Background: an optimization exercise with open tools, aiming at small area. Do not read the settings as production practice. At most, simulation tests tie the RTL to the original design; equivalence was not proved. Not every run is shown, and edits may drop behaviour that the tests do not exercise. Only the layout flow was run in runs 2 to 5, 7 and 8; the RTL was not checked for function there. In runs 4 and 7 to 12 the design's own scripts or RTL, not TritonCTS, make the clock network. The clock input has no modelled driver; a real chip could not lean on it and would need a root buffer or a full tree. Power is estimated from default activity; no workload was simulated.

===== flow/config.mk =====
export PLATFORM = sky130hd
export DESIGN_NAME = top
export DESIGN_NICKNAME = top
export VERILOG_FILES = /design/flow/design.v
export SDC_FILE = /design/flow/constraint.sdc
export NUM_CORES = 4
export LEC_CHECK = 0
export CAP_MARGIN = 20
export CORE_MARGIN = 2
export CORE_UTILIZATION = 40
export SLEW_MARGIN = 20

===== flow/constraint.sdc =====
create_clock -name core_clock -period 10.0 [get_ports {clk}]
set_input_delay 2.0000 -clock core_clock [delete_from_list [all_inputs] [get_ports {clk}]]
set_output_delay 2.0000 -clock core_clock [all_outputs]
set_load 0.01 [all_outputs]

===== flow/design.v =====
module pwm #(
    parameter PWM_INTERVAL = 1200        
)(
    input logic clk, 
    input logic rst,
    input logic [$clog2(PWM_INTERVAL) - 1:0] pwm_value, 
    output logic pwm_out
);
    logic [$clog2(PWM_INTERVAL) - 1:0] pwm_count;
    always_ff @(posedge clk) begin
        if (rst) begin
            pwm_count <= 0;
        end
        else if (pwm_count == PWM_INTERVAL - 1) begin
            pwm_count <= 0;
        end
        else begin
            pwm_count <= pwm_count + 1;
        end
    end
    assign pwm_out = (pwm_count > pwm_value) ? 1'b0 : 1'b1;
endmodule
module fade #(
    parameter INITIAL_STATE = 3'b000,        
    parameter INC_DEC_INTERVAL = 12000,      
    parameter INC_DEC_MAX = 166,             
    parameter PWM_INTERVAL = 1200,           
    parameter INC_DEC_VAL = PWM_INTERVAL / INC_DEC_MAX
)(
    input logic clk, 
    input logic rst,
    output logic [$clog2(PWM_INTERVAL) - 1:0] pwm_value
);
    localparam PWM_INC = 3'b000;
    localparam PWM_HI = 3'b001;
    localparam PWM_HI2 = 3'b010;
    localparam PWM_DEC = 3'b011;
    localparam PWM_LO = 3'b100;
    localparam PWM_LO2 = 3'b101;
    logic [2:0] current_state;
    logic [2:0] next_state;
    logic [$clog2(INC_DEC_INTERVAL) - 1:0] count;
    logic [$clog2(INC_DEC_MAX) - 1:0] inc_dec_count;
    logic time_to_inc_dec;
    logic time_to_transition;
    assign time_to_inc_dec = (count == INC_DEC_INTERVAL - 1);
    assign time_to_transition = time_to_inc_dec && (inc_dec_count == INC_DEC_MAX - 1);
    always_ff @(posedge clk) begin
        if (rst)
            current_state <= INITIAL_STATE;
        else if (time_to_transition)
            current_state <= next_state;
    end
    always_comb begin
        next_state = PWM_INC;
        case (current_state)
            PWM_INC:
                next_state = PWM_HI;
            PWM_HI:
                next_state = PWM_HI2;
            PWM_HI2:
                next_state = PWM_DEC;
            PWM_DEC:
                next_state = PWM_LO;
            PWM_LO:
                next_state = PWM_LO2;
            PWM_LO2:
                next_state = PWM_INC;
            default:
                next_state = PWM_INC;
        endcase
    end
    always_ff @(posedge clk) begin
        if (rst) begin
            count <= 0;
        end
        else if (count == INC_DEC_INTERVAL - 1) begin
            count <= 0;
        end
        else begin
            count <= count + 1;
        end
    end
    always_ff @(posedge clk) begin
        if (rst) begin
            if (INITIAL_STATE == PWM_HI || INITIAL_STATE == PWM_HI2 || INITIAL_STATE == PWM_DEC)
                pwm_value <= INC_DEC_VAL * (INC_DEC_MAX);
            else
                pwm_value <= 0;
        end
        else if (time_to_inc_dec) begin
            case (current_state)
                PWM_INC:
                    pwm_value <= pwm_value + INC_DEC_VAL;
                PWM_DEC:
                    pwm_value <= pwm_value - INC_DEC_VAL;
                default: ;
            endcase
        end
    end
    always_ff @(posedge clk) begin
        if (rst) begin
            inc_dec_count <= 0;
        end
        else if (time_to_inc_dec) begin
            if (inc_dec_count == INC_DEC_MAX - 1) begin
                inc_dec_count <= 0;
            end
            else begin
                inc_dec_count <= inc_dec_count + 1;
            end
        end
    end
endmodule
module top #(
    parameter PWM_INTERVAL = 1200        
)(
    input logic     clk, 
    input logic     rst,
    output logic    RGB_R,
    output logic    RGB_G,
    output logic    RGB_B
);
    logic [$clog2(PWM_INTERVAL) - 1:0] rgb_r_pwm_value;
    logic [$clog2(PWM_INTERVAL) - 1:0] rgb_g_pwm_value;
    logic [$clog2(PWM_INTERVAL) - 1:0] rgb_b_pwm_value;
    logic rgb_r_pwm_out;
    logic rgb_g_pwm_out;
    logic rgb_b_pwm_out;
    fade #(
        .INITIAL_STATE  (3'b010),  
        .PWM_INTERVAL   (PWM_INTERVAL)
    ) u1 (
        .clk            (clk), 
        .rst            (rst),
        .pwm_value      (rgb_r_pwm_value)
    );
    pwm #(
        .PWM_INTERVAL   (PWM_INTERVAL)
    ) u2 (
        .clk            (clk), 
        .rst            (rst),
        .pwm_value      (rgb_r_pwm_value), 
        .pwm_out        (rgb_r_pwm_out)
    );
    fade #(
        .INITIAL_STATE  (3'b000),  
        .PWM_INTERVAL   (PWM_INTERVAL)
    ) u3 (
        .clk            (clk), 
        .rst            (rst),
        .pwm_value      (rgb_g_pwm_value)
    );
    pwm #(
        .PWM_INTERVAL   (PWM_INTERVAL)
    ) u4 (
        .clk            (clk), 
        .rst            (rst),
        .pwm_value      (rgb_g_pwm_value), 
        .pwm_out        (rgb_g_pwm_out)
    );
    fade #(
        .INITIAL_STATE  (3'b100),    
        .PWM_INTERVAL   (PWM_INTERVAL)
    ) u5 (
        .clk            (clk), 
        .rst            (rst),
        .pwm_value      (rgb_b_pwm_value)
    );
    pwm #(
        .PWM_INTERVAL   (PWM_INTERVAL)
    ) u6 (
        .clk            (clk), 
        .rst            (rst),
        .pwm_value      (rgb_b_pwm_value), 
        .pwm_out        (rgb_b_pwm_out)
    );
    assign RGB_R = ~rgb_r_pwm_out;
    assign RGB_G = ~rgb_g_pwm_out;
    assign RGB_B = ~rgb_b_pwm_out;
endmodule

===== flow/run.sh =====
#!/bin/bash
# synth_recipe.tcl (not shown) runs the flow's synth.tcl, then flattens the netlist and writes it again
# the make line also repeats each setting of config.mk as NAME=value (left out here)
make -C /OpenROAD-flow-scripts/flow DESIGN_CONFIG=/design/flow/config.mk WORK_HOME=/design/flow/orfs CLKGATE_MAP_FILE= SYNTH_SCRIPT=/design/flow/synth_recipe.tcl finish

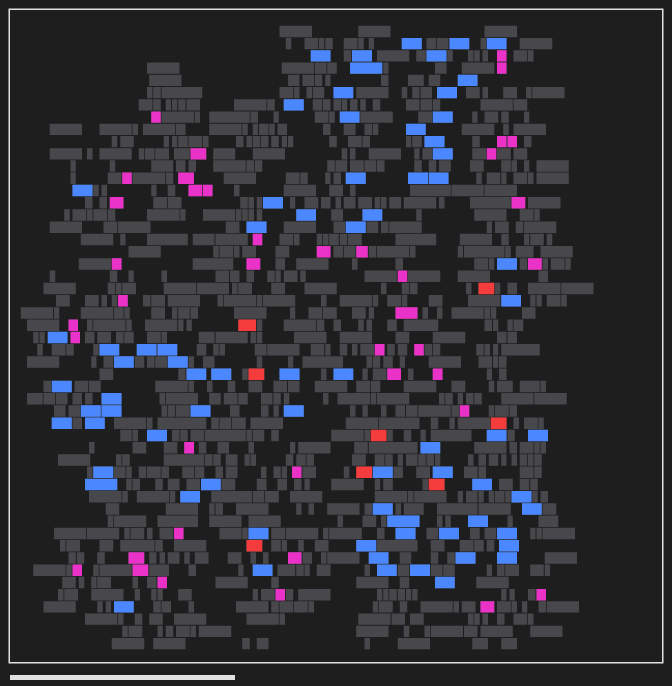
Run 1: gate families picked out
The bar under the picture is 50 um long.
Magenta is and/or cells, cells 40, most used and3_1. Red is mux cells, cells 8, most used mux2i_1. Blue is fa/ha/maj cells, cells 75, most used ha_1, where spread over the die.

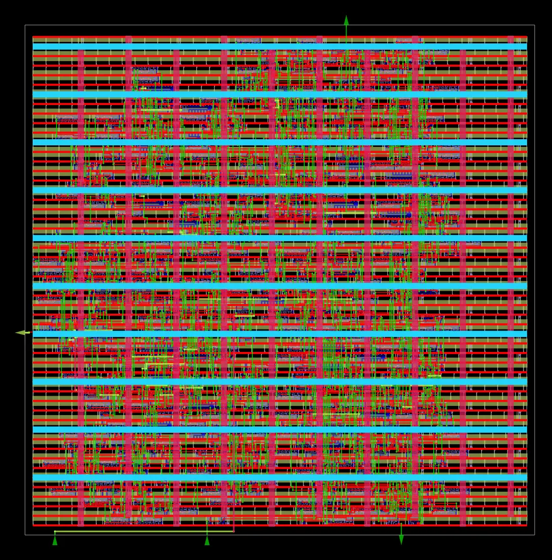
Run 1: finished layout with every layer on
IO Pins: 5
die height: 144.8 um
Total Wirelength: 14990 um
Post-Layout Inst Area: 0.008835 mm^2

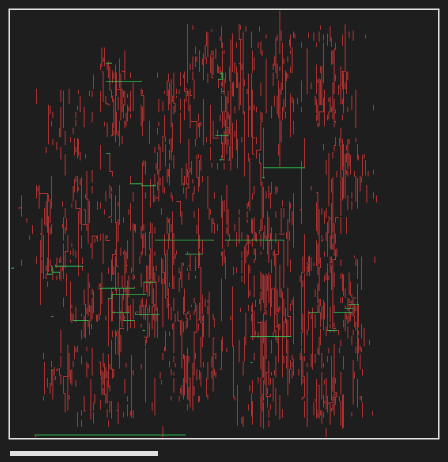
Run 1: wiring by layer
The bar under the picture is 50 um long. Only two layers are drawn.
Red is metal 2, wire length 6600 um. Green is metal 3, wire length 243 um.

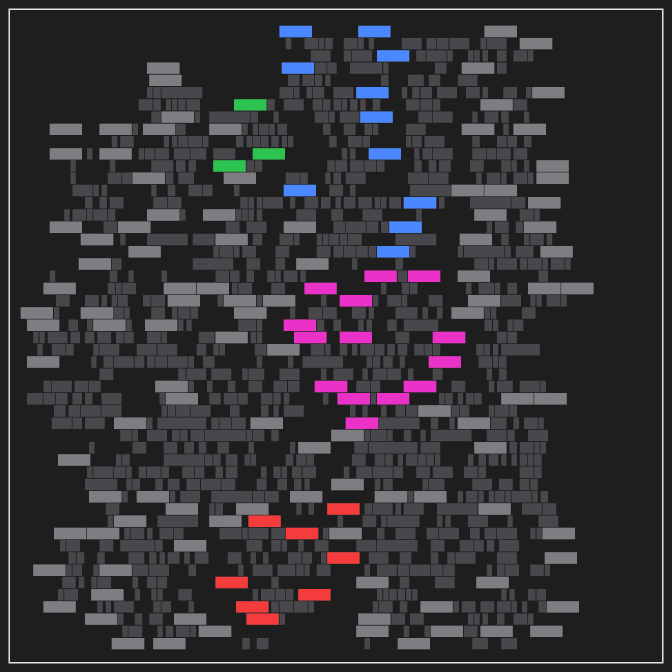
Run 1: sequential cells grouped by signal name
Other sequential cells in the stronger grey, the rest of the logic in the fainter grey.
Blue is u1.pwm_value, placed flops 11, where top middle. Green is u1.current_state, placed flops 3. Red is u3.inc_dec_count, placed flops 8, where bottom middle. Magenta is u5.count, placed flops 14, where middle.
Another 105 sequential cells are not coloured.

==> out/results.txt, run 1 <==
status = no timing/DRC/antenna violations
Max Clock Skew = 0.008095 ns
Placeable Area = 0.01946 mm^2
leading cell type by number of instances after synthesis = nor2_1
Tmin final = 4.562 ns
Buf+Inv Stages, Crit Path = 2
GRT Total Usage = 15.39%
Critical Path Start Type = flop
post-synthesis async set-or-reset flop share = 0%
Non-Filler Instances = 1219
GRT overflow = 0
sequential area share after synthesis = 35.58%
first-pass GRT wire length = 26450 um
number of non-clock inverters = 56
placed cell area = 0.008259 mm^2
Cells on Worst Hold Path = 1
Worst path slowest cell = clkdlybuf4s50_1
met1 wire length = 7942 um
WP data arrival = 2.56 ns
PwrDens = 139.7 mW/mm^2
Min-Delay Startpoint = u2.pwm_count[0]
Main synth FF type = dfxtp_1
Pins Over Slew Limit = 0
Post-DRT Antenna Nets = 0
top cell type's share of synthesized area = 35.58%
setup repair bufs after CTS = 0
Pre-Repair DR Iteration Count = 4
Worst R2R End = u1.pwm_value[10]
area of the multi-input gates = 0.004830 mm^2
vias in the first global route = 5829
post-synthesis register bit count = 141
die footprint = 0.02098 mm^2
Pleak = 0.003455 uW
Post-synth EDFFs = 0
register area = 0.002823 mm^2
met3 Use GR = 3.126%
leading cell types by count after synthesis = 151 x nor2_1, 141 x dfxtp_1, 72 x ha_1
Reg clk slew, reported paths = 0.06 ns
layout cells sized above 1 = 5.241%
TAP cells = 265
CP endpoint = RGB_G
Setup CP Type = reg -> out
CTS max path bufs = 2
fraction of area in multi-input gates = 54.67%
clock network share of area = 6.515%
Initial Utilization = 40.77%
syn nets = 1011
clkbuf count = 23
WP depth = 8
met2 usage = 24.16%
initial antenna violation count = 0
DRC violations left = 0
met2 wire length = 6603 um
WP data required = 8.00 ns
slew of the pin with the lowest slew margin = 1.041 ns
setup TNS = 0 ns
post-synthesis instance total = 934
final core utilization = 45.39%
Layout area overhead = 11.35%
hold buffers post-CTS = 0
H-tree levels = 4
DR WL/cell = 12.30 um
RR Startpoint = u1.current_state[1]
fin crit share = 45.62%
max cap viols = 0
initial DRC count = 173
antenna cell count = 0
final setup vio count = 0
most used cell, CP = a21oi_1
crit-path cells = inv_1 > ha_1 > a21o_1 > a21oi_1 > nor2b_1 > a2111oi_0 > a21oi_1 > clkdlybuf4s50_1
pre-CTS setup slack = 5.906 ns
setup ws final = 5.438 ns
crit path max fanout = 3
via/cell ratio = 5.057
# port buffers = 4
Final #Nets = 1020
Leading cell kind = multi-input combinational cells
R2R depth = 10
RSZ-0062 raised after global routing = false
CP delay by family, top = compound AO/OA/AOI/OAI gates
-- run 1: registers in the layout, indices dropped and copies added, names as in the netlist --
signal and cells:
u1.count 14, u5.count 14, u5.current_state 3, u3.inc_dec_count 8
u3.pwm_value 11, u3.current_state 3, u1.inc_dec_count 8, u5.pwm_value 11
u4.pwm_count 11, u6.pwm_count 11, u1.current_state 3, u2.pwm_count 11
u5.inc_dec_count 8, u1.pwm_value 11, u3.count 14
-- run 1: report_power, final --
part	total [uW]	leakage [uW]	switching [uW]	internal, uW
combinational	40.5	0.00203	23.3	17.2
clock	619	0.000285	230	389
sequential	575	0.00114	6.98	568
total	1230	0.00346	260	974
-- run 1: cells by family after synthesis --
kind of cell,share of synthesized area (%)
compound gates,12.36
xor+xnor,11.04
fa+ha+maj,12.11
buf+inv,3.627
flops,35.58
mux,1.025
simple gates,24.25
-- run 1: layout by cell type, fill, tap and decap left out, types with 10 or more instances in the layout --
cell	n
a21o_1	10
xor2_1	67
dfxtp_1	141
nand3_1	58
a21oi_1	48
nand2_1	67
nand4_1	28
inv_1	56
o21a_1	17
clkbuf_16	17
ha_1	72
xnor2_1	33
nor2_1	151
and3_1	10
o21ai_0	21
nor2b_1	16
==> inputs of run 2 (changes only) <==
==> flow/design.v (replaced) <==
module pwm (
    input  logic       clk,
    input  logic       rst,
    output logic [7:0] c,
    output logic       wrap        
);
    logic [2:0] b;
    assign wrap = c[7] & c[5] & c[3] & c[2] & b[0];
    always_ff @(posedge clk) begin
        if (rst || wrap) begin
            b <= 3'b001;
            c <= 8'd0;
        end else begin
            b <= {b[1:0], b[2] ^ b[1]};
            if (b == 3'b001)
                c <= c + 8'd1;
        end
    end
endmodule
module fade (
    input  logic       clk,
    input  logic       rst,
    input  logic       wrap,
    output logic [7:0] m,
    output logic [2:0] j
);
    logic [3:0] q;       
    logic       step;
    logic       up;
    logic       last;
    logic [8:0] t;       
    assign step = wrap & q[3] & q[0];    
    assign up   = j[0] ^ j[1] ^ j[2];
    assign last = up ? (m[7] & m[5] & m[2] & m[0]) : (m[7:1] == 7'd0);
    always_comb begin
        t[0] = step;
        for (int i = 0; i < 8; i++)
            t[i+1] = t[i] & (m[i] ~^ up);
    end
    always_ff @(posedge clk) begin
        if (rst)
            q <= 4'd0;
        else if (wrap)
            q <= step ? 4'd0 : q + 4'd1;
    end
    always_ff @(posedge clk) begin
        if (rst)
            m <= 8'd0;
        else
            m <= m ^ t[7:0];
    end
    always_ff @(posedge clk) begin
        if (rst)
            j <= 3'b001;
        else if (step && last)
            j <= {j[1], j[0], ~j[2]};
    end
endmodule
module top (
    input  logic clk,
    input  logic rst,
    output logic RGB_R,
    output logic RGB_G,
    output logic RGB_B
);
    logic [7:0] c;
    logic       wrap;
    logic [7:0] m;
    logic [2:0] j;
    pwm u_pwm (.clk(clk), .rst(rst), .c(c), .wrap(wrap));
    fade u_fade (.clk(clk), .rst(rst), .wrap(wrap), .m(m), .j(j));
    logic hi_on, ramp_on, lo_on;
    assign hi_on   = ~(c[7] & c[5] & (c[3] | (c[2] & c[1] & c[0])));   
    always_comb begin
        ramp_on = 1'b1;
        for (int i = 0; i < 8; i++)
            ramp_on = (m[i] & ~c[i]) | ((m[i] | ~c[i]) & ramp_on);
    end
    assign lo_on   = (c == 8'd0);
    function automatic logic chan(input logic x, input logic y,
                                  input logic h, input logic r, input logic l);
        chan = (x & y) ? h : ((x | y) ? r : l);
    endfunction
    assign RGB_G = ~chan( j[0],  j[1], hi_on, ramp_on, lo_on);
    assign RGB_R = ~chan(~j[1], ~j[2], hi_on, ramp_on, lo_on);
    assign RGB_B = ~chan( j[2], ~j[0], hi_on, ramp_on, lo_on);
endmodule
==> flow/flow/run.sh (new file) <==
#!/bin/bash
# Standard ORFS layout, with two changes:
#  - synthesis maps logic with an area-oriented ABC script (flow/abc_area.script)
#    and without the half/full adder cell map; everything else in synthesis,
#    including flip-flop mapping and naming, is the standard synth_recipe.tcl.
#  - port buffers use the smallest buffer cell.
set -euo pipefail
cd "$(dirname "$0")/.."
W=$PWD
rm -rf "$W/scripts_area"
cp -r "$FLOW_HOME/scripts" "$W/scripts_area"
cp "$W/flow/abc_area.script" "$W/scripts_area/abc_speed.script"
bash standard.sh SCRIPTS_DIR="$W/scripts_area" ADDER_MAP_FILE= synth > "$W/synth.log" 2>&1
bash standard.sh "BUFFER_PORTS_ARGS=-buffer_cell sky130_fd_sc_hd__buf_1" finish > "$W/layout.log" 2>&1
==> flow/flow/abc_area.script (new file) <==
strash
dc2
dch -f
amap
strash
dc2
dch -f
amap
==> flow/standard.sh (new file) <==
#!/bin/bash
# synth_recipe.tcl (not shown) runs the flow's synth.tcl, then flattens the netlist and writes it again
# the make line also repeats each setting of config.mk as NAME=value (left out here)
make -C /OpenROAD-flow-scripts/flow DESIGN_CONFIG=/design/flow/config.mk WORK_HOME=/design/flow/orfs CLKGATE_MAP_FILE= SYNTH_SCRIPT=/design/flow/synth_recipe.tcl "${@:-finish}"
--- a/flow/config.mk
+++ b/flow/config.mk
@@ -10,2 +10,3 @@
 export CORE_UTILIZATION = 40
+export CTS_BUF_LIST = sky130_fd_sc_hd__clkbuf_8
 export SLEW_MARGIN = 20
removed: flow/run.sh
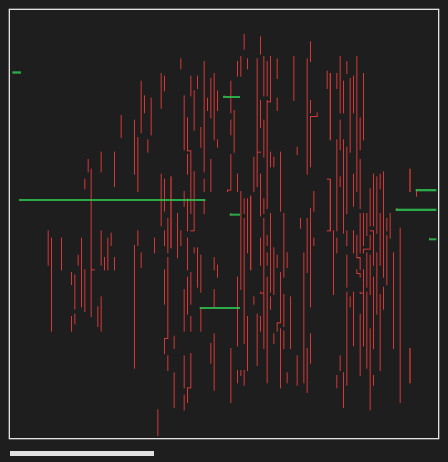
Run 2: wiring by layer
The bar under the picture is 20 um long. Only two layers are drawn.
Green is metal 3, wire length 43.6 um. Red is metal 2, wire length 1200 um.

==> out/results.txt, run 2 <==
status = no timing/DRC/antenna violations
area of the multi-input gates = 601.8 um^2 (-88%)
CP endpoint = RGB_B
hold buffers post-CTS = 0 (unchanged)
Tmin final = 4.233 ns (-0.3296 ns)
DRC violations left = 0 (unchanged)
initial antenna violation count = 0 (unchanged)
Reg clk slew, reported paths = 0.08 ns (+0.02 ns)
# port buffers = 4 (unchanged)
most used cell, CP = o221ai_1
most frequent cells in the layout = 31 x nor2_1, 27 x clkinv_1, 26 x dfxtp_1
RR Startpoint = u_fade.j[2]
post-synthesis instance total = 165 (-82%)
xor and xnor area share after synthesis = 0% (-11 points)
initial DRC count = 42 (-76%)
combinational family with the most area after synthesis = compound AO/OA/AOI/OAI gates
leading cell types by count after synthesis = 31 x nor2_1, 27 x clkinv_1, 26 x dfxtp_1
Pleak = 0.0004046 uW (-88%)
top sig layer = met4
setup TNS = 0 ns (unchanged)
Max Clock Skew = 0.001634 ns (-0.006461 ns)
H-tree levels = 1 (-3)
pre-CTS setup slack = 6.053 ns (+0.1477 ns)
vias in the first global route = 1059 (-82%)
Final #Nets = 176 (-83%)
GRT Total Usage = 16.41% (+1.0 points)
die height = 59.31 um (-59%)
mux share of post-synthesis cell area = 0% (-1.0 points)
Crit. End Element = output pin
Critical Path Start Type = flop
IO Pins = 5 (unchanged)
syn_area_per_cell = 7.416 um^2
via/cell ratio = 5.634 (+11%)
clock latency on the worst-skew pair = 0.27 ns
Post-Synth Simple-Gate Area = 23.31% (-0.94 points)
first-pass GRT wire length = 4457 um (-83%)
hold_ws = 0.4483 ns
Rel. slew slack = 58.38%
CP peak stage delay = 0.38 ns
row count = 20
die footprint = 0.003518 mm^2 (-83%)
slew of the pin with the lowest slew margin = 0.6243 ns (-0.4167 ns)
CTS max path bufs = 2 (unchanged)
cts repair resizes = 0
Cells on Worst Hold Path = 2 (+1)
post-synthesis compound-gate area fraction = 25.87% (+14 points)
worst vdd ir = 0.04198 mV
met1 wire length = 1210 um (-85%)
register area = 520.5 um^2 (-82%)
met2 wire length = 1203 um (-82%)
Placeable Area = 0.002978 mm^2 (-85%)
GRT overflow = 0 (unchanged)
top flop regs = u_fade.m: 8 flops, u_pwm.c: 8 flops, u_fade.q: 4 flops
post-synthesis async set-or-reset flop share = 0% (unchanged)
setup repair bufs after CTS = 0 (unchanged)
Netlist cell types = 23
Pre-Repair DR Iteration Count = 4 (unchanged)
top cell type's share of synthesized area = 42.54% (+7.0 points)
WP data required = 8.00 ns (about the same)
Clock Sinks = 26
setup ws final = 5.767 ns (+0.3296 ns)
Min-Delay Startpoint = u_pwm.b[0]
Post-synth EDFFs = 0 (unchanged)
sequential area share after synthesis = 42.54% (+7.0 points)
Post-Syn Area = 0.001224 mm^2
Post-Layout Inst Area = 0.001321 mm^2 (-85%)
Pins Over Slew Limit = 0 (unchanged)
RSZ-0062 raised after global routing = false
final hold violations = 0
Setup CP Type = reg -> out
Non-Filler Instances = 205 (-83%)
final setup vio count = 0 (unchanged)
yosys warns = 3
Layout area overhead = 7.976%
placed cell area = 0.001280 mm^2 (-85%)
leading cell type by number of instances after synthesis = nor2_1
crit path max fanout = 4 (+1)
R2R depth = 10 (unchanged)
Adder-Cell Fraction of Synth Area = 0% (-12 points)
Post-DRT Antenna Nets = 0 (unchanged)
Buf+Inv Stages, Crit Path = 2 (unchanged)
syn nets = 167 (-83%)
layout cells sized above 1 = 1.744% (-3.5 points)
DR WL/cell = 12.21 um (-0.68%)
WP depth = 12 (+4)
Hold Path End = u_pwm.b[1]
PwrDens = 136.1 mW/mm^2 (-2.6%)
Worst path slowest cell = dfxtp_1
Main synth FF type = dfxtp_1
CP delay by family, top = compound AO/OA/AOI/OAI gates
fillcell total = 314
most common cell after layout, fill and taps aside = nor2_1
Worst R2R End = u_fade.j[2]
WP data arrival = 2.23 ns (-0.33 ns)
Initial Utilization = 41.09% (+0.33 points)
max cap viols = 0 (unchanged)
Total Wirelength = 2504 um (-83%)
RePlAce Congestion = 0.8782
post-synthesis register bit count = 26 (-82%)
fin crit share = 42.33% (-3.3 points)
antenna cell count = 0 (unchanged)
crit-path cells = clkinv_1 > o211ai_1 > o221ai_1 > o221ai_1 > o221ai_1 > o21ai_0 > o21ai_0 > o221ai_1 > o221ai_1 > o21a_1 > a221o_1 > buf_1
fmax = 236.2 MHz
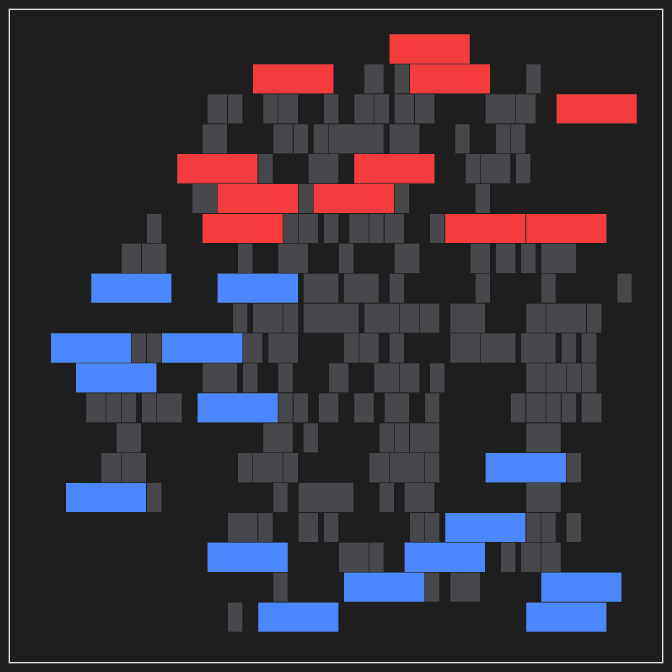
Run 2: hierarchy map of the flops
Other cells in grey.
Blue is u_fade, placed flops 15. Red is u_pwm, placed flops 11.

-- run 2: layer usage --
layer  global-route usage, %  up-vias
met5                       0        -
met4                   7.468        0
met3                   2.620        5
met2                   28.26        7
met1                   19.86      540
li1                        -      603
-- run 2: per-stage QoR --
| step | power [uW] | util (%) |
|---|---|---|
| after global routing | 187.9 | 44.37 |
| after floorplan | 119.9 | - |
| final | 179.8 | 44.37 |
| after CTS | 181.4 | 44.37 |
| after detailed placement | 123.5 | 42.98 |
| after global placement | 123.4 | 42.98 |
-- run 2: logic make-up (layout without fill, tap and decap cells) --
family                 count (synthesis)  count (layout)
and+or+nand+nor                       66              66
AOI/OAI and AO/OA                     46              46
DFF                                   26              26
buffers and inverters                 27              34
-- run 2: layout make-up --
cell class | count | share of cell area [%]
Clock buffer | 3 | 3.125
Inverter | 27 | 7.670
Multi-Input combinational cell | 112 | 45.55
Sequential cell | 26 | 39.39
Tap cell | 33 | 3.125
Timing Repair Buffer | 4 | 1.136
-- run 2: where the power goes --
part	switching, uW	total, uW	internal [uW]
Combinational	7.85	14.2	6.36
Sequential	1.61	107	105
Clock	31.7	58.7	27.0
Total	41.2	180	139
==> inputs of run 3 (changes only) <==
--- a/flow/flow/run.sh
+++ b/flow/flow/run.sh
@@ -1,3 +1,3 @@
 #!/bin/bash
-# Standard ORFS layout, with two changes:
+# Standard ORFS layout, with these changes:
 #  - synthesis maps logic with an area-oriented ABC script (flow/abc_area.script)
@@ -6,2 +6,5 @@
 #  - port buffers use the smallest buffer cell.
+#  - clock tree synthesis takes its arguments from flow/cts_args.
+# Each tool's output goes to a log file in the work folder (synth.log, layout.log)
+# besides ORFS's own per-step logs under orfs/logs.
 set -euo pipefail
@@ -13,2 +16,3 @@
 bash standard.sh SCRIPTS_DIR="$W/scripts_area" ADDER_MAP_FILE= synth > "$W/synth.log" 2>&1
-bash standard.sh "BUFFER_PORTS_ARGS=-buffer_cell sky130_fd_sc_hd__buf_1" finish > "$W/layout.log" 2>&1
+bash standard.sh "BUFFER_PORTS_ARGS=-buffer_cell sky130_fd_sc_hd__buf_1" \
+    "CTS_ARGS=$(cat "$W/flow/cts_args")" finish > "$W/layout.log" 2>&1
==> flow/flow/cts_args (new file) <==
-repair_clock_nets -root_buf sky130_fd_sc_hd__clkbuf_8 -buf_list sky130_fd_sc_hd__clkbuf_8
--- a/flow/config.mk
+++ b/flow/config.mk
@@ -10,3 +10,2 @@
 export CORE_UTILIZATION = 40
-export CTS_BUF_LIST = sky130_fd_sc_hd__clkbuf_8
 export SLEW_MARGIN = 20
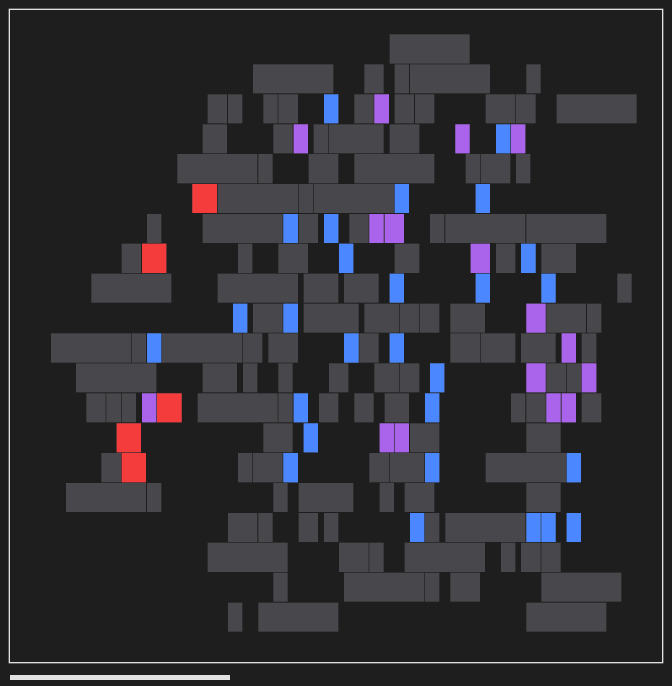
Run 3: gate families picked out
The bar under the picture is 20 um long.
Blue is inv cells, cells 27, most used clkinv_1. Red is and/or cells, cells 5, most used and2_0. Purple is nand cells, cells 16, most used nand2_1.

==> out/results.txt, run 3 <==
RSZ-0062 raised after global routing = false
most common cell after layout, fill and taps aside = nor2_1
setup TNS = 0 ns (unchanged)
GRT overflow = 0 (unchanged)
total power = 179.8 uW (unchanged)
CTS max path bufs = 2 (unchanged)
H-tree levels = 1 (unchanged)
max cap viols = 0 (unchanged)
via/cell ratio = 5.634 (unchanged)
WP data arrival = 2.23 ns (about the same)
Post-synth EDFFs = 0 (unchanged)
first-pass GRT wire length = 4457 um (unchanged)
RePlAce Congestion = 0.8782 (unchanged)
leading cell type by number of instances after synthesis = nor2_1
post-synthesis register bit count = 26 (unchanged)
initial DRC count = 42 (unchanged)
CP delay by family, top = compound AO/OA/AOI/OAI gates
Total Wirelength = 2504 um (unchanged)
sequential area share after synthesis = 42.54% (unchanged)
Pre-Repair DR Iteration Count = 4 (unchanged)
IO Pins = 5 (unchanged)
Main synth FF type = dfxtp_1
Netlist cell types = 23 (unchanged)
Rel. slew slack = 58.38% (unchanged)
CTS tree = done
status = no timing/DRC/antenna violations
met3 Use GR = 2.620% (unchanged)
fin crit share = 42.33% (unchanged)
Clock Sinks = 26 (unchanged)
setup repair bufs after CTS = 0 (unchanged)
Post-Layout Inst Area = 0.001321 mm^2 (unchanged)
TritonCTS Buffers = 3
post-synthesis async set-or-reset flop share = 0% (unchanged)
leading cell types by count after synthesis = 31 x nor2_1, 27 x clkinv_1, 26 x dfxtp_1
area of the multi-input gates = 601.8 um^2 (unchanged)
Pins Over Slew Limit = 0 (unchanged)
DRC violations left = 0 (unchanged)
top flop regs = u_fade.m: 8 flops, u_pwm.c: 8 flops, u_fade.q: 4 flops
Post-Syn Area = 0.001224 mm^2 (unchanged)
yosys warns = 3 (unchanged)
Yosys top cell by area = dfxtp_1
most used cell, CP = o221ai_1
Setup CP Type = reg -> out
Via Count = 1155
# port buffers = 4 (unchanged)
crit path max fanout = 4 (unchanged)
GRT Total Usage = 16.41% (unchanged)
vias in the first global route = 1059 (unchanged)
Layout area overhead = 7.976% (unchanged)
pre-CTS setup slack = 6.053 ns (unchanged)
hold buffers post-CTS = 0 (unchanged)
Pleak = 0.0004046 uW (unchanged)
layout cells sized above 1 = 1.744% (unchanged)
Initial Utilization = 41.09% (unchanged)
Crit. End Element = output pin
top sig layer = met4
Critical Path Start Type = flop
Post-DRT Antenna Nets = 0 (unchanged)
initial antenna violation count = 0 (unchanged)
Buf+Inv Stages, Crit Path = 2 (unchanged)
Hold Path End = u_pwm.b[1]
final setup vio count = 0 (unchanged)
final hold violations = 0 (unchanged)
die footprint = 0.003518 mm^2 (unchanged)
RR Startpoint = u_fade.j[2]
M1 GR Usage = 19.86% (unchanged)
crit-path cells = clkinv_1 > o211ai_1 > o221ai_1 > o221ai_1 > o221ai_1 > o21ai_0 > o21ai_0 > o221ai_1 > o221ai_1 > o21a_1 > a221o_1 > buf_1
WP data required = 8.00 ns (about the same)
fmax = 236.2 MHz (unchanged)
met1 wire length = 1210 um (unchanged)
top cell type's share of synthesized area = 42.54% (unchanged)
worst vdd ir = 0.04198 mV (unchanged)
met2 usage = 28.26% (unchanged)
Cells on Worst Hold Path = 2 (unchanged)
placed cell area = 0.001280 mm^2 (unchanged)
syn_area_per_cell = 7.416 um^2 (unchanged)
register area = 520.5 um^2 (unchanged)
Max Clock Skew = 0.001634 ns (unchanged)
die height = 59.31 um (unchanged)
hpwl dp = 1954 um
Final #Nets = 176 (unchanged)
DR WL/cell = 12.21 um (unchanged)
PwrDens = 136.1 mW/mm^2 (unchanged)
setup ws final = 5.767 ns (unchanged)
CP endpoint = RGB_B
final core utilization = 44.37% (unchanged)
met2 wire length = 1203 um (unchanged)
largest cells by area after synthesis = dfxtp_1 43%, nor2_1 9.5%, clkinv_1 8.3%
syn nets = 167 (unchanged)
row count = 20 (unchanged)
most frequent cells in the layout = 31 x nor2_1, 27 x clkinv_1, 26 x dfxtp_1
R2R depth = 10 (unchanged)
antenna cell count = 0 (unchanged)
post-synthesis instance total = 165 (unchanged)
fillcell total = 314 (unchanged)
grt peak-use layer = met2
Placeable Area = 0.002978 mm^2 (unchanged)
cts repair resizes = 0 (unchanged)
Worst R2R End = u_fade.j[2]
clock latency on the worst-skew pair = 0.27 ns (about the same)
Reg clk slew, reported paths = 0.08 ns (about the same)
CP peak stage delay = 0.38 ns (about the same)
WP depth = 12 (unchanged)
Worst path slowest cell = dfxtp_1
Min-Delay Startpoint = u_pwm.b[0]
Tmin final = 4.233 ns (unchanged)
slew of the pin with the lowest slew margin = 0.6243 ns (unchanged)
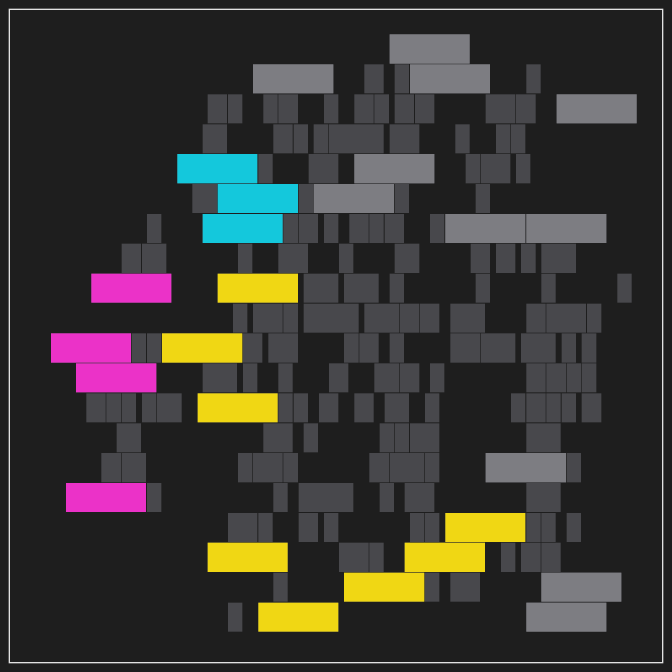
Run 3: sequential cells grouped by signal name
Other sequential cells in the stronger grey, the rest of the logic in the fainter grey.
Yellow is u_fade.m, placed flops 8. Cyan is u_pwm.b, placed flops 3. Magenta is u_fade.q, placed flops 4, where left middle.
Another 11 sequential cells are not coloured.

run 3: cell counts in the layout (fill, tap and decap cells not counted):
No cell type changed its count.
run 3: final cells by class:
type	count	share of cell area (%)
sequential	26	39.39
timing repair buffer	4	1.136
multi-input combinational	112	45.55
clock buffer	3	3.125
inverter	27	7.670
tap	33	3.125
run 3: power by group:
| part | leakage [uW] | switching (uW) | internal [uW] |
|---|---|---|---|
| logic | 0.000172 | 7.85 | 6.36 |
| registers | 0.000211 | 1.61 | 105 |
| clock network | 0.0000216 | 31.7 | 27.0 |
| total | 0.000405 | 41.2 | 139 |
run 3: metrics by stage:
step | hold slack (ns) | std cells
after floorplan | 0.4192 | 165
after global placement | 0.4388 | 202
after detailed placement | 0.4318 | 202
after CTS | 0.4477 | 205
after global routing | 0.4582 | 205
final | 0.4483 | 205
run 3: worst min-delay path, cell delays in order, from the launching register on:
cell      delay [ns]
dfxtp_1         0.31
clkinv_1        0.06
nor2_1          0.04
run 3: cell families (layout without fill, tap and decap cells):
kind of cell | count (synthesis) | after routing | share of synthesized area [%]
buffers and inverters | 27 | 34 | 8.282
and+or+nand+nor | 66 | 66 | 23.31
AOI/OAI and AO/OA | 46 | 46 | 25.87
DFF | 26 | 26 | 42.54
==> inputs of run 4 (changes only) <==
--- a/flow/flow/run.sh
+++ b/flow/flow/run.sh
@@ -6,3 +6,4 @@
 #  - port buffers use the smallest buffer cell.
-#  - clock tree synthesis takes its arguments from flow/cts_args.
+#  - clock tree synthesis takes its arguments from flow/cts_args; then
+#    flow/post_cts.tcl resizes or collapses the tree as flow/clk_cells says.
 # Each tool's output goes to a log file in the work folder (synth.log, layout.log)
@@ -17,2 +18,3 @@
 bash standard.sh "BUFFER_PORTS_ARGS=-buffer_cell sky130_fd_sc_hd__buf_1" \
-    "CTS_ARGS=$(cat "$W/flow/cts_args")" finish > "$W/layout.log" 2>&1
+    "CTS_ARGS=$(cat "$W/flow/cts_args")" POST_CTS_TCL="$W/flow/post_cts.tcl" \
+    $(cat "$W/flow/clk_cells") finish > "$W/layout.log" 2>&1
==> flow/flow/clk_cells (new file) <==
CLK_COLLAPSE=1 CLK_LEAF_CELL=sky130_fd_sc_hd__clkbuf_8 CLK_ROOT_CELL=sky130_fd_sc_hd__clkbuf_16
==> flow/flow/cts_args (replaced) <==
-sink_clustering_enable -repair_clock_nets -buf_list sky130_fd_sc_hd__clkbuf_8
==> flow/flow/post_cts.tcl (new file) <==
# After clock tree synthesis: collapse the clock tree into one buffer.
# The clock port drives a single buffer (CLK_ROOT_CELL), which drives every
# register's clock pin; the leaf buffers CTS made are removed.
set block [ord::get_db_block]
set db [ord::get_db]
set root [$block findInst clkbuf_0_clk]
set rootnet [[$root findITerm X] getNet]
set leaves {}
foreach it [$rootnet getITerms] {
  set inst [$it getInst]
  if { $inst != $root && [string match "sky130_fd_sc_hd__clkbuf_*" [[$inst getMaster] getName]] } {
    lappend leaves $inst
  }
}
if { $::env(CLK_COLLAPSE) } {
  foreach inst $leaves {
    set leafnet [[$inst findITerm X] getNet]
    foreach it [$leafnet getITerms] {
      if { [$it getInst] != $inst } {
        $it disconnect
        $it connect $rootnet
      }
    }
    odb::dbInst_destroy $inst
    odb::dbNet_destroy $leafnet
  }
} else {
  foreach inst $leaves {
    $inst swapMaster [$db findMaster $::env(CLK_LEAF_CELL)]
  }
}
$root swapMaster [$db findMaster $::env(CLK_ROOT_CELL)]
detailed_placement
check_placement -verbose
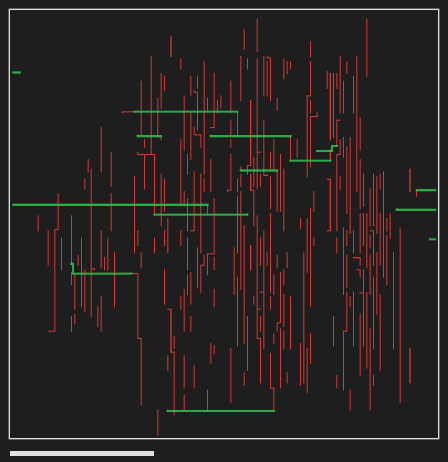
Run 4: wiring by layer
The bar under the picture is 20 um long. Only two layers are drawn.
Green is metal 3, wire length 116 um. Red is metal 2, wire length 1260 um.

==> out/results.txt, run 4 <==
GRT overflow = 0 (unchanged)
Yosys top cell by area = dfxtp_1
number of non-clock inverters = 27 (unchanged)
post-synthesis instance total = 165 (unchanged)
hold_ws = 0.4480 ns (-0.0003590 ns)
final setup vio count = 0 (unchanged)
Reg clk slew, reported paths = 0.10 ns (+0.02 ns)
clock network share of area = 1.918% (-1.2 points)
crit path max fanout = 4 (unchanged)
fmax = 241.3 MHz (+2.1%)
sequential area share after synthesis = 42.54% (unchanged)
combinational family with the most area after synthesis = compound AO/OA/AOI/OAI gates
Critical Path Start Type = flop
status = no timing/DRC/antenna violations
RSZ-0062 raised after global routing = false
Multi-In Gates = 112 (unchanged)
mux share of post-synthesis cell area = 0% (unchanged)
num sequential = 26 (unchanged)
fillcell total = 313 (-0.32%)
row count = 20 (unchanged)
slew of the pin with the lowest slew margin = 0.6227 ns (-0.001576 ns)
yosys warns = 3 (unchanged)
crit-path cells = clkinv_1 > o211ai_1 > o221ai_1 > o221ai_1 > o221ai_1 > o21ai_0 > o21ai_0 > o221ai_1 > o221ai_1 > o21a_1 > a221o_1 > buf_1
syn nets = 167 (unchanged)
post-synthesis async set-or-reset flop share = 0% (unchanged)
Total Wirelength = 2548 um (+1.8%)
most frequent cells in the layout = 31 x nor2_1, 27 x clkinv_1, 26 x dfxtp_1
DR WL/cell = 12.55 um (+2.8%)
vias in the first global route = 1079 (+1.9%)
area of the multi-input gates = 601.8 um^2 (unchanged)
fraction of area in registers = 39.88% (+0.49 points)
post-synthesis register bit count = 26 (unchanged)
Layout area overhead = 6.646%
Post-Syn Area = 0.001224 mm^2 (unchanged)
top flop regs = u_fade.m: 8 flops, u_pwm.c: 8 flops, u_fade.q: 4 flops
DRC violations left = 0 (unchanged)
via/cell ratio = 5.739 (+1.9%)
Post-DRT Antenna Nets = 0 (unchanged)
post-synthesis compound-gate area fraction = 25.87% (unchanged)
PwrDens = 127.7 mW/mm^2 (-6.1%)
placed cell area = 0.001280 mm^2 (unchanged)
fin crit share = 41.45% (-0.88 points)
most common cell after layout, fill and taps aside = nor2_1
fraction of area in multi-input gates = 46.12% (+0.57 points)
antenna cell count = 0 (unchanged)
CP delay by family, top = compound AO/OA/AOI/OAI gates
Buf+Inv Stages, Crit Path = 2 (unchanged)
register area = 520.5 um^2 (unchanged)
leading cell types by count after synthesis = 31 x nor2_1, 27 x clkinv_1, 26 x dfxtp_1
CP peak stage delay = 0.39 ns (about the same)
TAP cells = 33 (unchanged)
Final non-clock buffer share = 1.151% (+0.014 points)
worst vdd ir = 0.06302 mV (+50%)
layout cells sized above 1 = 0.5882% (-1.2 points)
met2 wire length = 1257 um (+4.5%)
Netlist cell types = 23 (unchanged)
Post-synth EDFFs = 0 (unchanged)
most used cell, CP = o221ai_1
Placeable Area = 0.002978 mm^2 (unchanged)
initial DRC count = 102 (+140%)
pre-CTS setup slack = 6.053 ns (unchanged)
Setup CP Type = reg -> out
Pre-Repair DR Iteration Count = 6 (+2)
Non-clk bufs = 4 (unchanged)
largest cells by area after synthesis = dfxtp_1 43%, nor2_1 9.5%, clkinv_1 8.3%
die height = 59.31 um (unchanged)
WP data required = 8.00 ns (about the same)
Post-Synth Simple-Gate Area = 23.31% (unchanged)
# port buffers = 4 (unchanged)
final hold violations = 0 (unchanged)
top sig layer = met4
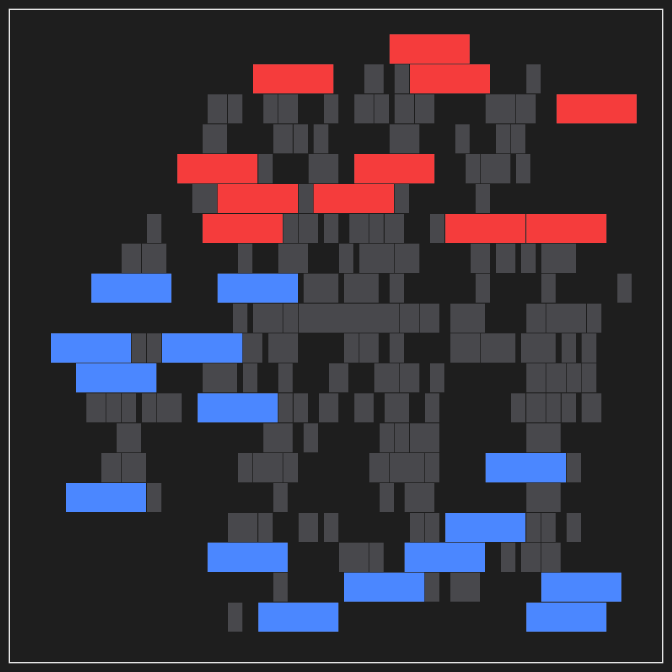
Run 4: hierarchy map of the flops
Other cells in grey.
Red is u_pwm, placed flops 11. Blue is u_fade, placed flops 15.
final core utilization: 43.82%
Non-Filler Instances: 203

-- run 4: cell count changes in the layout (fill, tap and decap cells not counted), sizes merged --
| cell | before | now |
|---|---|---|
| clkbuf | 3 | 1 |
-- run 4: kinds of logic after synthesis --
| kind of cell | after synthesis |
|---|---|
| flops | 26 |
| buf+inv | 27 |
| compound gates | 46 |
| simple gates | 66 |
-- run 4: final timing paths --
kind,start,to,slack (ns),cells after the start
setup / recovery,u_fade.m[1],RGB_B,5.86,12
hold / removal,u_pwm.b[0],u_pwm.b[1],0.45,2
setup reg to reg,u_fade.j[2],u_fade.j[2],7.06,10
hold reg to reg,u_pwm.b[0],u_pwm.b[1],0.45,2
-- run 4: worst min-delay path: stages, from the launching register on --
cell and delay [ns]:
dfxtp_1 0.31, clkinv_1 0.06, nor2_1 0.04
-- run 4: per-layer routing --
layer	track usage, %	vias to the layer above
met4	5.844	0
met3	2.183	2
met2	32.81	25
met1	22.97	539
met5	0	-
li1	-	599
-- run 4: report_power, final --
| part | internal [uW] | total [uW] | switching [uW] |
|---|---|---|---|
| Combinational | 6.36 | 14.3 | 7.94 |
| Clock | 18.5 | 45.5 | 27.0 |
| Sequential | 105 | 107 | 1.57 |
| Total | 130 | 167 | 36.5 |
==> inputs of run 5 (changes only) <==
==> flow/flow/clk_cells (replaced) <==
CLK_COLLAPSE=0 CLK_LEAF_CELL=sky130_fd_sc_hd__clkbuf_8 CLK_ROOT_CELL=sky130_fd_sc_hd__clkbuf_2
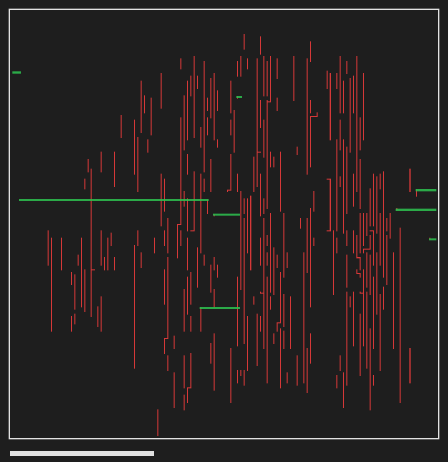
Run 5: wiring by layer
The bar under the picture is 20 um long. Only two layers are drawn.
Green is metal 3, wire length 44.5 um. Red is metal 2, wire length 1220 um.

==> out/results.txt, run 5 <==
status = no timing/DRC/antenna violations
Pleak = 0.0004016 uW
via/cell ratio = 5.644 (-1.7%)
antenna cell count = 0 (unchanged)
Adder-Cell Fraction of Synth Area = 0%
fillcell total = 314 (+0.32%)
GRT overflow = 0 (unchanged)
most frequent cells in the layout = 31 x nor2_1, 27 x clkinv_1, 26 x dfxtp_1
fin crit share = 42.66% (+1.2 points)
Total Wirelength = 2512 um (-1.4%)
Non-Filler Instances = 205 (+0.99%)
initial DRC count = 43 (-58%)
mux share of post-synthesis cell area = 0% (unchanged)
yosys warns = 3 (unchanged)
sequential area share after synthesis = 42.54% (unchanged)
die footprint = 0.003518 mm^2
Netlist cell types = 23 (unchanged)
combinational family with the most area after synthesis = compound AO/OA/AOI/OAI gates
Yosys top cell by area = dfxtp_1
Clock Sinks = 26
syn_area_per_cell = 7.416 um^2
slew of the pin with the lowest slew margin = 0.6203 ns (-0.002424 ns)
Tmin final = 4.266 ns
switching power = 41.39 uW (+13%)
top flop regs = u_fade.m: 8 flops, u_pwm.c: 8 flops, u_fade.q: 4 flops
RePlAce Congestion = 0.8782
Post-Syn Area = 0.001224 mm^2 (unchanged)
RSZ-0062 raised after global routing = false
largest cells by area after synthesis = dfxtp_1 43%, nor2_1 9.5%, clkinv_1 8.3%
# port buffers = 4 (unchanged)
Post-Synth Simple-Gate Area = 23.31% (unchanged)
post-synthesis register bit count = 26 (unchanged)
post-synthesis async set-or-reset flop share = 0% (unchanged)
post-synthesis compound-gate area fraction = 25.87% (unchanged)
Comb group = 14.2 uW (about the same)
fmax = 234.4 MHz (-2.8%)
vias in the first global route = 1059 (-1.9%)
clock latency on the worst-skew pair = 0.30 ns
Pre-Repair DR Iteration Count = 4 (-2)
final setup vio count = 0 (unchanged)
Reg clk slew, reported paths = 0.08 ns (-0.02 ns)
DR WL/cell = 12.25 um (-2.4%)
Layout area overhead = 7.260%
initial antenna violation count = 0
post-synthesis instance total = 165 (unchanged)
sequential power = 107 uW (about the same)
PwrDens = 132.4 mW/mm^2 (+3.7%)
placed cell area = 0.001280 mm^2 (unchanged)
Cell Int Power = 132.4 uW (+1.7%)
worst vdd ir = 0.04188 mV (-34%)
register share of total power = 61.5% (-2.6 points)
layout cells sized above 1 = 1.744% (+1.2 points)
setup ws final = 5.734 ns
Clock power frac = 30.3% (+3.0 points)
WP data required = 8.00 ns (about the same)
Rel. slew slack = 58.65%
total power = 173.8 uW
switching part of the total = 23.81% (+1.9 points)
die height = 59.31 um (unchanged)
pre-CTS setup slack = 6.053 ns (unchanged)
final hold violations = 0 (unchanged)
IO Pins = 5
final core utilization = 44.08% (+0.25 points)
most common cell after layout, fill and taps aside = nor2_1
Main synth FF type = dfxtp_1
row count = 20 (unchanged)
leading cell types by count after synthesis = 31 x nor2_1, 27 x clkinv_1, 26 x dfxtp_1
largest net degree at the start of global routing = 16
hold_ws = 0.4496 ns (+0.001579 ns)
leading cell type by number of instances after synthesis = nor2_1
Top pwr grp = sequential cells
syn nets = 167 (unchanged)
Placeable Area = 0.002978 mm^2 (unchanged)
Post-DRT Antenna Nets = 0 (unchanged)
Setup CP Type = reg -> out
crit path max fanout = 4 (unchanged)
DRC violations left = 0 (unchanged)
Critical Path Start Type = flop
Post-synth EDFFs = 0 (unchanged)
clk pwr = 52.7 uW (+16%)
combinational share of power = 8.2% (-0.4 points)
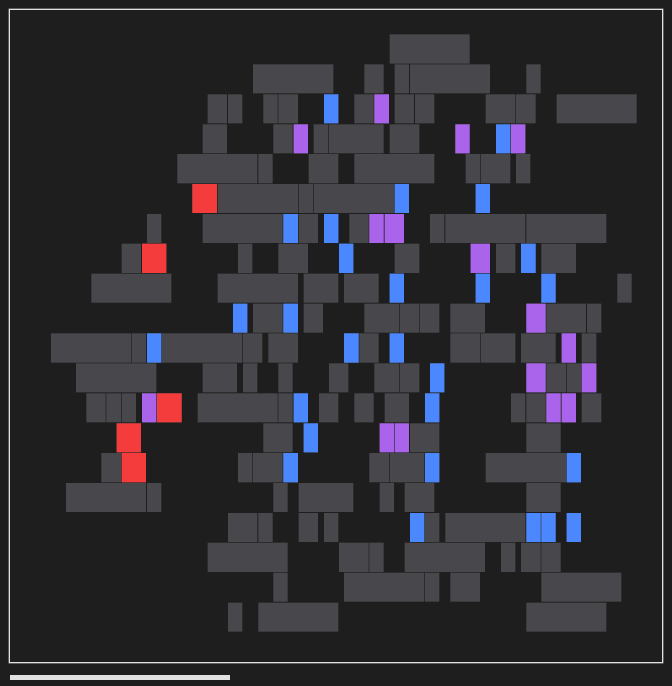
Run 5: gate families picked out
The bar under the picture is 20 um long.
Blue is inv cells, cells 27, most used clkinv_1. Red is and/or cells, cells 5, most used and2_0. Purple is nand cells, cells 16, most used nand2_1.

==> run 5: cell counts after synthesis <==
Identical to the previous run, type by type.
==> run 5: cell type report <==
class,count,area (um^2),area share (%)
clock buffer,3,32.53,2.479
inverter,27,101.3,7.722
sequential,26,520.5,39.66
multi-input combinational,112,601.8,45.85
timing repair buffer,4,15.01,1.144
tap,33,41.29,3.146
==> run 5: final timing paths <==
path                      end  slack [ns]  depth (start not counted)        start
setup reg to reg  u_fade.j[2]        7.06                         10  u_fade.j[2]
hold / removal     u_pwm.b[1]        0.45                          2   u_pwm.b[0]
setup / recovery        RGB_B        5.73                         12  u_fade.m[1]
hold reg to reg    u_pwm.b[1]        0.45                          2   u_pwm.b[0]
==> run 5: critical path: stages, from the launching register on <==
cell and delay, ns:
dfxtp_1 0.38, clkinv_1 0.13, o211ai_1 0.17, o221ai_1 0.13, o221ai_1 0.08, o221ai_1 0.13, o21ai_0 0.08, o21ai_0 0.09
o221ai_1 0.07, o221ai_1 0.13, o21a_1 0.15, a221o_1 0.29, buf_1 0.13
==> run 5: layer usage <==
metal	wire (um)	share of wire, %	GRT usage, %
met1	1202	48	19.86
met2	1218	48	28.26
met3	44	1.8	2.620
met4	46	1.8	7.468
met5	0	0	0
==> inputs of run 6 (changes only) <==
--- a/flow/design.v
+++ b/flow/design.v
@@ -7,10 +7,10 @@
     logic [2:0] b;
-    assign wrap = c[7] & c[5] & c[3] & c[2] & b[0];
+    assign wrap = c[7] & c[5] & c[3] & c[2] & b[1];
     always_ff @(posedge clk) begin
         if (rst || wrap) begin
-            b <= 3'b001;
+            b <= 3'd0;
             c <= 8'd0;
         end else begin
-            b <= {b[1:0], b[2] ^ b[1]};
-            if (b == 3'b001)
+            b <= (b == 3'd6) ? 3'd0 : b + 3'd1;
+            if (b == 3'd0)
                 c <= c + 8'd1;
@@ -30,11 +30,5 @@
     logic       last;
-    logic [8:0] t;       
     assign step = wrap & q[3] & q[0];    
     assign up   = j[0] ^ j[1] ^ j[2];
-    assign last = up ? (m[7] & m[5] & m[2] & m[0]) : (m[7:1] == 7'd0);
-    always_comb begin
-        t[0] = step;
-        for (int i = 0; i < 8; i++)
-            t[i+1] = t[i] & (m[i] ~^ up);
-    end
+    assign last = up ? (m == 8'd165) : (m == 8'd1);
     always_ff @(posedge clk) begin
@@ -48,4 +42,4 @@
             m <= 8'd0;
-        else
-            m <= m ^ t[7:0];
+        else if (step)
+            m <= up ? m + 8'd1 : m - 8'd1;
     end
@@ -73,7 +67,3 @@
     assign hi_on   = ~(c[7] & c[5] & (c[3] | (c[2] & c[1] & c[0])));   
-    always_comb begin
-        ramp_on = 1'b1;
-        for (int i = 0; i < 8; i++)
-            ramp_on = (m[i] & ~c[i]) | ((m[i] | ~c[i]) & ramp_on);
-    end
+    assign ramp_on = (c <= m);
     assign lo_on   = (c == 8'd0);
==> flow/run.sh (new file) <==
#!/bin/bash
# synth_recipe.tcl (not shown) runs the flow's synth.tcl, then flattens the netlist and writes it again
# the make line also repeats each setting of config.mk as NAME=value (left out here)
make -C /OpenROAD-flow-scripts/flow DESIGN_CONFIG=/design/flow/config.mk WORK_HOME=/design/flow/orfs CLKGATE_MAP_FILE= SYNTH_SCRIPT=/design/flow/synth_recipe.tcl finish
removed: flow/flow/run.sh
removed: flow/flow/abc_area.script
removed: flow/flow/clk_cells
removed: flow/flow/cts_args
removed: flow/flow/post_cts.tcl
removed: flow/standard.sh
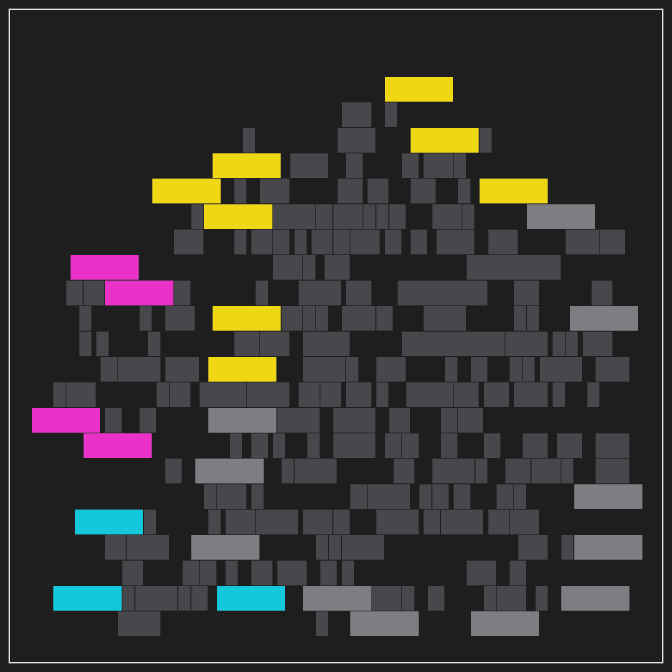
Run 6: sequential cells grouped by signal name
Other sequential cells in the stronger grey, the rest of the logic in the fainter grey.
Cyan is u_pwm.b, placed flops 3. Magenta is u_fade.q, placed flops 4, where left middle. Yellow is u_fade.m, placed flops 8.
Another 11 sequential cells are not coloured.

==> out/results.txt, run 6 <==
layout cells sized above 1 = 8.213% (+6.5 points)
Leading cell kind = multi-input combinational cells
met3 Use GR = 3.634% (+1.0 points)
Placeable Area = 0.004086 mm^2 (+37%)
Rel. slew slack = 48.33% (-10 points)
Worst path slowest cell = clkdlybuf4s50_1
Worst R2R End = u_fade.m[2]
antenna cell count = 0 (unchanged)
final hold violations = 0 (unchanged)
post-synthesis register bit count = 26 (unchanged)
GRT overflow = 0 (unchanged)
most frequent cells in the layout = 29 x nor2_1, 26 x dfxtp_1, 20 x ha_1
TAP cells = 50 (+52%)
met2 usage = 21.90% (-6.4 points)
fraction of area in multi-input gates = 59.01% (+13 points)
# port buffers = 4 (unchanged)
Comb group = 31.6 uW (+120%)
RR Startpoint = u_fade.j[1]
RSZ-0062 raised after global routing = false
fin crit share = 45.91% (+3.3 points)
Top pwr grp = sequential cells
Hold Path End = u_fade.q[3]
sequential power = 109 uW (about the same)
number of non-clock inverters = 17 (-37%)
register area = 520.5 um^2 (unchanged)
Netlist cell types = 46 (+100%)
Pleak = 0.0006990 uW (+74%)
Reg clk slew, reported paths = 0.09 ns (about the same)
WP data required = 8.00 ns (about the same)
vias in the first global route = 1190 (+12%)
Critical path origin = u_fade.m[1]
Clock Sinks = 26 (unchanged)
CP peak stage delay = 0.60 ns (+0.22 ns)
fmax = 217.8 MHz (-7.1%)
Post-Syn Area = 0.001725 mm^2 (+41%)
leading cell types by count after synthesis = 29 x nor2_1, 26 x dfxtp_1, 20 x ha_1
most common cell after layout, fill and taps aside = nor2_1
DR WL/cell = 12.51 um (+2.1%)
register share of total power = 47.9% (-14 points)
post-synthesis compound-gate area fraction = 12.91% (-13 points)
combinational share of power = 13.9% (+5.7 points)
Cells on Worst Hold Path = 2 (unchanged)
initial antenna violation count = 0 (unchanged)
mux share of post-synthesis cell area = 1.233% (+1.2 points)
top sig layer = met4
Cell Int Power = 175.5 uW (+33%)
crit-path cells = inv_1 > ha_1 > nor2b_1 > o211ai_1 > a21oi_1 > o21ai_0 > o311ai_0 > clkdlybuf4s50_1
total length of routed met3 wires = 74 um (+68%)
met2 wire length = 1411 um (+16%)
worst reg2reg setup slack = 7.85 ns (+0.79 ns)
Tmin final = 4.591 ns (+0.3251 ns)
syn_area_per_cell = 8.458 um^2 (+14%)
sequential area share after synthesis = 30.17% (-12 points)
die footprint = 0.004855 mm^2 (+38%)
row count = 23 (+15%)
Yosys top cell by area = dfxtp_1
switching power = 52.36 uW (+27%)
Pre-Repair DR Iteration Count = 4 (unchanged)
leading cell type by number of instances after synthesis = nor2_1
Min-Delay Startpoint = u_fade.q[3]
final setup vio count = 0 (unchanged)
clock network share of area = 3.818% (+1.3 points)
R2R depth = 7 (-3)
Total Wirelength = 3215 um (+28%)
top flop regs = u_fade.m: 8 flops, u_pwm.c: 8 flops, u_fade.q: 4 flops
Post-synth EDFFs = 0 (unchanged)
Non-clk bufs = 5 (+1)
clock latency on the worst-skew pair = 0.27 ns (-0.03 ns)
worst vdd ir = 0.08604 mV (+110%)
CP endpoint = RGB_G
syn nets = 226 (+35%)
M1 GR Usage = 19.45% (-0.41 points)
Main synth FF type = dfxtp_1
num sequential = 26 (unchanged)
fraction of area in registers = 27.86% (-12 points)
status = no timing/DRC/antenna violations
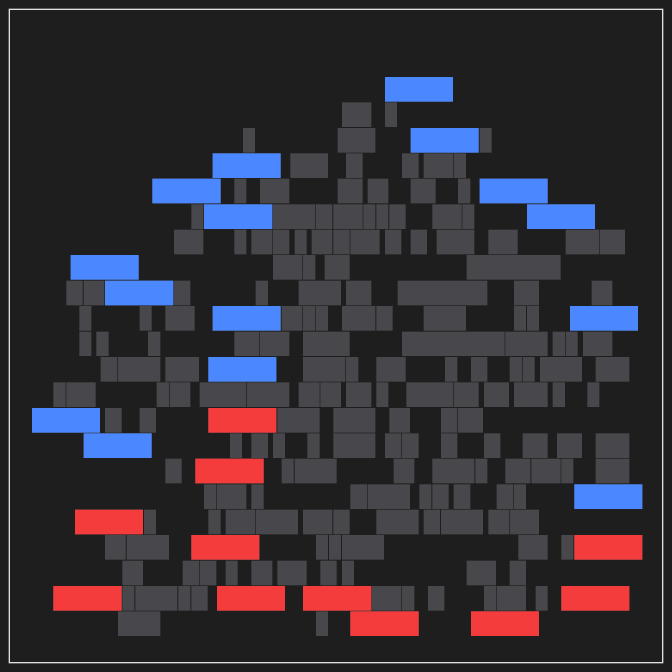
Run 6: hierarchy map of the flops
Other cells in grey.
Blue is u_fade, placed flops 15. Red is u_pwm, placed flops 11.

-- run 6: cell count changes after synthesis, moves of 3 or more --
cell | before | now
nand4_1 | 0 | 3
xnor2_1 | 0 | 12
nor3_1 | 12 | 5
o31ai_1 | 0 | 3
a221oi_1 | 3 | 0
a22oi_1 | 6 | 2
a211oi_1 | 7 | 1
nand3_1 | 4 | 9
xor2_1 | 0 | 5
inv_1 | 0 | 17
ha_1 | 0 | 20
and4_1 | 0 | 3
clkinv_1 | 27 | 0
o221ai_1 | 7 | 0
-- run 6: through the flow --
step | cells | worst slack, ns | cell area (um^2) | total power, uW | utilization (%)
finish | 257 | 5.409 | 1868 | 227.9 | 45.71
CTS | 257 | 5.431 | 1868 | 232.1 | 45.71
floorplan | 204 | 6.279 | 1725 | 133.1 | -
global route | 257 | 5.157 | 1868 | 243.8 | 45.71
global placement | 253 | 5.807 | 1797 | 143.0 | 43.97
detailed placement | 253 | 5.758 | 1797 | 143.4 | 43.97
-- run 6: critical path: cells and delay by family (launching register included) --
family | cells | cell delay [ns]
flops | 1 | 0.46
compound gates | 4 | 0.69
fa+ha+maj | 1 | 0.31
simple gates | 1 | 0.13
buf+inv | 2 | 0.74
## Run 7: files that changed since run 6, shown whole
removed: flow/run.sh
==> flow/design.v <==
module pwm (
    input  logic       clk,
    input  logic       rst,
    output logic [7:0] c,
    output logic       wrap        
);
    logic [2:0] b;
    assign wrap = c[7] & c[5] & c[3] & c[2] & b[0];
    always_ff @(posedge clk) begin
        if (rst || wrap) begin
            b <= 3'b001;
            c <= 8'd0;
        end else begin
            b <= {b[1:0], b[2] ^ b[1]};
            if (b == 3'b001)
                c <= c + 8'd1;
        end
    end
endmodule
module fade (
    input  logic       clk,
    input  logic       rst,
    input  logic       wrap,
    output logic [7:0] m,
    output logic [2:0] j
);
    logic [3:0] q;       
    logic       step;
    logic       up;
    logic       last;
    logic [8:0] t;       
    assign step = wrap & q[3] & q[0];    
    assign up   = j[0] ^ j[1] ^ j[2];
    assign last = up ? (m[7] & m[5] & m[2] & m[0]) : (m[7:1] == 7'd0);
    always_comb begin
        t[0] = step;
        for (int i = 0; i < 8; i++)
            t[i+1] = t[i] & (m[i] ~^ up);
    end
    always_ff @(posedge clk) begin
        if (rst)
            q <= 4'd0;
        else if (wrap)
            q <= step ? 4'd0 : q + 4'd1;
    end
    always_ff @(posedge clk) begin
        if (rst)
            m <= 8'd0;
        else
            m <= m ^ t[7:0];
    end
    always_ff @(posedge clk) begin
        if (rst)
            j <= 3'b001;
        else if (step && last)
            j <= {j[1], j[0], ~j[2]};
    end
endmodule
module top (
    input  logic clk,
    input  logic rst,
    output logic RGB_R,
    output logic RGB_G,
    output logic RGB_B
);
    logic [7:0] c;
    logic       wrap;
    logic [7:0] m;
    logic [2:0] j;
    pwm u_pwm (.clk(clk), .rst(rst), .c(c), .wrap(wrap));
    fade u_fade (.clk(clk), .rst(rst), .wrap(wrap), .m(m), .j(j));
    logic hi_on, ramp_on, lo_on;
    assign hi_on   = ~(c[7] & c[5] & (c[3] | (c[2] & c[1] & c[0])));   
    always_comb begin
        ramp_on = 1'b1;
        for (int i = 0; i < 8; i++)
            ramp_on = (m[i] & ~c[i]) | ((m[i] | ~c[i]) & ramp_on);
    end
    assign lo_on   = (c == 8'd0);
    function automatic logic chan(input logic x, input logic y,
                                  input logic h, input logic r, input logic l);
        chan = (x & y) ? h : ((x | y) ? r : l);
    endfunction
    assign RGB_G = ~chan( j[0],  j[1], hi_on, ramp_on, lo_on);
    assign RGB_R = ~chan(~j[1], ~j[2], hi_on, ramp_on, lo_on);
    assign RGB_B = ~chan( j[2], ~j[0], hi_on, ramp_on, lo_on);
endmodule
==> flow/flow/run.sh <==
#!/bin/bash
# Standard ORFS layout, with these changes:
#  - synthesis maps logic with an area-oriented ABC script (flow/abc_area.script)
#    and without the half/full adder cell map; everything else in synthesis,
#    including flip-flop mapping and naming, is the standard synth_recipe.tcl.
#  - port buffers use the smallest buffer cell.
#  - clock tree synthesis takes its arguments from flow/cts_args; then
#    flow/post_cts.tcl replaces the tree by the cells in flow/clk_chain.
# Each tool's output goes to a log file in the work folder (synth.log, layout.log)
# besides ORFS's own per-step logs under orfs/logs.
set -euo pipefail
cd "$(dirname "$0")/.."
W=$PWD
rm -rf "$W/scripts_area"
cp -r "$FLOW_HOME/scripts" "$W/scripts_area"
cp "$W/flow/abc_area.script" "$W/scripts_area/abc_speed.script"
bash standard.sh SCRIPTS_DIR="$W/scripts_area" ADDER_MAP_FILE= synth > "$W/synth.log" 2>&1
bash standard.sh "BUFFER_PORTS_ARGS=-buffer_cell sky130_fd_sc_hd__buf_1" \
    "CTS_ARGS=$(cat "$W/flow/cts_args")" POST_CTS_TCL="$W/flow/post_cts.tcl" \
    "CLK_CHAIN=$(cat "$W/flow/clk_chain")" finish > "$W/layout.log" 2>&1
==> flow/flow/abc_area.script <==
strash
dc2
dch -f
amap
strash
dc2
dch -f
amap
==> flow/flow/clk_chain <==
sky130_fd_sc_hd__inv_1 sky130_fd_sc_hd__inv_12
==> flow/flow/cts_args <==
-sink_clustering_enable -repair_clock_nets -buf_list sky130_fd_sc_hd__clkbuf_8
==> flow/flow/post_cts.tcl <==
# After clock tree synthesis: replace the clock tree by a chain of cells
# given in CLK_CHAIN (one buffer, or two inverters, for example). The clock
# port drives the first cell, the last one drives every register's clock pin.
set block [ord::get_db_block]
set db [ord::get_db]
set clkport [$block findBTerm clk]
set clknet [$clkport getNet]

# Remove the buffers CTS made, collecting the clock pins they drove.
set sinks {}
set todo [list $clknet]
set loc {}
while { [llength $todo] } {
  set net [lindex $todo 0]
  set todo [lrange $todo 1 end]
  foreach it [$net getITerms] {
    if { [[$it getMTerm] getIoType] ne "INPUT" } { continue }
    set inst [$it getInst]
    set master [[$inst getMaster] getName]
    if { [string match "sky130_fd_sc_hd__clkbuf_*" $master] } {
      if { $loc eq {} } { set loc [$inst getLocation] }
      set out [[$inst findITerm X] getNet]
      lappend todo $out
    } else {
      lappend sinks $it
    }
  }
}
foreach inst [$block getInsts] {
  if { [string match "sky130_fd_sc_hd__clkbuf_*" [[$inst getMaster] getName]] } {
    set out [[$inst findITerm X] getNet]
    foreach it [$out getITerms] { $it disconnect }
    [$inst findITerm A] disconnect
    odb::dbInst_destroy $inst
    odb::dbNet_destroy $out
  }
}
foreach it $sinks { $it disconnect }

set prev $clknet
set i 0
foreach cell $::env(CLK_CHAIN) {
  set master [$db findMaster $cell]
  set inst [odb::dbInst_create $block $master "clkchain_$i"]
  set in ""
  set out ""
  foreach mt [$master getMTerms] {
    if { [$mt getSigType] ne "SIGNAL" } { continue }
    if { [$mt getIoType] eq "INPUT" } { set in [$mt getName] } else { set out [$mt getName] }
  }
  [$inst findITerm $in] connect $prev
  set net [odb::dbNet_create $block "clknet_chain_$i"]
  $net setSigType CLOCK
  [$inst findITerm $out] connect $net
  $inst setLocation [lindex $loc 0] [lindex $loc 1]
  $inst setPlacementStatus PLACED
  set prev $net
  incr i
}
foreach it $sinks { $it connect $prev }
detailed_placement
check_placement -verbose
estimate_parasitics -placement
report_clock_min_period
==> flow/standard.sh <==
#!/bin/bash
# synth_recipe.tcl (not shown) runs the flow's synth.tcl, then flattens the netlist and writes it again
# the make line also repeats each setting of config.mk as NAME=value (left out here)
make -C /OpenROAD-flow-scripts/flow DESIGN_CONFIG=/design/flow/config.mk WORK_HOME=/design/flow/orfs CLKGATE_MAP_FILE= SYNTH_SCRIPT=/design/flow/synth_recipe.tcl "${@:-finish}"
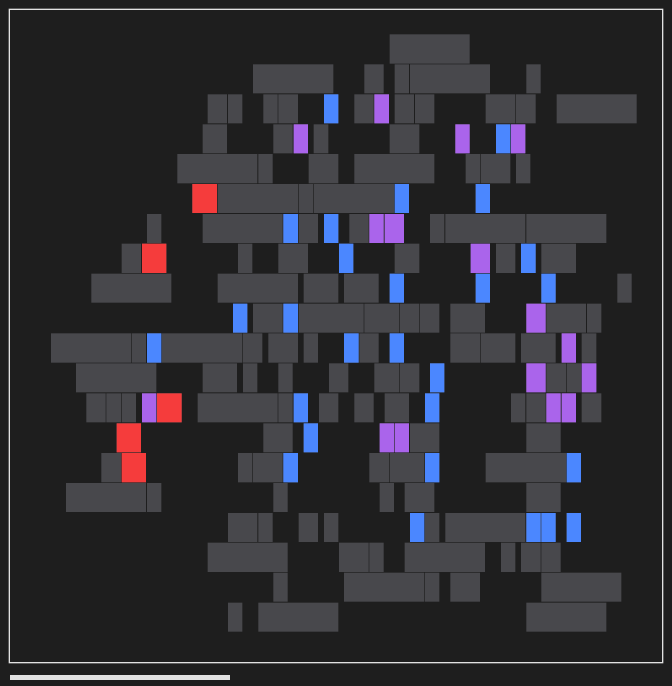
Run 7: gate families picked out
The bar under the picture is 20 um long.
Red is and/or cells, cells 5, most used and2_0. Blue is inv cells, cells 27, most used clkinv_1. Purple is nand cells, cells 16, most used nand2_1.
Non-Filler Instances: 204
fraction of area in multi-input gates: 46.29%

==> out/results.txt, run 7 <==
status = no timing/DRC/antenna violations
number of non-clock inverters = 29 (+12)
final hold violations = 0 (unchanged)
Clock Sinks = 26 (unchanged)
initial DRC count = 42
CP peak stage delay = 0.39 ns (-0.21 ns)
Yosys top cell by area = dfxtp_1
CP endpoint = RGB_B
Rel. slew slack = 59.32% (+11 points)
Pleak = 0.0003957 uW (-43%)
Setup CP Type = reg -> out
combinational share of power = 8.8% (-5.1 points)
TAP cells = 33 (-34%)
Post-Syn Area = 0.001224 mm^2 (-29%)
Cell Int Power = 117.4 uW (-33%)
Cells on Worst Hold Path = 2 (unchanged)
WP data required = 8.00 ns (about the same)
num sequential = 26 (unchanged)
DR WL/cell = 12.04 um (-3.7%)
crit path max fanout = 4
CP delay by family, top = compound AO/OA/AOI/OAI gates
GRT overflow = 0 (unchanged)
slew of the pin with the lowest slew margin = 0.6103 ns
Placeable Area = 0.002978 mm^2 (-27%)
Top pwr grp = sequential cells
switching power = 44.56 uW (-15%)
antenna cell count = 0 (unchanged)
final setup vio count = 0 (unchanged)
worst vdd ir = 0.05443 mV (-37%)
# port buffers = 4 (unchanged)
Leading cell kind = multi-input combinational cells
sequential area share after synthesis = 42.54% (+12 points)
register area = 520.5 um^2 (unchanged)
Post-DRT Antenna Nets = 0
yosys warns = 3
most frequent cells in the layout = 31 x nor2_1, 27 x clkinv_1, 26 x dfxtp_1
Initial Utilization = 41.09%
syn_area_per_cell = 7.416 um^2 (-12%)
Adder-Cell Fraction of Synth Area = 0%
Post-Synth Simple-Gate Area = 23.31%
fmax = 237.8 MHz (+9.1%)
layout cells sized above 1 = 0.5848% (-7.6 points)
post-synthesis async set-or-reset flop share = 0%
Max Clock Skew = 0.003255 ns
Netlist cell types = 23 (-50%)
Critical path origin = u_fade.m[1]
RR Startpoint = u_fade.j[2]
xor and xnor area share after synthesis = 0%
setup TNS = 0 ns
Final #Nets = 175
leading cell type by number of instances after synthesis = nor2_1
worst reg2reg setup slack = 7.06 ns (-0.79 ns)
Pins Over Slew Limit = 0
Main synth FF type = dfxtp_1
switching part of the total = 27.52%
placed cell area = 0.001280 mm^2 (-29%)
Post-synth EDFFs = 0 (unchanged)
Pre-Repair DR Iteration Count = 4 (unchanged)
row count = 20 (-13%)
combinational family with the most area after synthesis = compound AO/OA/AOI/OAI gates
syn nets = 167 (-26%)
RSZ-0062 raised after global routing = false
initial antenna violation count = 0 (unchanged)
die height = 59.31 um
Buf+Inv Stages, Crit Path = 2 (unchanged)
Via Count = 1146
Total Wirelength = 2457 um (-24%)
vias in the first global route = 1043 (-12%)
Hold Path End = u_pwm.b[1]
Worst path slowest cell = dfxtp_1
most common cell after layout, fill and taps aside = nor2_1
Post-Layout Inst Area = 0.001300 mm^2 (-30%)
clock latency on the worst-skew pair = 0.23 ns (-0.04 ns)
Tmin final = 4.206 ns (-0.3847 ns)
Worst R2R End = u_fade.j[2]
mux share of post-synthesis cell area = 0% (-1.2 points)
clk pwr = 40.8 uW
area of the multi-input gates = 601.8 um^2
sequential power = 107 uW (about the same)
post-synthesis register bit count = 26 (unchanged)
top flop regs = u_fade.m: 8 flops, u_pwm.c: 8 flops, u_fade.q: 4 flops
top cell type's share of synthesized area = 42.54%
leading cell types by count after synthesis = 31 x nor2_1, 27 x clkinv_1, 26 x dfxtp_1
PwrDens = 124.6 mW/mm^2
crit-path cells = clkinv_1 > o211ai_1 > o221ai_1 > o221ai_1 > o221ai_1 > o21ai_0 > o21ai_0 > o221ai_1 > o221ai_1 > o21a_1 > a221o_1 > buf_1
register share of total power = 66.0% (+18 points)
fillcell total = 314
WP depth = 12 (+4)
Min-Delay Startpoint = u_pwm.b[0]
post-synthesis compound-gate area fraction = 25.87% (+13 points)
fraction of area in registers = 40.04% (+12 points)
GRT Total Usage = 15.73%
Layout area overhead = 6.237%
R2R depth = 10 (+3)
Comb group = 14.2 uW (-55%)
Reg clk slew, reported paths = 0.10 ns (about the same)
fin crit share = 42.06% (-3.8 points)
most used cell, CP = o221ai_1
max cap viols = 0
RePlAce Congestion = 0.8782
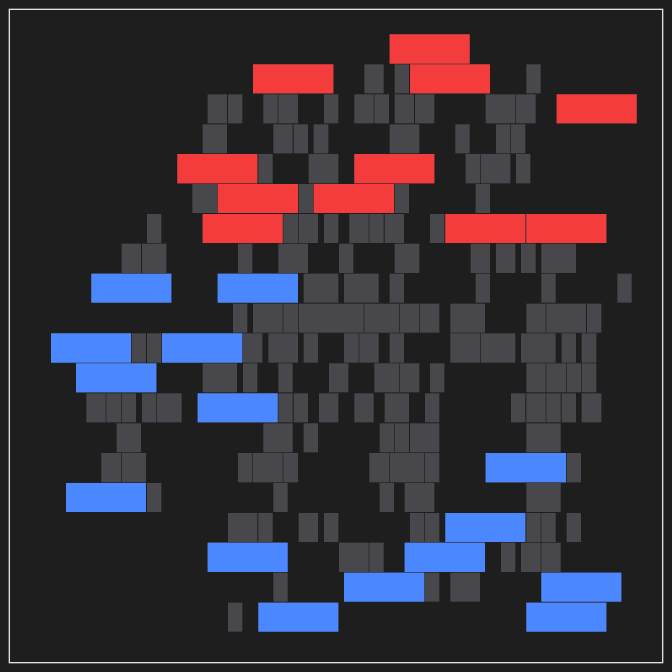
Run 7: hierarchy map of the flops
Other cells in grey.
Red is u_pwm, placed flops 11. Blue is u_fade, placed flops 15.
die footprint: 0.003518 mm^2
final core utilization: 43.66%

-- run 7: changes by cell type after synthesis, sizes merged, moves of 6 or more --
cell    previous run  this run
clkinv             0        27
ha                20         0
inv               17         0
xnor2             13         0
o221ai             0         7
a211oi             1         7
nor3               6        12
-- run 7: cells by family (layout without fill, tap and decap cells) --
| family | Yosys count | count (layout) |
|---|---|---|
| simple gates | 66 | 66 |
| flops | 26 | 26 |
| compound gates | 46 | 46 |
| buf+inv | 27 | 33 |
-- run 7: layer usage --
| metal | up-vias | GRT usage, % | share of wire [%] |
|---|---|---|---|
| li1 | 602 | - | - |
| met1 | 536 | 19.32 | 48 |
| met2 | 6 | 28.73 | 50 |
| met3 | 2 | 2.183 | 1.7 |
| met4 | 0 | 3.571 | 0.69 |
| met5 | - | 0 | 0 |
-- run 7: stage by stage --
stage               std cells  total power, uW  util [%]  hold slack [ns]  setup slack (ns)
finish                    204            161.9     43.66           0.4486             5.794
global route              204            170.3     43.66           0.4611             5.561
detailed placement        202            123.5     42.98           0.4318             6.053
global placement          202            123.4     42.98           0.4388             6.103
floorplan                 165            119.9         -           0.4192             6.258
==> inputs of run 8 (changes only) <==
==> flow/flow/clk_chain (replaced) <==
sky130_fd_sc_hd__inv_1 sky130_fd_sc_hd__inv_8
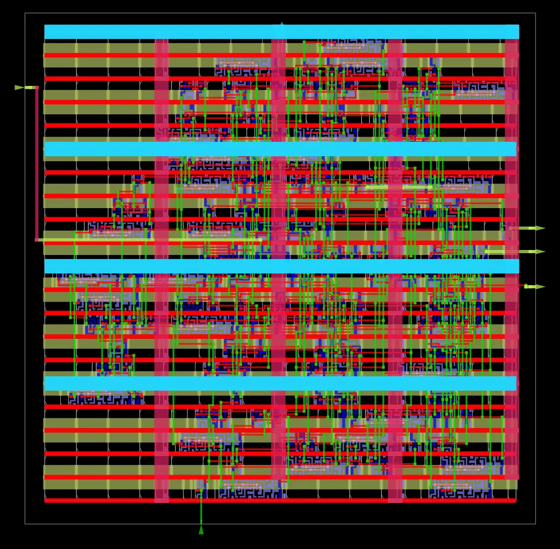
Run 8: finished layout with every layer on
final core utilization: 43.49%
Total Wirelength: 2457 um

==> out/results.txt, run 8 <==
Final #Nets = 175 (unchanged)
die footprint = 0.003518 mm^2 (unchanged)
Netlist cell types = 23 (unchanged)
met2 wire length = 1226 um (about the same)
antenna cell count = 0 (unchanged)
pre-CTS setup slack = 6.053 ns (unchanged)
Worst path slowest cell = dfxtp_1
Die W = 59.31 um
final setup vio count = 0 (unchanged)
Yosys top cell by area = dfxtp_1
Cell Int Power = 116.1 uW (-1.1%)
GRT overflow = 0 (unchanged)
most common cell after layout, fill and taps aside = nor2_1
leading cell types by count after synthesis = 31 x nor2_1, 27 x clkinv_1, 26 x dfxtp_1
most frequent cells in the layout = 31 x nor2_1, 27 x clkinv_1, 26 x dfxtp_1
register share of total power = 67.8% (+1.8 points)
Post-Layout Inst Area = 0.001295 mm^2 (-0.39%)
worst reg2reg setup slack = 7.05 ns (about the same)
yosys warns = 3 (unchanged)
Pleak = 0.0003944 uW (-0.31%)
WP data arrival = 2.19 ns
post-synthesis register bit count = 26 (unchanged)
met3 Use GR = 2.183% (unchanged)
sequential area share after synthesis = 42.54% (unchanged)
GRT Total Usage = 15.73% (unchanged)
Cells after DPL = 202 (unchanged)
Initial Utilization = 41.09% (unchanged)
crit-path cells = clkinv_1 > o211ai_1 > o221ai_1 > o221ai_1 > o221ai_1 > o21ai_0 > o21ai_0 > o221ai_1 > o221ai_1 > o21a_1 > a221o_1 > buf_1
hold_ws = 0.4531 ns (+0.004444 ns)
Rel. slew slack = 59.52% (+0.20 points)
top flop regs = u_fade.m: 8 flops, u_pwm.c: 8 flops, u_fade.q: 4 flops
M1 GR Usage = 19.32% (unchanged)
Buf+Inv Stages, Crit Path = 2 (unchanged)
Critical Path Start Type = flop
status = no timing/DRC/antenna violations
combinational family with the most area after synthesis = compound AO/OA/AOI/OAI gates
Pre-Repair DR Iteration Count = 4 (unchanged)
Hold Path Class = reg -> reg
initial antenna violation count = 0 (unchanged)
max cap viols = 0 (unchanged)
Tmin final = 4.194 ns (-0.01235 ns)
via/cell ratio = 5.618
RePlAce Congestion = 0.8782 (unchanged)
first-pass GRT wire length = 4395 um
grt peak-use layer = met2
syn nets = 167 (unchanged)
syn_area_per_cell = 7.416 um^2 (unchanged)
die height = 59.31 um (unchanged)
Clock power frac = 23.2%
most used cell, CP = o221ai_1
Reg clk slew, reported paths = 0.13 ns (+0.03 ns)
combinational share of power = 9.0% (+0.2 points)
mux share of post-synthesis cell area = 0% (unchanged)
Post-synth EDFFs = 0 (unchanged)
post-synthesis compound-gate area fraction = 25.87% (unchanged)
IO Pins = 5
top sig layer = met4
layout cells sized above 1 = 0.5848% (unchanged)
largest net degree at the start of global routing = 27
post-synthesis async set-or-reset flop share = 0% (unchanged)
final hold violations = 0 (unchanged)
total length of routed met3 wires = 42 um (unchanged)
Main synth FF type = dfxtp_1
setup TNS = 0 ns (unchanged)
RSZ-0062 raised after global routing = false
DR WL/cell = 12.04 um (unchanged)
met1 wire length = 1169 um (unchanged)
DRC violations left = 0
Post-DRT Antenna Nets = 0 (unchanged)
initial DRC count = 36 (-14%)
Crit. End Element = output pin
clock latency on the worst-skew pair = 0.21 ns (-0.02 ns)
worst vdd ir = 0.05136 mV (-5.6%)
leading cell type by number of instances after synthesis = nor2_1
setup ws final = 5.806 ns (+0.01235 ns)
Pins Over Slew Limit = 0 (unchanged)
placed cell area = 0.001280 mm^2 (unchanged)
Post-Synth Simple-Gate Area = 23.31% (unchanged)
CP delay by family, top = compound AO/OA/AOI/OAI gates
WP data required = 8.00 ns (about the same)
Clock Sinks = 26 (unchanged)
Non-Filler Instances = 204 (unchanged)
fin crit share = 41.94% (-0.12 points)
Setup CP Type = reg -> out
switching part of the total = 26.44% (-1.1 points)
PwrDens = 121.9 mW/mm^2 (-2.2%)
fillcell total = 317 (+0.96%)
slew of the pin with the lowest slew margin = 0.6072 ns (-0.003034 ns)
Placeable Area = 0.002978 mm^2 (unchanged)
Via Count = 1146 (unchanged)
vias in the first global route = 1043 (unchanged)
fmax = 238.5 MHz (+0.29%)
CP peak stage delay = 0.40 ns (about the same)
Layout area overhead = 5.828%
row count = 20 (unchanged)
hpwl dp = 1954 um
crit path max fanout = 4 (unchanged)
post-synthesis instance total = 165
Post-Syn Area = 0.001224 mm^2 (unchanged)
xor and xnor area share after synthesis = 0% (unchanged)
Max Clock Skew = 0.003273 ns (+0.00001800 ns)
# port buffers = 4 (unchanged)
switching power = 41.74 uW (-6.3%)
top cell type's share of synthesized area = 42.54% (unchanged)
met2 usage = 28.73% (unchanged)
Adder-Cell Fraction of Synth Area = 0% (unchanged)
largest cells by area after synthesis = dfxtp_1 43%, nor2_1 9.5%, clkinv_1 8.3%
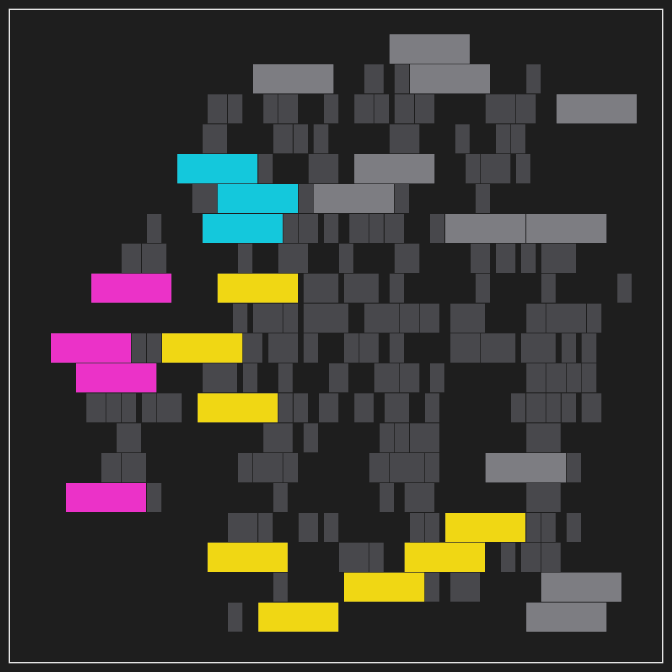
Run 8: sequential cells grouped by signal name
Other sequential cells in the stronger grey, the rest of the logic in the fainter grey.
Yellow is u_fade.m, placed flops 8. Cyan is u_pwm.b, placed flops 3. Magenta is u_fade.q, placed flops 4, where left middle.
Another 11 sequential cells are not coloured.

## run 8: cell counts after synthesis
Identical to the previous run, type by type.
## run 8: cell type report
type / count / area (um^2) / area share, %
inverter: 29 / 116.4 / 8.986
tap: 33 / 41.29 / 3.188
timing repair buffer: 4 / 15.01 / 1.159
multi-input combinational: 112 / 601.8 / 46.47
sequential: 26 / 520.5 / 40.19
## run 8: tightest hold or removal path: stages, from the launching register on
cell and delay [ns]:
dfxtp_1 0.32, clkinv_1 0.06, nor2_1 0.04
## run 8: path summary, 6_finish.rpt
check | start | end | cells past startpoint
worst max-delay path | u_fade.m[1] | RGB_B | 12
worst min-delay path | u_pwm.b[0] | u_pwm.b[1] | 2
worst max register to register | u_fade.j[2] | u_fade.j[2] | 10
worst min register to register | u_pwm.b[0] | u_pwm.b[1] | 2
## run 8: power groups by stage
stage               clock network (uW)  registers (uW)  logic, uW
floorplan                            0             109       11.0
finish                            36.7             107       14.2
global route                      42.6             107       16.2
global placement                     0             109       14.0
detailed placement                   0             109       14.2
## run 8: per-stage QoR
step / total power, uW / utilization, %
global placement: 123.4 / 42.98
floorplan: 119.9 / -
global route: 166.1 / 43.49
finish: 157.8 / 43.49
detailed placement: 123.5 / 42.98
==> inputs of run 9 (changes only) <==
--- a/flow/design.v
+++ b/flow/design.v
@@ -7,2 +7,4 @@
     logic [2:0] b;
+    logic [7:0] cn;      
+    assign c = ~cn;
     assign wrap = c[7] & c[5] & c[3] & c[2] & b[0];
@@ -11,3 +13,3 @@
             b <= 3'b001;
-            c <= 8'd0;
+            cn <= 8'hff;
         end else begin
@@ -15,3 +17,3 @@
             if (b == 3'b001)
-                c <= c + 8'd1;
+                cn <= cn - 8'd1;
         end
==> flow/flow/abc_area.script (replaced) <==
&get -n
&st
&deepsyn -T 60
&dch -f
&nf -R 1000 -p -a
&put
==> flow/flow/clk_chain (replaced) <==
sky130_fd_sc_hd__inv_1 sky130_fd_sc_hd__inv_12
--- a/flow/flow/post_cts.tcl
+++ b/flow/flow/post_cts.tcl
@@ -7,2 +7,10 @@
 set clknet [$clkport getNet]
+
+# Remove the dummy loads CTS hung on its nets.
+foreach inst [$block getInsts] {
+  if { [string match "clkload*" [$inst getName]] } {
+    foreach it [$inst getITerms] { $it disconnect }
+    odb::dbInst_destroy $inst
+  }
+}
 
--- a/flow/config.mk
+++ b/flow/config.mk
@@ -8,4 +8,4 @@
 export CAP_MARGIN = 20
-export CORE_MARGIN = 2
-export CORE_UTILIZATION = 40
+export CORE_AREA = 2 2 73 73
+export DIE_AREA = 0 0 75 75
 export SLEW_MARGIN = 20
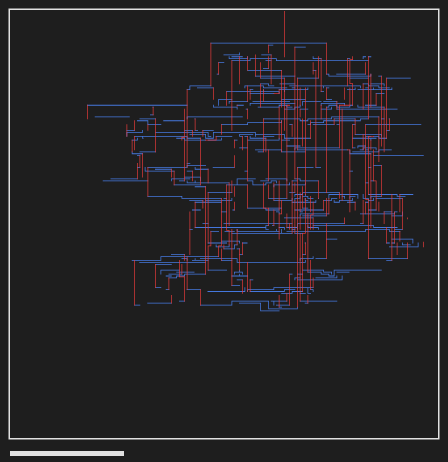
Run 9: wiring by layer
The bar under the picture is 20 um long. Only two layers are drawn.
Blue is metal 1, wire length 1120 um. Red is metal 2, wire length 910 um.

==> out/results.txt, run 9 <==
Setup CP Type = reg -> out
row count = 25 (+25%)
Min-Delay Startpoint = u_fade.q[1]
fillcell total = 532 (+68%)
fraction of area in multi-input gates = 50.29% (+3.8 points)
RePlAce Congestion = 0.7929 (-9.7%)
Max Clock Skew = 0.005072 ns (+0.001799 ns)
switching power = 44.80 uW (+7.3%)
GRT Total Usage = 7.426% (-8.3 points)
clk pwr = 42.1 uW (+15%)
xor and xnor area share after synthesis = 5.964% (+6.0 points)
setup TNS = 0 ns (unchanged)
Final #Nets = 148 (-15%)
IO Pins = 5 (unchanged)
TAP cells = 67 (+100%)
Hold Path End = u_fade.q[1]
Pleak = 0.0004672 uW (+18%)
CP peak stage delay = 0.41 ns (about the same)
sequential power = 107 uW (about the same)
Netlist cell types = 31 (+35%)
antenna cell count = 0 (unchanged)
leading cell type by number of instances after synthesis = dfxtp_1
vias in the first global route = 784 (-25%)
Tmin final = 4.286 ns (+0.09231 ns)
Worst R2R End = u_fade.j[1]
clock latency on the worst-skew pair = 0.23 ns (+0.02 ns)
Initial Utilization = 24.55% (-17 points)
post-synthesis async set-or-reset flop share = 0% (unchanged)
Reg clk slew, reported paths = 0.10 ns (-0.03 ns)
Top pwr grp = sequential cells
combinational share of power = 7.5% (-1.5 points)
fmax = 233.3 MHz (-2.2%)
Comb group = 12.1 uW (-15%)
Layout area overhead = 10.12%
die footprint = 0.005625 mm^2 (+60%)
total power = 161.2 uW (+2.2%)
num sequential = 26 (unchanged)
R2R depth = 7 (-3)
combinational family with the most area after synthesis = compound AO/OA/AOI/OAI gates
slew of the pin with the lowest slew margin = 0.5999 ns (-0.007358 ns)
register share of total power = 66.4% (-1.4 points)
Total Wirelength = 2090 um (-15%)
Clock Sinks = 26 (unchanged)
Pre-Repair DR Iteration Count = 4 (unchanged)
final core utilization = 27.03% (-16 points)
Post-Layout Inst Area = 0.001294 mm^2 (about the same)
DRC violations left = 0 (unchanged)
most frequent cells in the layout = 26 x dfxtp_1, 17 x nor2_1, 13 x a21oi_1
largest net degree at the start of global routing = 27 (unchanged)
GRT overflow = 0 (unchanged)
Post-Syn Area = 0.001175 mm^2 (-4.0%)
Cells after DPL = 209 (+3.5%)
Crit. End Element = output pin
worst reg2reg setup slack = 7.68 ns (+0.63 ns)
RSZ-0062 raised after global routing = false
# port buffers = 4 (unchanged)
fraction of area in registers = 40.23% (about the same)
RR Startpoint = u_fade.j[2]
area of the multi-input gates = 650.6 um^2 (+8.1%)
Post-synth EDFFs = 0 (unchanged)
top cell type's share of synthesized area = 44.30% (+1.8 points)
DR WL/cell = 9.905 um (-18%)
initial antenna violation count = 0 (unchanged)
top flop regs = u_fade.m: 8 flops, u_pwm.cn: 8 flops, u_fade.q: 4 flops
hold_ws = 0.4735 ns (+0.02047 ns)
pre-CTS setup slack = 5.977 ns (-0.07614 ns)
post-synthesis compound-gate area fraction = 25.13% (-0.74 points)
Post-DRT Antenna Nets = 0 (unchanged)
Cell Int Power = 116.4 uW (+0.29%)
PwrDens = 124.6 mW/mm^2 (+2.3%)
Multi-In Gates = 111 (-0.89%)
setup ws final = 5.714 ns (-0.09231 ns)
initial DRC count = 42 (+17%)
die height = 75 um (+26%)
Die W = 75 um (+26%)
register area = 520.5 um^2 (unchanged)
status = no timing/DRC/antenna violations
most common cell after layout, fill and taps aside = dfxtp_1
sequential area share after synthesis = 44.30% (+1.8 points)
layout cells sized above 1 = 0.6944% (+0.11 points)
Clock power frac = 26.1% (+2.9 points)
post-synthesis instance total = 138 (-16%)
Critical path origin = u_fade.m[1]
Cells on Worst Hold Path = 1 (-1)
first-pass GRT wire length = 3387 um (-23%)
WP data arrival = 2.29 ns (+0.10 ns)
WP data required = 8.00 ns (about the same)
number of non-clock inverters = 3 (-90%)
hpwl dp = 1567 um (-20%)
switching part of the total = 27.78% (+1.3 points)
leading cell types by count after synthesis = 26 x dfxtp_1, 17 x nor2_1, 13 x a21oi_1
yosys warns = 3 (unchanged)
Critical Path Start Type = flop
crit path max fanout = 10 (+6)
Leading cell kind = multi-input combinational cells
Post-Synth Simple-Gate Area = 23.43% (+0.12 points)
syn nets = 140 (-16%)
crit-path cells = a211oi_1 > o21ai_0 > o21ai_0 > a21oi_1 > a221oi_1 > nor2_1 > maj3_1 > a221oi_1 > buf_1
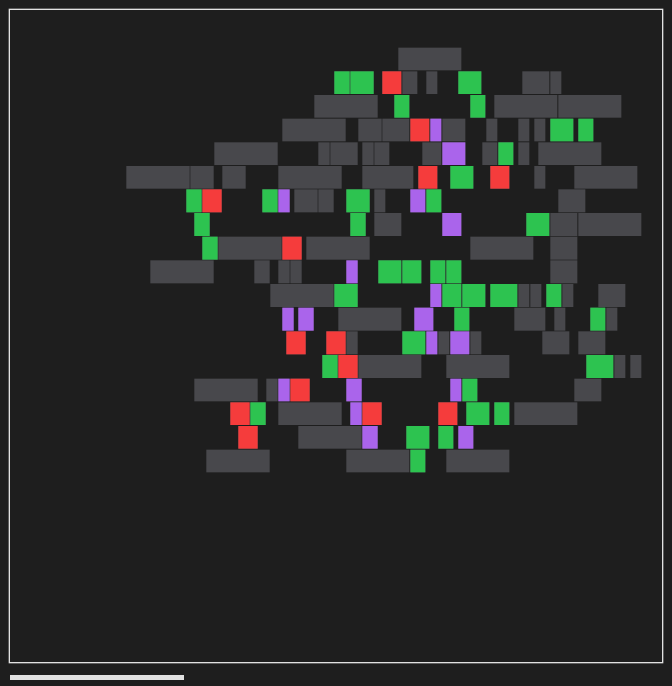
Run 9: gate families picked out
The bar under the picture is 20 um long.
Green is aoi and oai cells, cells 38, most used a21oi_1. Purple is nand cells, cells 18, most used nand2_1. Red is and/or cells, cells 14, most used and2_0, where middle.

## run 9: cell types whose count changed in the layout (fill, tap and decap cells not counted), sizes merged, moves of 5 or more
cell	previous run	this run
nor3	12	5
o221ai	7	0
nor2	31	17
a211oi	7	2
a21oi	8	13
clkinv	27	1
## run 9: cells by family after synthesis
kind of cell	Yosys count
fa+ha+maj	1
flops	26
compound gates	46
simple gates	56
buf+inv	1
xor+xnor	8
## run 9: how the worst max path moves through the flow
stage | to | slack, ns
final | RGB_R | 5.71
after global routing | RGB_R | 5.45
after detailed placement | RGB_R | 5.98
after global placement | RGB_R | 6.01
after floorplan | RGB_R | 6.12
## run 9: layer usage
layer / vias up / GRT usage (%) / part of all wire (%)
li1: 522 / - / -
met1: 440 / 10.13 / 54
met2: 4 / 12.57 / 44
met3: 0 / 2.008 / 2.8
met4: 0 / 0 / 0
met5: - / 0 / 0
## run 9: worst max-delay path, delay by kind of cell (launching register included)
| family | cells | cell delay, ns |
|---|---|---|
| flops | 1 | 0.41 |
| compound gates | 6 | 1.00 |
| simple gates | 1 | 0.07 |
| fa+ha+maj | 1 | 0.39 |
| buf+inv | 1 | 0.18 |
==> inputs of run 10 (changes only) <==
--- a/flow/design.v
+++ b/flow/design.v
@@ -83,3 +83,3 @@
                                   input logic h, input logic r, input logic l);
-        chan = (x & y) ? h : ((x | y) ? r : l);
+        chan = l | ((x | y) & r) | (x & y & h);
     endfunction
==> flow/flow/run.sh (replaced) <==
#!/bin/bash
# Standard ORFS layout, with these changes:
#  - synthesis maps logic with an area-oriented ABC script (flow/abc_area.script,
#    which holds a random seed SEED for ABC's &deepsyn) and without the
#    half/full adder cell map. It is run for seeds 0..3 and the netlist with the
#    smallest cell area is kept. Everything else in synthesis, including
#    flip-flop mapping and naming, is the standard synth_recipe.tcl.
#  - port buffers use the smallest buffer cell.
#  - clock tree synthesis takes its arguments from flow/cts_args; then
#    flow/post_cts.tcl replaces the tree by the cells in flow/clk_chain.
# Each tool's output goes to a log file in the work folder (synth_N.log,
# layout.log) besides ORFS's own per-step logs under orfs/logs.
set -euo pipefail
cd "$(dirname "$0")/.."
W=$PWD
best=""
best_area=""
for s in 0 1 2 3; do
  rm -rf "$W/scripts_$s" "$W/trial_$s"
  cp -r "$FLOW_HOME/scripts" "$W/scripts_$s"
  sed "s/SEED/$s/" "$W/flow/abc_area.script" > "$W/scripts_$s/abc_speed.script"
  make -C "$FLOW_HOME" DESIGN_CONFIG="$W/config.mk" WORK_HOME="$W/trial_$s" \
      CLKGATE_MAP_FILE= SYNTH_SCRIPT="$W/synth_recipe.tcl" \
      SCRIPTS_DIR="$W/scripts_$s" ADDER_MAP_FILE= synth > "$W/synth_$s.log" 2>&1 &
done
wait
for s in 0 1 2 3; do
  stat="$W/trial_$s/reports/$FLOW_PLATFORM/top/base/synth_stat.txt"
  [[ -f "$stat" && -f "$W/trial_$s/results/$FLOW_PLATFORM/top/base/1_synth.odb" ]] || continue
  a=$(awk '/Chip area for module/ {print $NF}' "$stat")
  echo "seed $s: area $a" >> "$W/synth_pick.log"
  if [[ -z "$best" ]] || awk -v a="$a" -v b="$best_area" 'BEGIN {exit !(a < b)}'; then
    best=$s
    best_area=$a
  fi
done
echo "picked seed $best" >> "$W/synth_pick.log"
rm -rf "$W/orfs"
cp -a "$W/trial_$best" "$W/orfs"
bash standard.sh "BUFFER_PORTS_ARGS=-buffer_cell sky130_fd_sc_hd__buf_1" \
    "CTS_ARGS=$(cat "$W/flow/cts_args")" POST_CTS_TCL="$W/flow/post_cts.tcl" \
    "CLK_CHAIN=$(cat "$W/flow/clk_chain")" finish > "$W/layout.log" 2>&1
==> flow/flow/abc_area.script (replaced) <==
&get -n
&st
&deepsyn -T 60 -S SEED
&dch -f
&nf -R 1000 -p -a
&put
==> flow/flow/clk_chain (replaced) <==
sky130_fd_sc_hd__inv_1 sky130_fd_sc_hd__inv_8
--- a/flow/config.mk
+++ b/flow/config.mk
@@ -10,2 +10,3 @@
 export DIE_AREA = 0 0 75 75
+export PLACE_DENSITY = 0.85
 export SLEW_MARGIN = 20
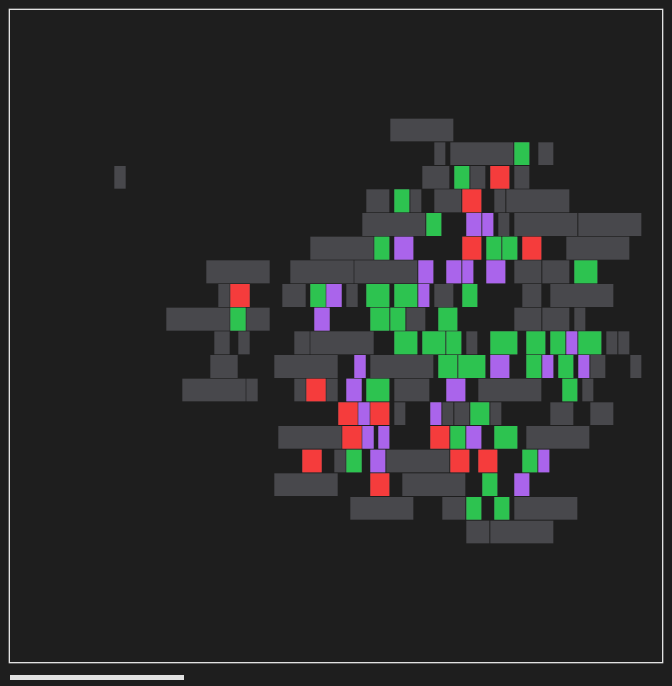
Run 10: gate families picked out
The bar under the picture is 20 um long.
Purple is nand cells, cells 25, most used nand2_1. Green is aoi and oai cells, cells 37, most used o21ai_0. Red is and/or cells, cells 14, most used or3_1.

==> out/results.txt, run 10 <==
post-synthesis instance total = 142 (+2.9%)
CP endpoint = RGB_B
Max Clock Skew = 0.004246 ns (-0.0008263 ns)
Netlist cell types = 28 (-9.7%)
status = no timing/DRC/antenna violations
RSZ-0062 raised after global routing = false
most frequent cells in the layout = 26 x dfxtp_1, 14 x nor2_1, 12 x nand2_1, 12 x o21ai_0, 10 x a21oi_1
M1 GR Usage = 10.58% (+0.45 points)
DRC violations left = 0 (unchanged)
die height = 75 um (unchanged)
Pre-Repair DR Iteration Count = 4 (unchanged)
Post-Syn Area = 0.001170 mm^2 (-0.43%)
Worst R2R End = u_fade.m[7]
Cells after DPL = 213 (+1.9%)
combinational family with the most area after synthesis = simple AND/OR/NAND/NOR gates
total length of routed met3 wires = 75 um (+29%)
post-synthesis compound-gate area fraction = 22.78% (-2.4 points)
clock latency on the worst-skew pair = 0.20 ns (-0.03 ns)
Cell Int Power = 114.3 uW (-1.9%)
Clock Sinks = 26 (unchanged)
IO Pins = 5 (unchanged)
combinational share of power = 7.5% (about the same)
GRT Total Usage = 8.657% (+1.2 points)
total power = 154.2 uW (-4.4%)
initial DRC count = 48 (+14%)
pre-CTS setup slack = 6.205 ns (+0.2277 ns)
crit-path cells = a22oi_1 > a21oi_1 > a221oi_1 > nor2_1 > a221oi_1 > o21ai_0 > o21ai_0 > nor3b_1 > buf_1
initial antenna violation count = 0 (unchanged)
Post-Synth Simple-Gate Area = 28.34% (+4.9 points)
Setup CP Type = reg -> out
R2R depth = 10 (+3)
switching part of the total = 25.88% (-1.9 points)
xor and xnor area share after synthesis = 3.743% (-2.2 points)
Initial Utilization = 24.44% (-0.10 points)
Post-DRT Antenna Nets = 0 (unchanged)
DR WL/cell = 10.32 um (+4.2%)
Layout area overhead = 9.733%
Tmin final = 4.060 ns (-0.2258 ns)
WP data arrival = 2.06 ns (-0.23 ns)
GRT overflow = 0 (unchanged)
most common cell after layout, fill and taps aside = dfxtp_1
worst reg2reg setup slack = 7.33 ns (-0.35 ns)
post-synthesis async set-or-reset flop share = 0% (unchanged)
largest net degree at the start of global routing = 27 (unchanged)
RR Startpoint = u_pwm.cn[2]
setup ws final = 5.940 ns (+0.2258 ns)
CP peak stage delay = 0.40 ns (about the same)
crit path max fanout = 9 (-1)
met1 wire length = 1105 um (-1.4%)
met2 usage = 14.33% (+1.8 points)
syn nets = 144 (+2.9%)
PwrDens = 120.1 mW/mm^2 (-3.6%)
top sig layer = met4
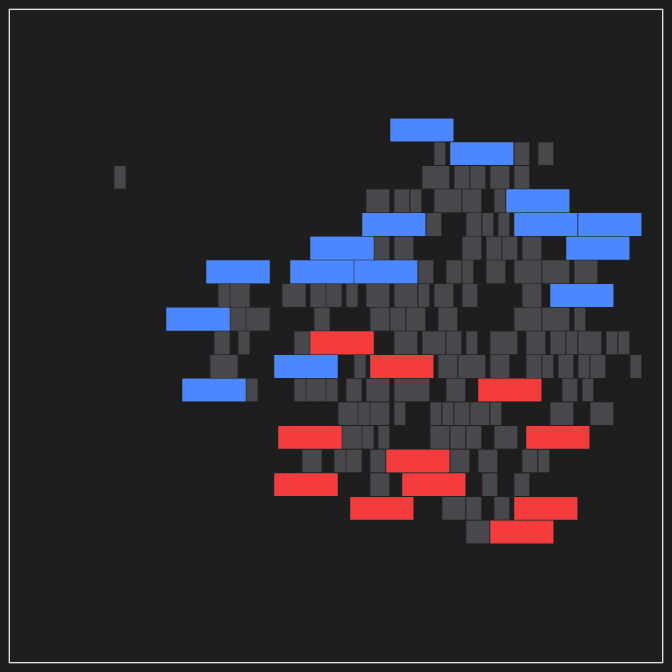
Run 10: hierarchy map of the flops
Other cells in grey.
Red is u_pwm, placed flops 11. Blue is u_fade, placed flops 15.
die footprint: 0.005625 mm^2
Non-Filler Instances: 215

-- run 10: changes by cell type after synthesis, moves of 3 or more --
cell / delta
nand2_1: +3
a21oi_1: -3
xor2_1: -3
o22ai_1: +3
nor2_1: -3
nand3_1: +4
o21ai_0: +3
-- run 10: final cells by class --
cell class / count / share of cell area, %
sequential: 26 / 40.55
multi-input combinational: 114 / 50.00
timing repair buffer: 4 / 1.170
tap: 67 / 6.530
inverter: 4 / 1.754
-- run 10: power groups by stage --
| stage | clock network (uW) | logic (uW) | registers (uW) |
|---|---|---|---|
| floorplan | 0 | 8.48 | 109 |
| global placement | 0 | 11.0 | 109 |
| detailed placement | 0 | 11.5 | 109 |
| global route | 40.0 | 13.2 | 107 |
| finish | 35.5 | 11.6 | 107 |
-- run 10: worst register-to-register path, delay by kind of cell (launching register included) --
kind / cells / cell delay [ns]
flip-flops: 1 / 0.39
AO/OA/AOI/OAI: 1 / 0.41
AND/OR/NAND/NOR: 9 / 1.76
-- run 10: worst min-delay path by stage --
stage                 end
2_1_floorplan  u_pwm.b[2]
3_3_place_gp   u_pwm.b[2]
3_5_place_dp   u_pwm.b[2]
5_1_grt        u_pwm.b[2]
6_report       u_pwm.b[2]
==> inputs of run 11 (changes only) <==
==> flow/flow/clk_chain (replaced) <==
sky130_fd_sc_hd__inv_1 sky130_fd_sc_hd__inv_12
--- a/flow/config.mk
+++ b/flow/config.mk
@@ -10,3 +10,2 @@
 export DIE_AREA = 0 0 75 75
-export PLACE_DENSITY = 0.85
 export SLEW_MARGIN = 20
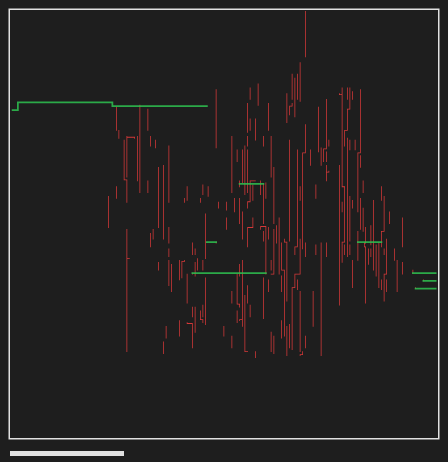
Run 11: wiring by layer
The bar under the picture is 20 um long. Only two layers are drawn.
Red is metal 2, wire length 924 um. Green is metal 3, wire length 68.5 um.

==> out/results.txt, run 11 <==
status = no timing/DRC/antenna violations
worst reg2reg setup slack = 7.37 ns (+0.04 ns)
first-pass GRT wire length = 3650 um
fillcell total = 509
DR WL/cell = 10.07 um (-2.4%)
met2 wire length = 923 um
PwrDens = 123.8 mW/mm^2 (+3.1%)
Crit. End Element = output pin
Pins Over Slew Limit = 0
fin crit share = 40.57%
final setup vio count = 0
Post-synth EDFFs = 0
CP peak stage delay = 0.40 ns (about the same)
total length of routed met3 wires = 68 um (-9.3%)
Rel. slew slack = 56.87%
Hold Path Class = reg -> reg
post-synthesis instance total = 142 (unchanged)
Critical path origin = u_fade.m[1]
GRT Total Usage = 8.340% (-0.32 points)
max cap viols = 0
pre-CTS setup slack = 6.233 ns (+0.02817 ns)
GRT overflow = 0 (unchanged)
Hold Path End = u_pwm.b[2]
antenna cell count = 0
Die W = 75 um
Setup CP Type = reg -> out
fmax = 246.5 MHz
R2R depth = 10 (unchanged)
largest cells by area after synthesis = dfxtp_1 44%, o21ai_0 5.1%, nor2_1 4.5%
initial DRC count = 66 (+38%)
most frequent cells in the layout = 26 x dfxtp_1, 14 x nor2_1, 12 x nand2_1, 12 x o21ai_0, 10 x a21oi_1
clock latency on the worst-skew pair = 0.23 ns (+0.03 ns)
Netlist cell types = 28 (unchanged)
WP data required = 8.00 ns
Post-DRT Antenna Nets = 0 (unchanged)
die footprint = 0.005625 mm^2 (unchanged)
area of the multi-input gates = 641.9 um^2
Worst R2R End = u_fade.m[5]
syn_area_per_cell = 8.239 um^2
Cells after DPL = 213 (unchanged)
Total Wirelength = 2166 um
setup TNS = 0 ns
Clock Sinks = 26 (unchanged)
M1 GR Usage = 11.76% (+1.2 points)
die height = 75 um (unchanged)
row count = 25
Pre-Repair DR Iteration Count = 4 (unchanged)
slew of the pin with the lowest slew margin = 0.6445 ns
Post-Syn Area = 0.001170 mm^2 (unchanged)
worst vdd ir = 0.06178 mV
yosys warns = 3
Cells on Worst Hold Path = 1
RR Startpoint = u_pwm.cn[2]
hpwl dp = 1585 um
top cell type's share of synthesized area = 44.49%
CP endpoint = RGB_B
Main synth FF type = dfxtp_1
IO Pins = 5 (unchanged)
sequential area share after synthesis = 44.49%
DRC violations left = 0 (unchanged)
Max Clock Skew = 0.004343 ns (+0.00009721 ns)
RSZ-0062 raised after global routing = false
Placeable Area = 0.004786 mm^2
register area = 520.5 um^2
grt peak-use layer = met2
RePlAce Congestion = 0.7617
syn nets = 144 (unchanged)
# port buffers = 4
Reg clk slew, reported paths = 0.10 ns
top flop regs = u_fade.m: 8 flops, u_pwm.cn: 8 flops, u_fade.q: 4 flops
Via Count = 990
WP data arrival = 2.06 ns (about the same)
crit path max fanout = 9 (unchanged)
Pleak = 0.0004502 uW
largest net degree at the start of global routing = 27 (unchanged)
met2 usage = 12.38% (-1.9 points)
Final #Nets = 152
Non-Filler Instances = 215 (unchanged)
Layout area overhead = 10.16%
Yosys top cell by area = dfxtp_1
Initial Utilization = 24.44% (unchanged)
setup ws final = 5.943 ns (+0.002590 ns)
layout cells sized above 1 = 0.6757%
initial antenna violation count = 0 (unchanged)
most common cell after layout, fill and taps aside = dfxtp_1
post-synthesis async set-or-reset flop share = 0% (unchanged)
top sig layer = met4
met1 wire length = 1150 um (+4.1%)
Worst path slowest cell = dfxtp_1
post-synthesis register bit count = 26
via/cell ratio = 4.605
leading cell types by count after synthesis = 26 x dfxtp_1, 14 x nor2_1, 12 x nand2_1, 12 x o21ai_0, 10 x a21oi_1
final hold violations = 0
Tmin final = 4.057 ns (-0.002590 ns)
crit-path cells = a22oi_1 > a21oi_1 > a221oi_1 > nor2_1 > a221oi_1 > o21ai_0 > o21ai_0 > nor3b_1 > buf_1
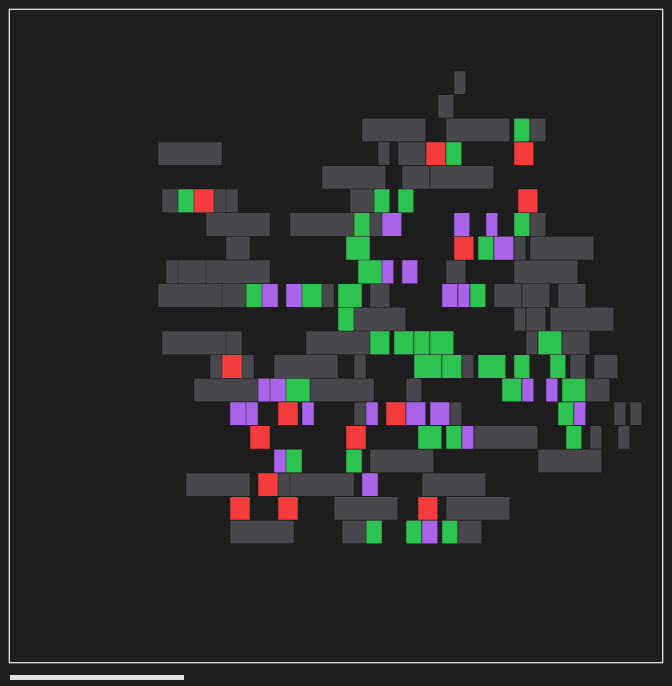
Run 11: gate families picked out
The bar under the picture is 20 um long.
Purple is nand cells, cells 25, most used nand2_1. Green is aoi and oai cells, cells 37, most used o21ai_0. Red is and/or cells, cells 14, most used or3_1.

-- run 11: logic make-up (layout without fill, tap and decap cells) --
group,count (synthesis),count (layout),synth area share (%)
compound gates,43,43,22.78
xor+xnor,5,5,3.743
buf+inv,2,8,0.6420
flops,26,26,44.49
simple gates,66,66,28.34
-- run 11: area by class of cell --
type                       count  share of cell area, %
multi-input combinational    114                  49.81
sequential                    26                  40.39
tap                           67                  6.505
inverter                       4                  2.136
timing repair buffer           4                  1.165
-- run 11: worst max-delay path: cells and delay by family (launching register included) --
family,cells,cell delay [ns]
AOI/OAI and AO/OA,6,0.97
buffers and inverters,1,0.17
DFF,1,0.40
and+or+nand+nor,2,0.29
-- run 11: through the flow --
stage	util (%)	total power [uW]	instance area, um^2	hold WS, ns
final	26.93	159.5	1289	0.4922
after global routing	26.93	168.9	1289	0.5112
after detailed placement	26.51	120.7	1269	0.4708
after global placement	26.51	120.7	1269	0.4596
after floorplan	-	117.4	1170	0.4472
-- run 11: where the power goes --
part | switching [uW] | internal [uW] | leakage, uW
registers | 1.88 | 105 | 0.000211
clock network | 35.4 | 5.72 | 0.0000126
logic | 6.65 | 4.58 | 0.000227
total | 43.9 | 116 | 0.000450
==> inputs of run 12 (changes only) <==
--- a/flow/design.v
+++ b/flow/design.v
@@ -29,2 +29,4 @@
     logic [3:0] q;       
+    logic [3:0] qn;      
+    assign q = ~qn;
     logic       step;
@@ -43,5 +45,5 @@
         if (rst)
-            q <= 4'd0;
+            qn <= 4'hf;
         else if (wrap)
-            q <= step ? 4'd0 : q + 4'd1;
+            qn <= step ? 4'hf : qn - 4'd1;
     end
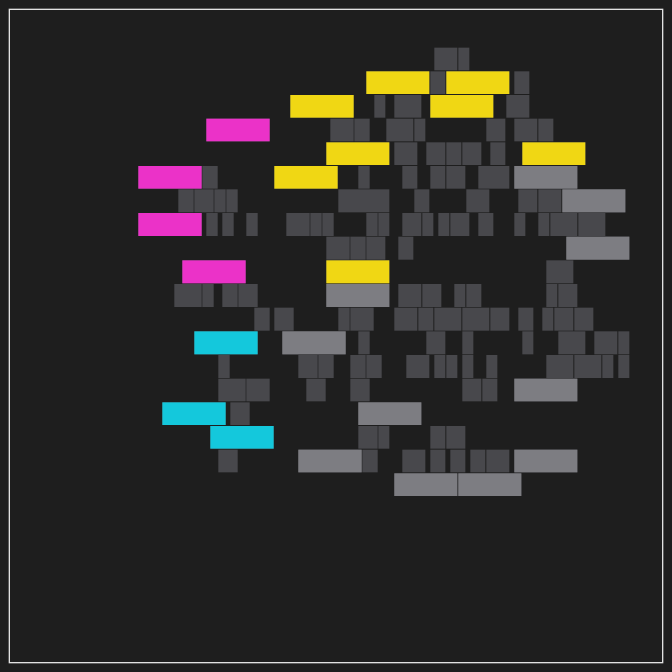
Run 12: sequential cells grouped by signal name
Other sequential cells in the stronger grey, the rest of the logic in the fainter grey.
Cyan is u_pwm.b, placed flops 3. Yellow is u_fade.m, placed flops 8, where top middle. Magenta is u_fade.qn, placed flops 4.
Another 11 sequential cells are not coloured.
final core utilization: 26.90%
sequential power: 108 uW
fraction of area in registers: 40.43%
register area: 520.5 um^2

==> out/results.txt, run 12 <==
status = no timing/DRC/antenna violations
Pins Over Slew Limit = 0 (unchanged)
most common cell after layout, fill and taps aside = dfxtp_1
Total Wirelength = 2077 um (-4.1%)
Yosys top cell by area = dfxtp_1
WP data arrival = 2.05 ns (about the same)
post-synthesis register bit count = 26 (unchanged)
fin crit share = 40.54% (about the same)
setup TNS = 0 ns (unchanged)
Worst path slowest cell = dfxtp_1
met2 wire length = 914 um (-0.98%)
pre-CTS setup slack = 6.228 ns (-0.005280 ns)
Placeable Area = 0.004786 mm^2 (unchanged)
Tmin final = 4.054 ns (-0.003010 ns)
Die W = 75 um (unchanged)
DRC violations left = 0 (unchanged)
Netlist cell types = 32 (+14%)
yosys warns = 3 (unchanged)
top sig layer = met3
Reg clk slew, reported paths = 0.10 ns (about the same)
WP data required = 8.00 ns (about the same)
post-synthesis instance total = 138 (-2.8%)
max cap viols = 0 (unchanged)
Layout area overhead = 10.17% (about the same)
RR Startpoint = u_pwm.cn[7]
Main synth FF type = dfxtp_1
PwrDens = 125.2 mW/mm^2 (+1.1%)
row count = 25 (unchanged)
Critical path origin = u_fade.m[2]
antenna cell count = 0 (unchanged)
hpwl dp = 1560 um (-1.6%)
clock latency on the worst-skew pair = 0.23 ns (about the same)
Post-synth EDFFs = 0 (unchanged)
CP endpoint = RGB_G
sequential area share after synthesis = 44.54% (+0.048 points)
Pre-Repair DR Iteration Count = 4 (unchanged)
first-pass GRT wire length = 3657 um (+0.19%)
die footprint = 0.005625 mm^2 (unchanged)
met2 usage = 13.06% (+0.68 points)
RSZ-0062 raised after global routing = false
post-synthesis async set-or-reset flop share = 0% (unchanged)
largest cells by area after synthesis = dfxtp_1 45%, nand2_1 5.1%, a21oi_1 4.3%
M1 GR Usage = 11.19% (-0.57 points)
Max Clock Skew = 0.002061 ns (-0.002282 ns)
hold_ws = 0.4569 ns (-0.03530 ns)
die height = 75 um (unchanged)
worst vdd ir = 0.07068 mV (+14%)
Post-Syn Area = 0.001169 mm^2 (-0.11%)
Post-DRT Antenna Nets = 0 (unchanged)
placed cell area = 0.001267 mm^2 (about the same)
most frequent cells in the layout = 26 x dfxtp_1, 16 x nand2_1, 12 x nor2_1
Worst R2R End = u_fade.m[6]
fmax = 246.6 MHz (about the same)
syn_area_per_cell = 8.468 um^2 (+2.8%)
Setup CP Type = reg -> out
Non-Filler Instances = 211 (-1.9%)
largest net degree at the start of global routing = 27 (unchanged)
Rel. slew slack = 43.64% (-13 points)
via/cell ratio = 4.592 (-0.27%)
setup ws final = 5.946 ns (+0.003010 ns)
Pleak = 0.0004671 uW (+3.8%)
crit-path cells = o22ai_1 > o21ai_0 > o221ai_1 > a21oi_1 > a221oi_1 > o21ai_0 > o21a_1 > a311oi_1 > buf_1
leading cell types by count after synthesis = 26 x dfxtp_1, 16 x nand2_1, 12 x nor2_1
initial antenna violation count = 0 (unchanged)
DR WL/cell = 9.844 um (-2.3%)
Cells on Worst Hold Path = 2 (+1)
final setup vio count = 0 (unchanged)
Initial Utilization = 24.42% (-0.026 points)
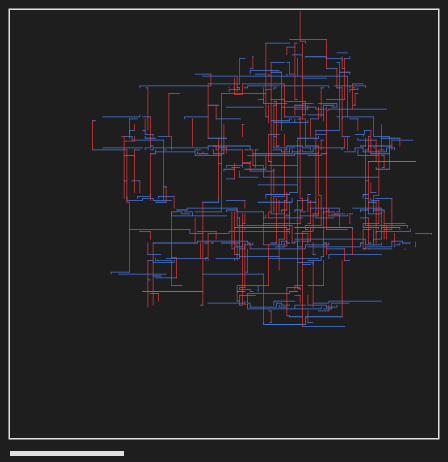
Run 12: wiring by layer
The bar under the picture is 20 um long. Only two layers are drawn.
Red is metal 2, wire length 915 um. Blue is metal 1, wire length 1100 um.

run 12: cells by family (layout without fill, tap and decap cells):
family	Yosys count	in the layout	synth area share (%)
AO/OA/AOI/OAI	45	45	24.95
XOR/XNOR	5	5	3.748
buffers and inverters	1	7	0.3209
flip-flops	26	26	44.54
multiplexers	1	1	0.8566
AND/OR/NAND/NOR	60	60	25.59
run 12: layout make-up:
type,count,area [um^2]
fillers,521,3498
repair buffers,4,15.01
inverters,3,23.77
well taps,67,83.83
multi-input cells,111,644.4
flip-flops and latches,26,520.5
run 12: power by group:
group / switching, uW / internal [uW]
Clock: 34.7 / 5.73
Sequential: 2.20 / 106
Combinational: 6.92 / 6.09
run 12: worst min path at each step:
stage / end / from / slack (ns)
floorplan: u_fade.qn[3] / u_fade.qn[3] / 0.42
global placement: u_fade.qn[3] / u_fade.qn[3] / 0.43
detailed placement: u_fade.qn[0] / u_fade.qn[0] / 0.45
global route: u_fade.qn[3] / u_fade.qn[3] / 0.48
finish: u_fade.qn[3] / u_fade.qn[3] / 0.46
run 12: worst max-delay path: cells and delay by family, from the launching register on:
kind,cells,cell delay (ns)
AO/OA/AOI/OAI,8,1.17
flip-flops,1,0.52
buffers and inverters,1,0.14

## Gallery

Gate families picked out.
The bar under the picture is 20 um long.
Plate I
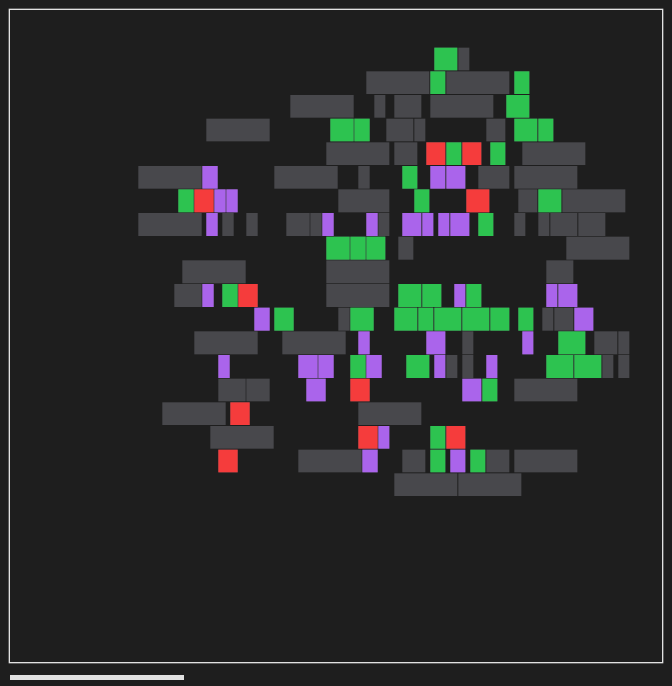
Plate II
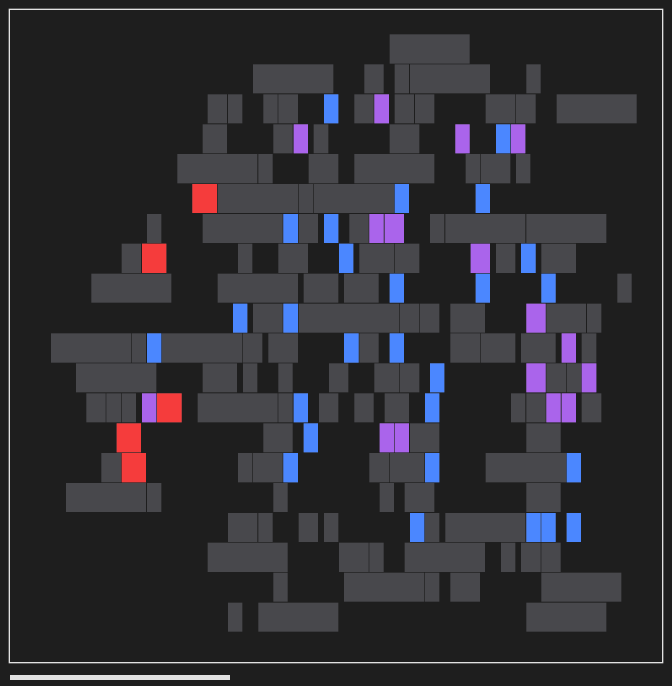
Plate III
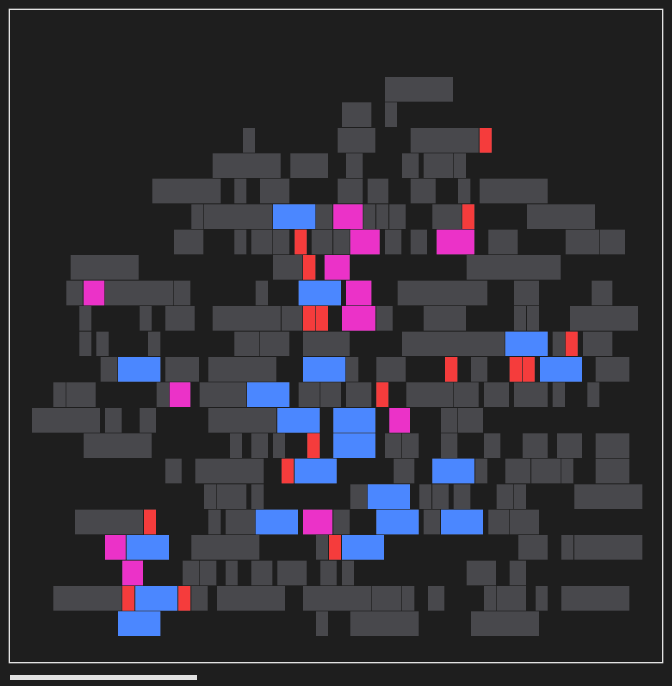
Plate III is run 6.
Plate I is run 12.
Plate II is run 4.


==> layout pictures side by side <==
Wiring by layer.
The bar under the picture is 20 um long. Only two layers are drawn.
image #1
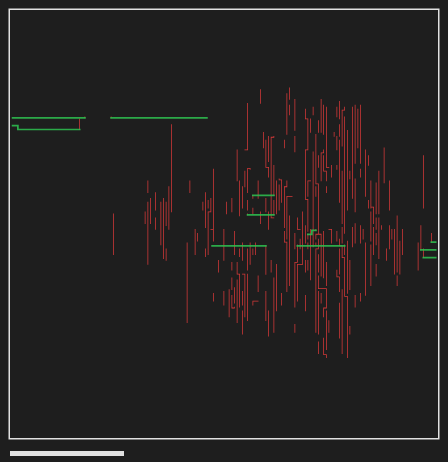
image #2
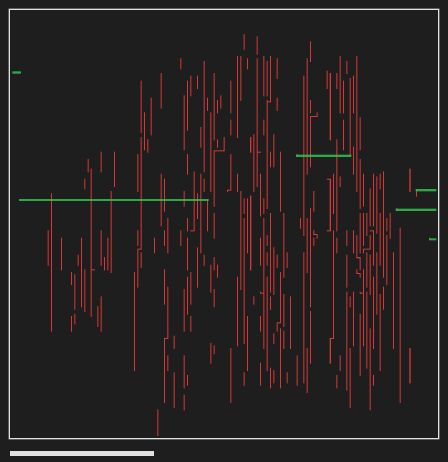
- image #1 = run 10
- image #2 = run 8

Key to image #1:
Green is metal 3, wire length 75.4 um. Red is metal 2, wire length 1010 um.

==> port drivers added, routing unchanged <==
In the flow no input, the clock included, has a driving cell. The finished layouts below were timed again as built, in two steps.
Step 1, drivers: a clkbuf_16 drives clk and a buf_2 each remaining input, both assumed.
Step 2 moves the port delays by t, midway between the first and last clock arrival at a register: inputs arrive t later, outputs are due t later. That takes back most of the time a late clock gives input paths.
a / b / c = ideal / step 1 / step 2; a / b = the first two.
run	t, ns	slack for setup (ns)	pins driven straight from the clock port
run 1	0.454	5.438 / 5.397 / 5.851	1
run 2	0.291	5.767 / 5.744 / 6.036	1
run 3	0.291	5.767 / 5.744 / 6.036	1
run 4	0.189	5.855 / 5.828 / 6.017	1
run 5	0.324	5.734 / 5.714 / 6.037	1
run 6	0.294	5.409 / 5.384 / 5.678	1
run 7	0.251	5.794 / 5.772 / 6.023	1
run 8	0.228	5.806 / 5.784 / 6.012	1
run 9	0.251	5.714 / 5.693 / 5.944	1
run 10	0.227	5.940 / 5.914 / 6.141	1
run 11	0.253	5.943 / 5.918 / 6.171	1
run 12	0.246	5.946 / 5.925 / 6.171	1
After both steps every run listed still meets setup and hold.
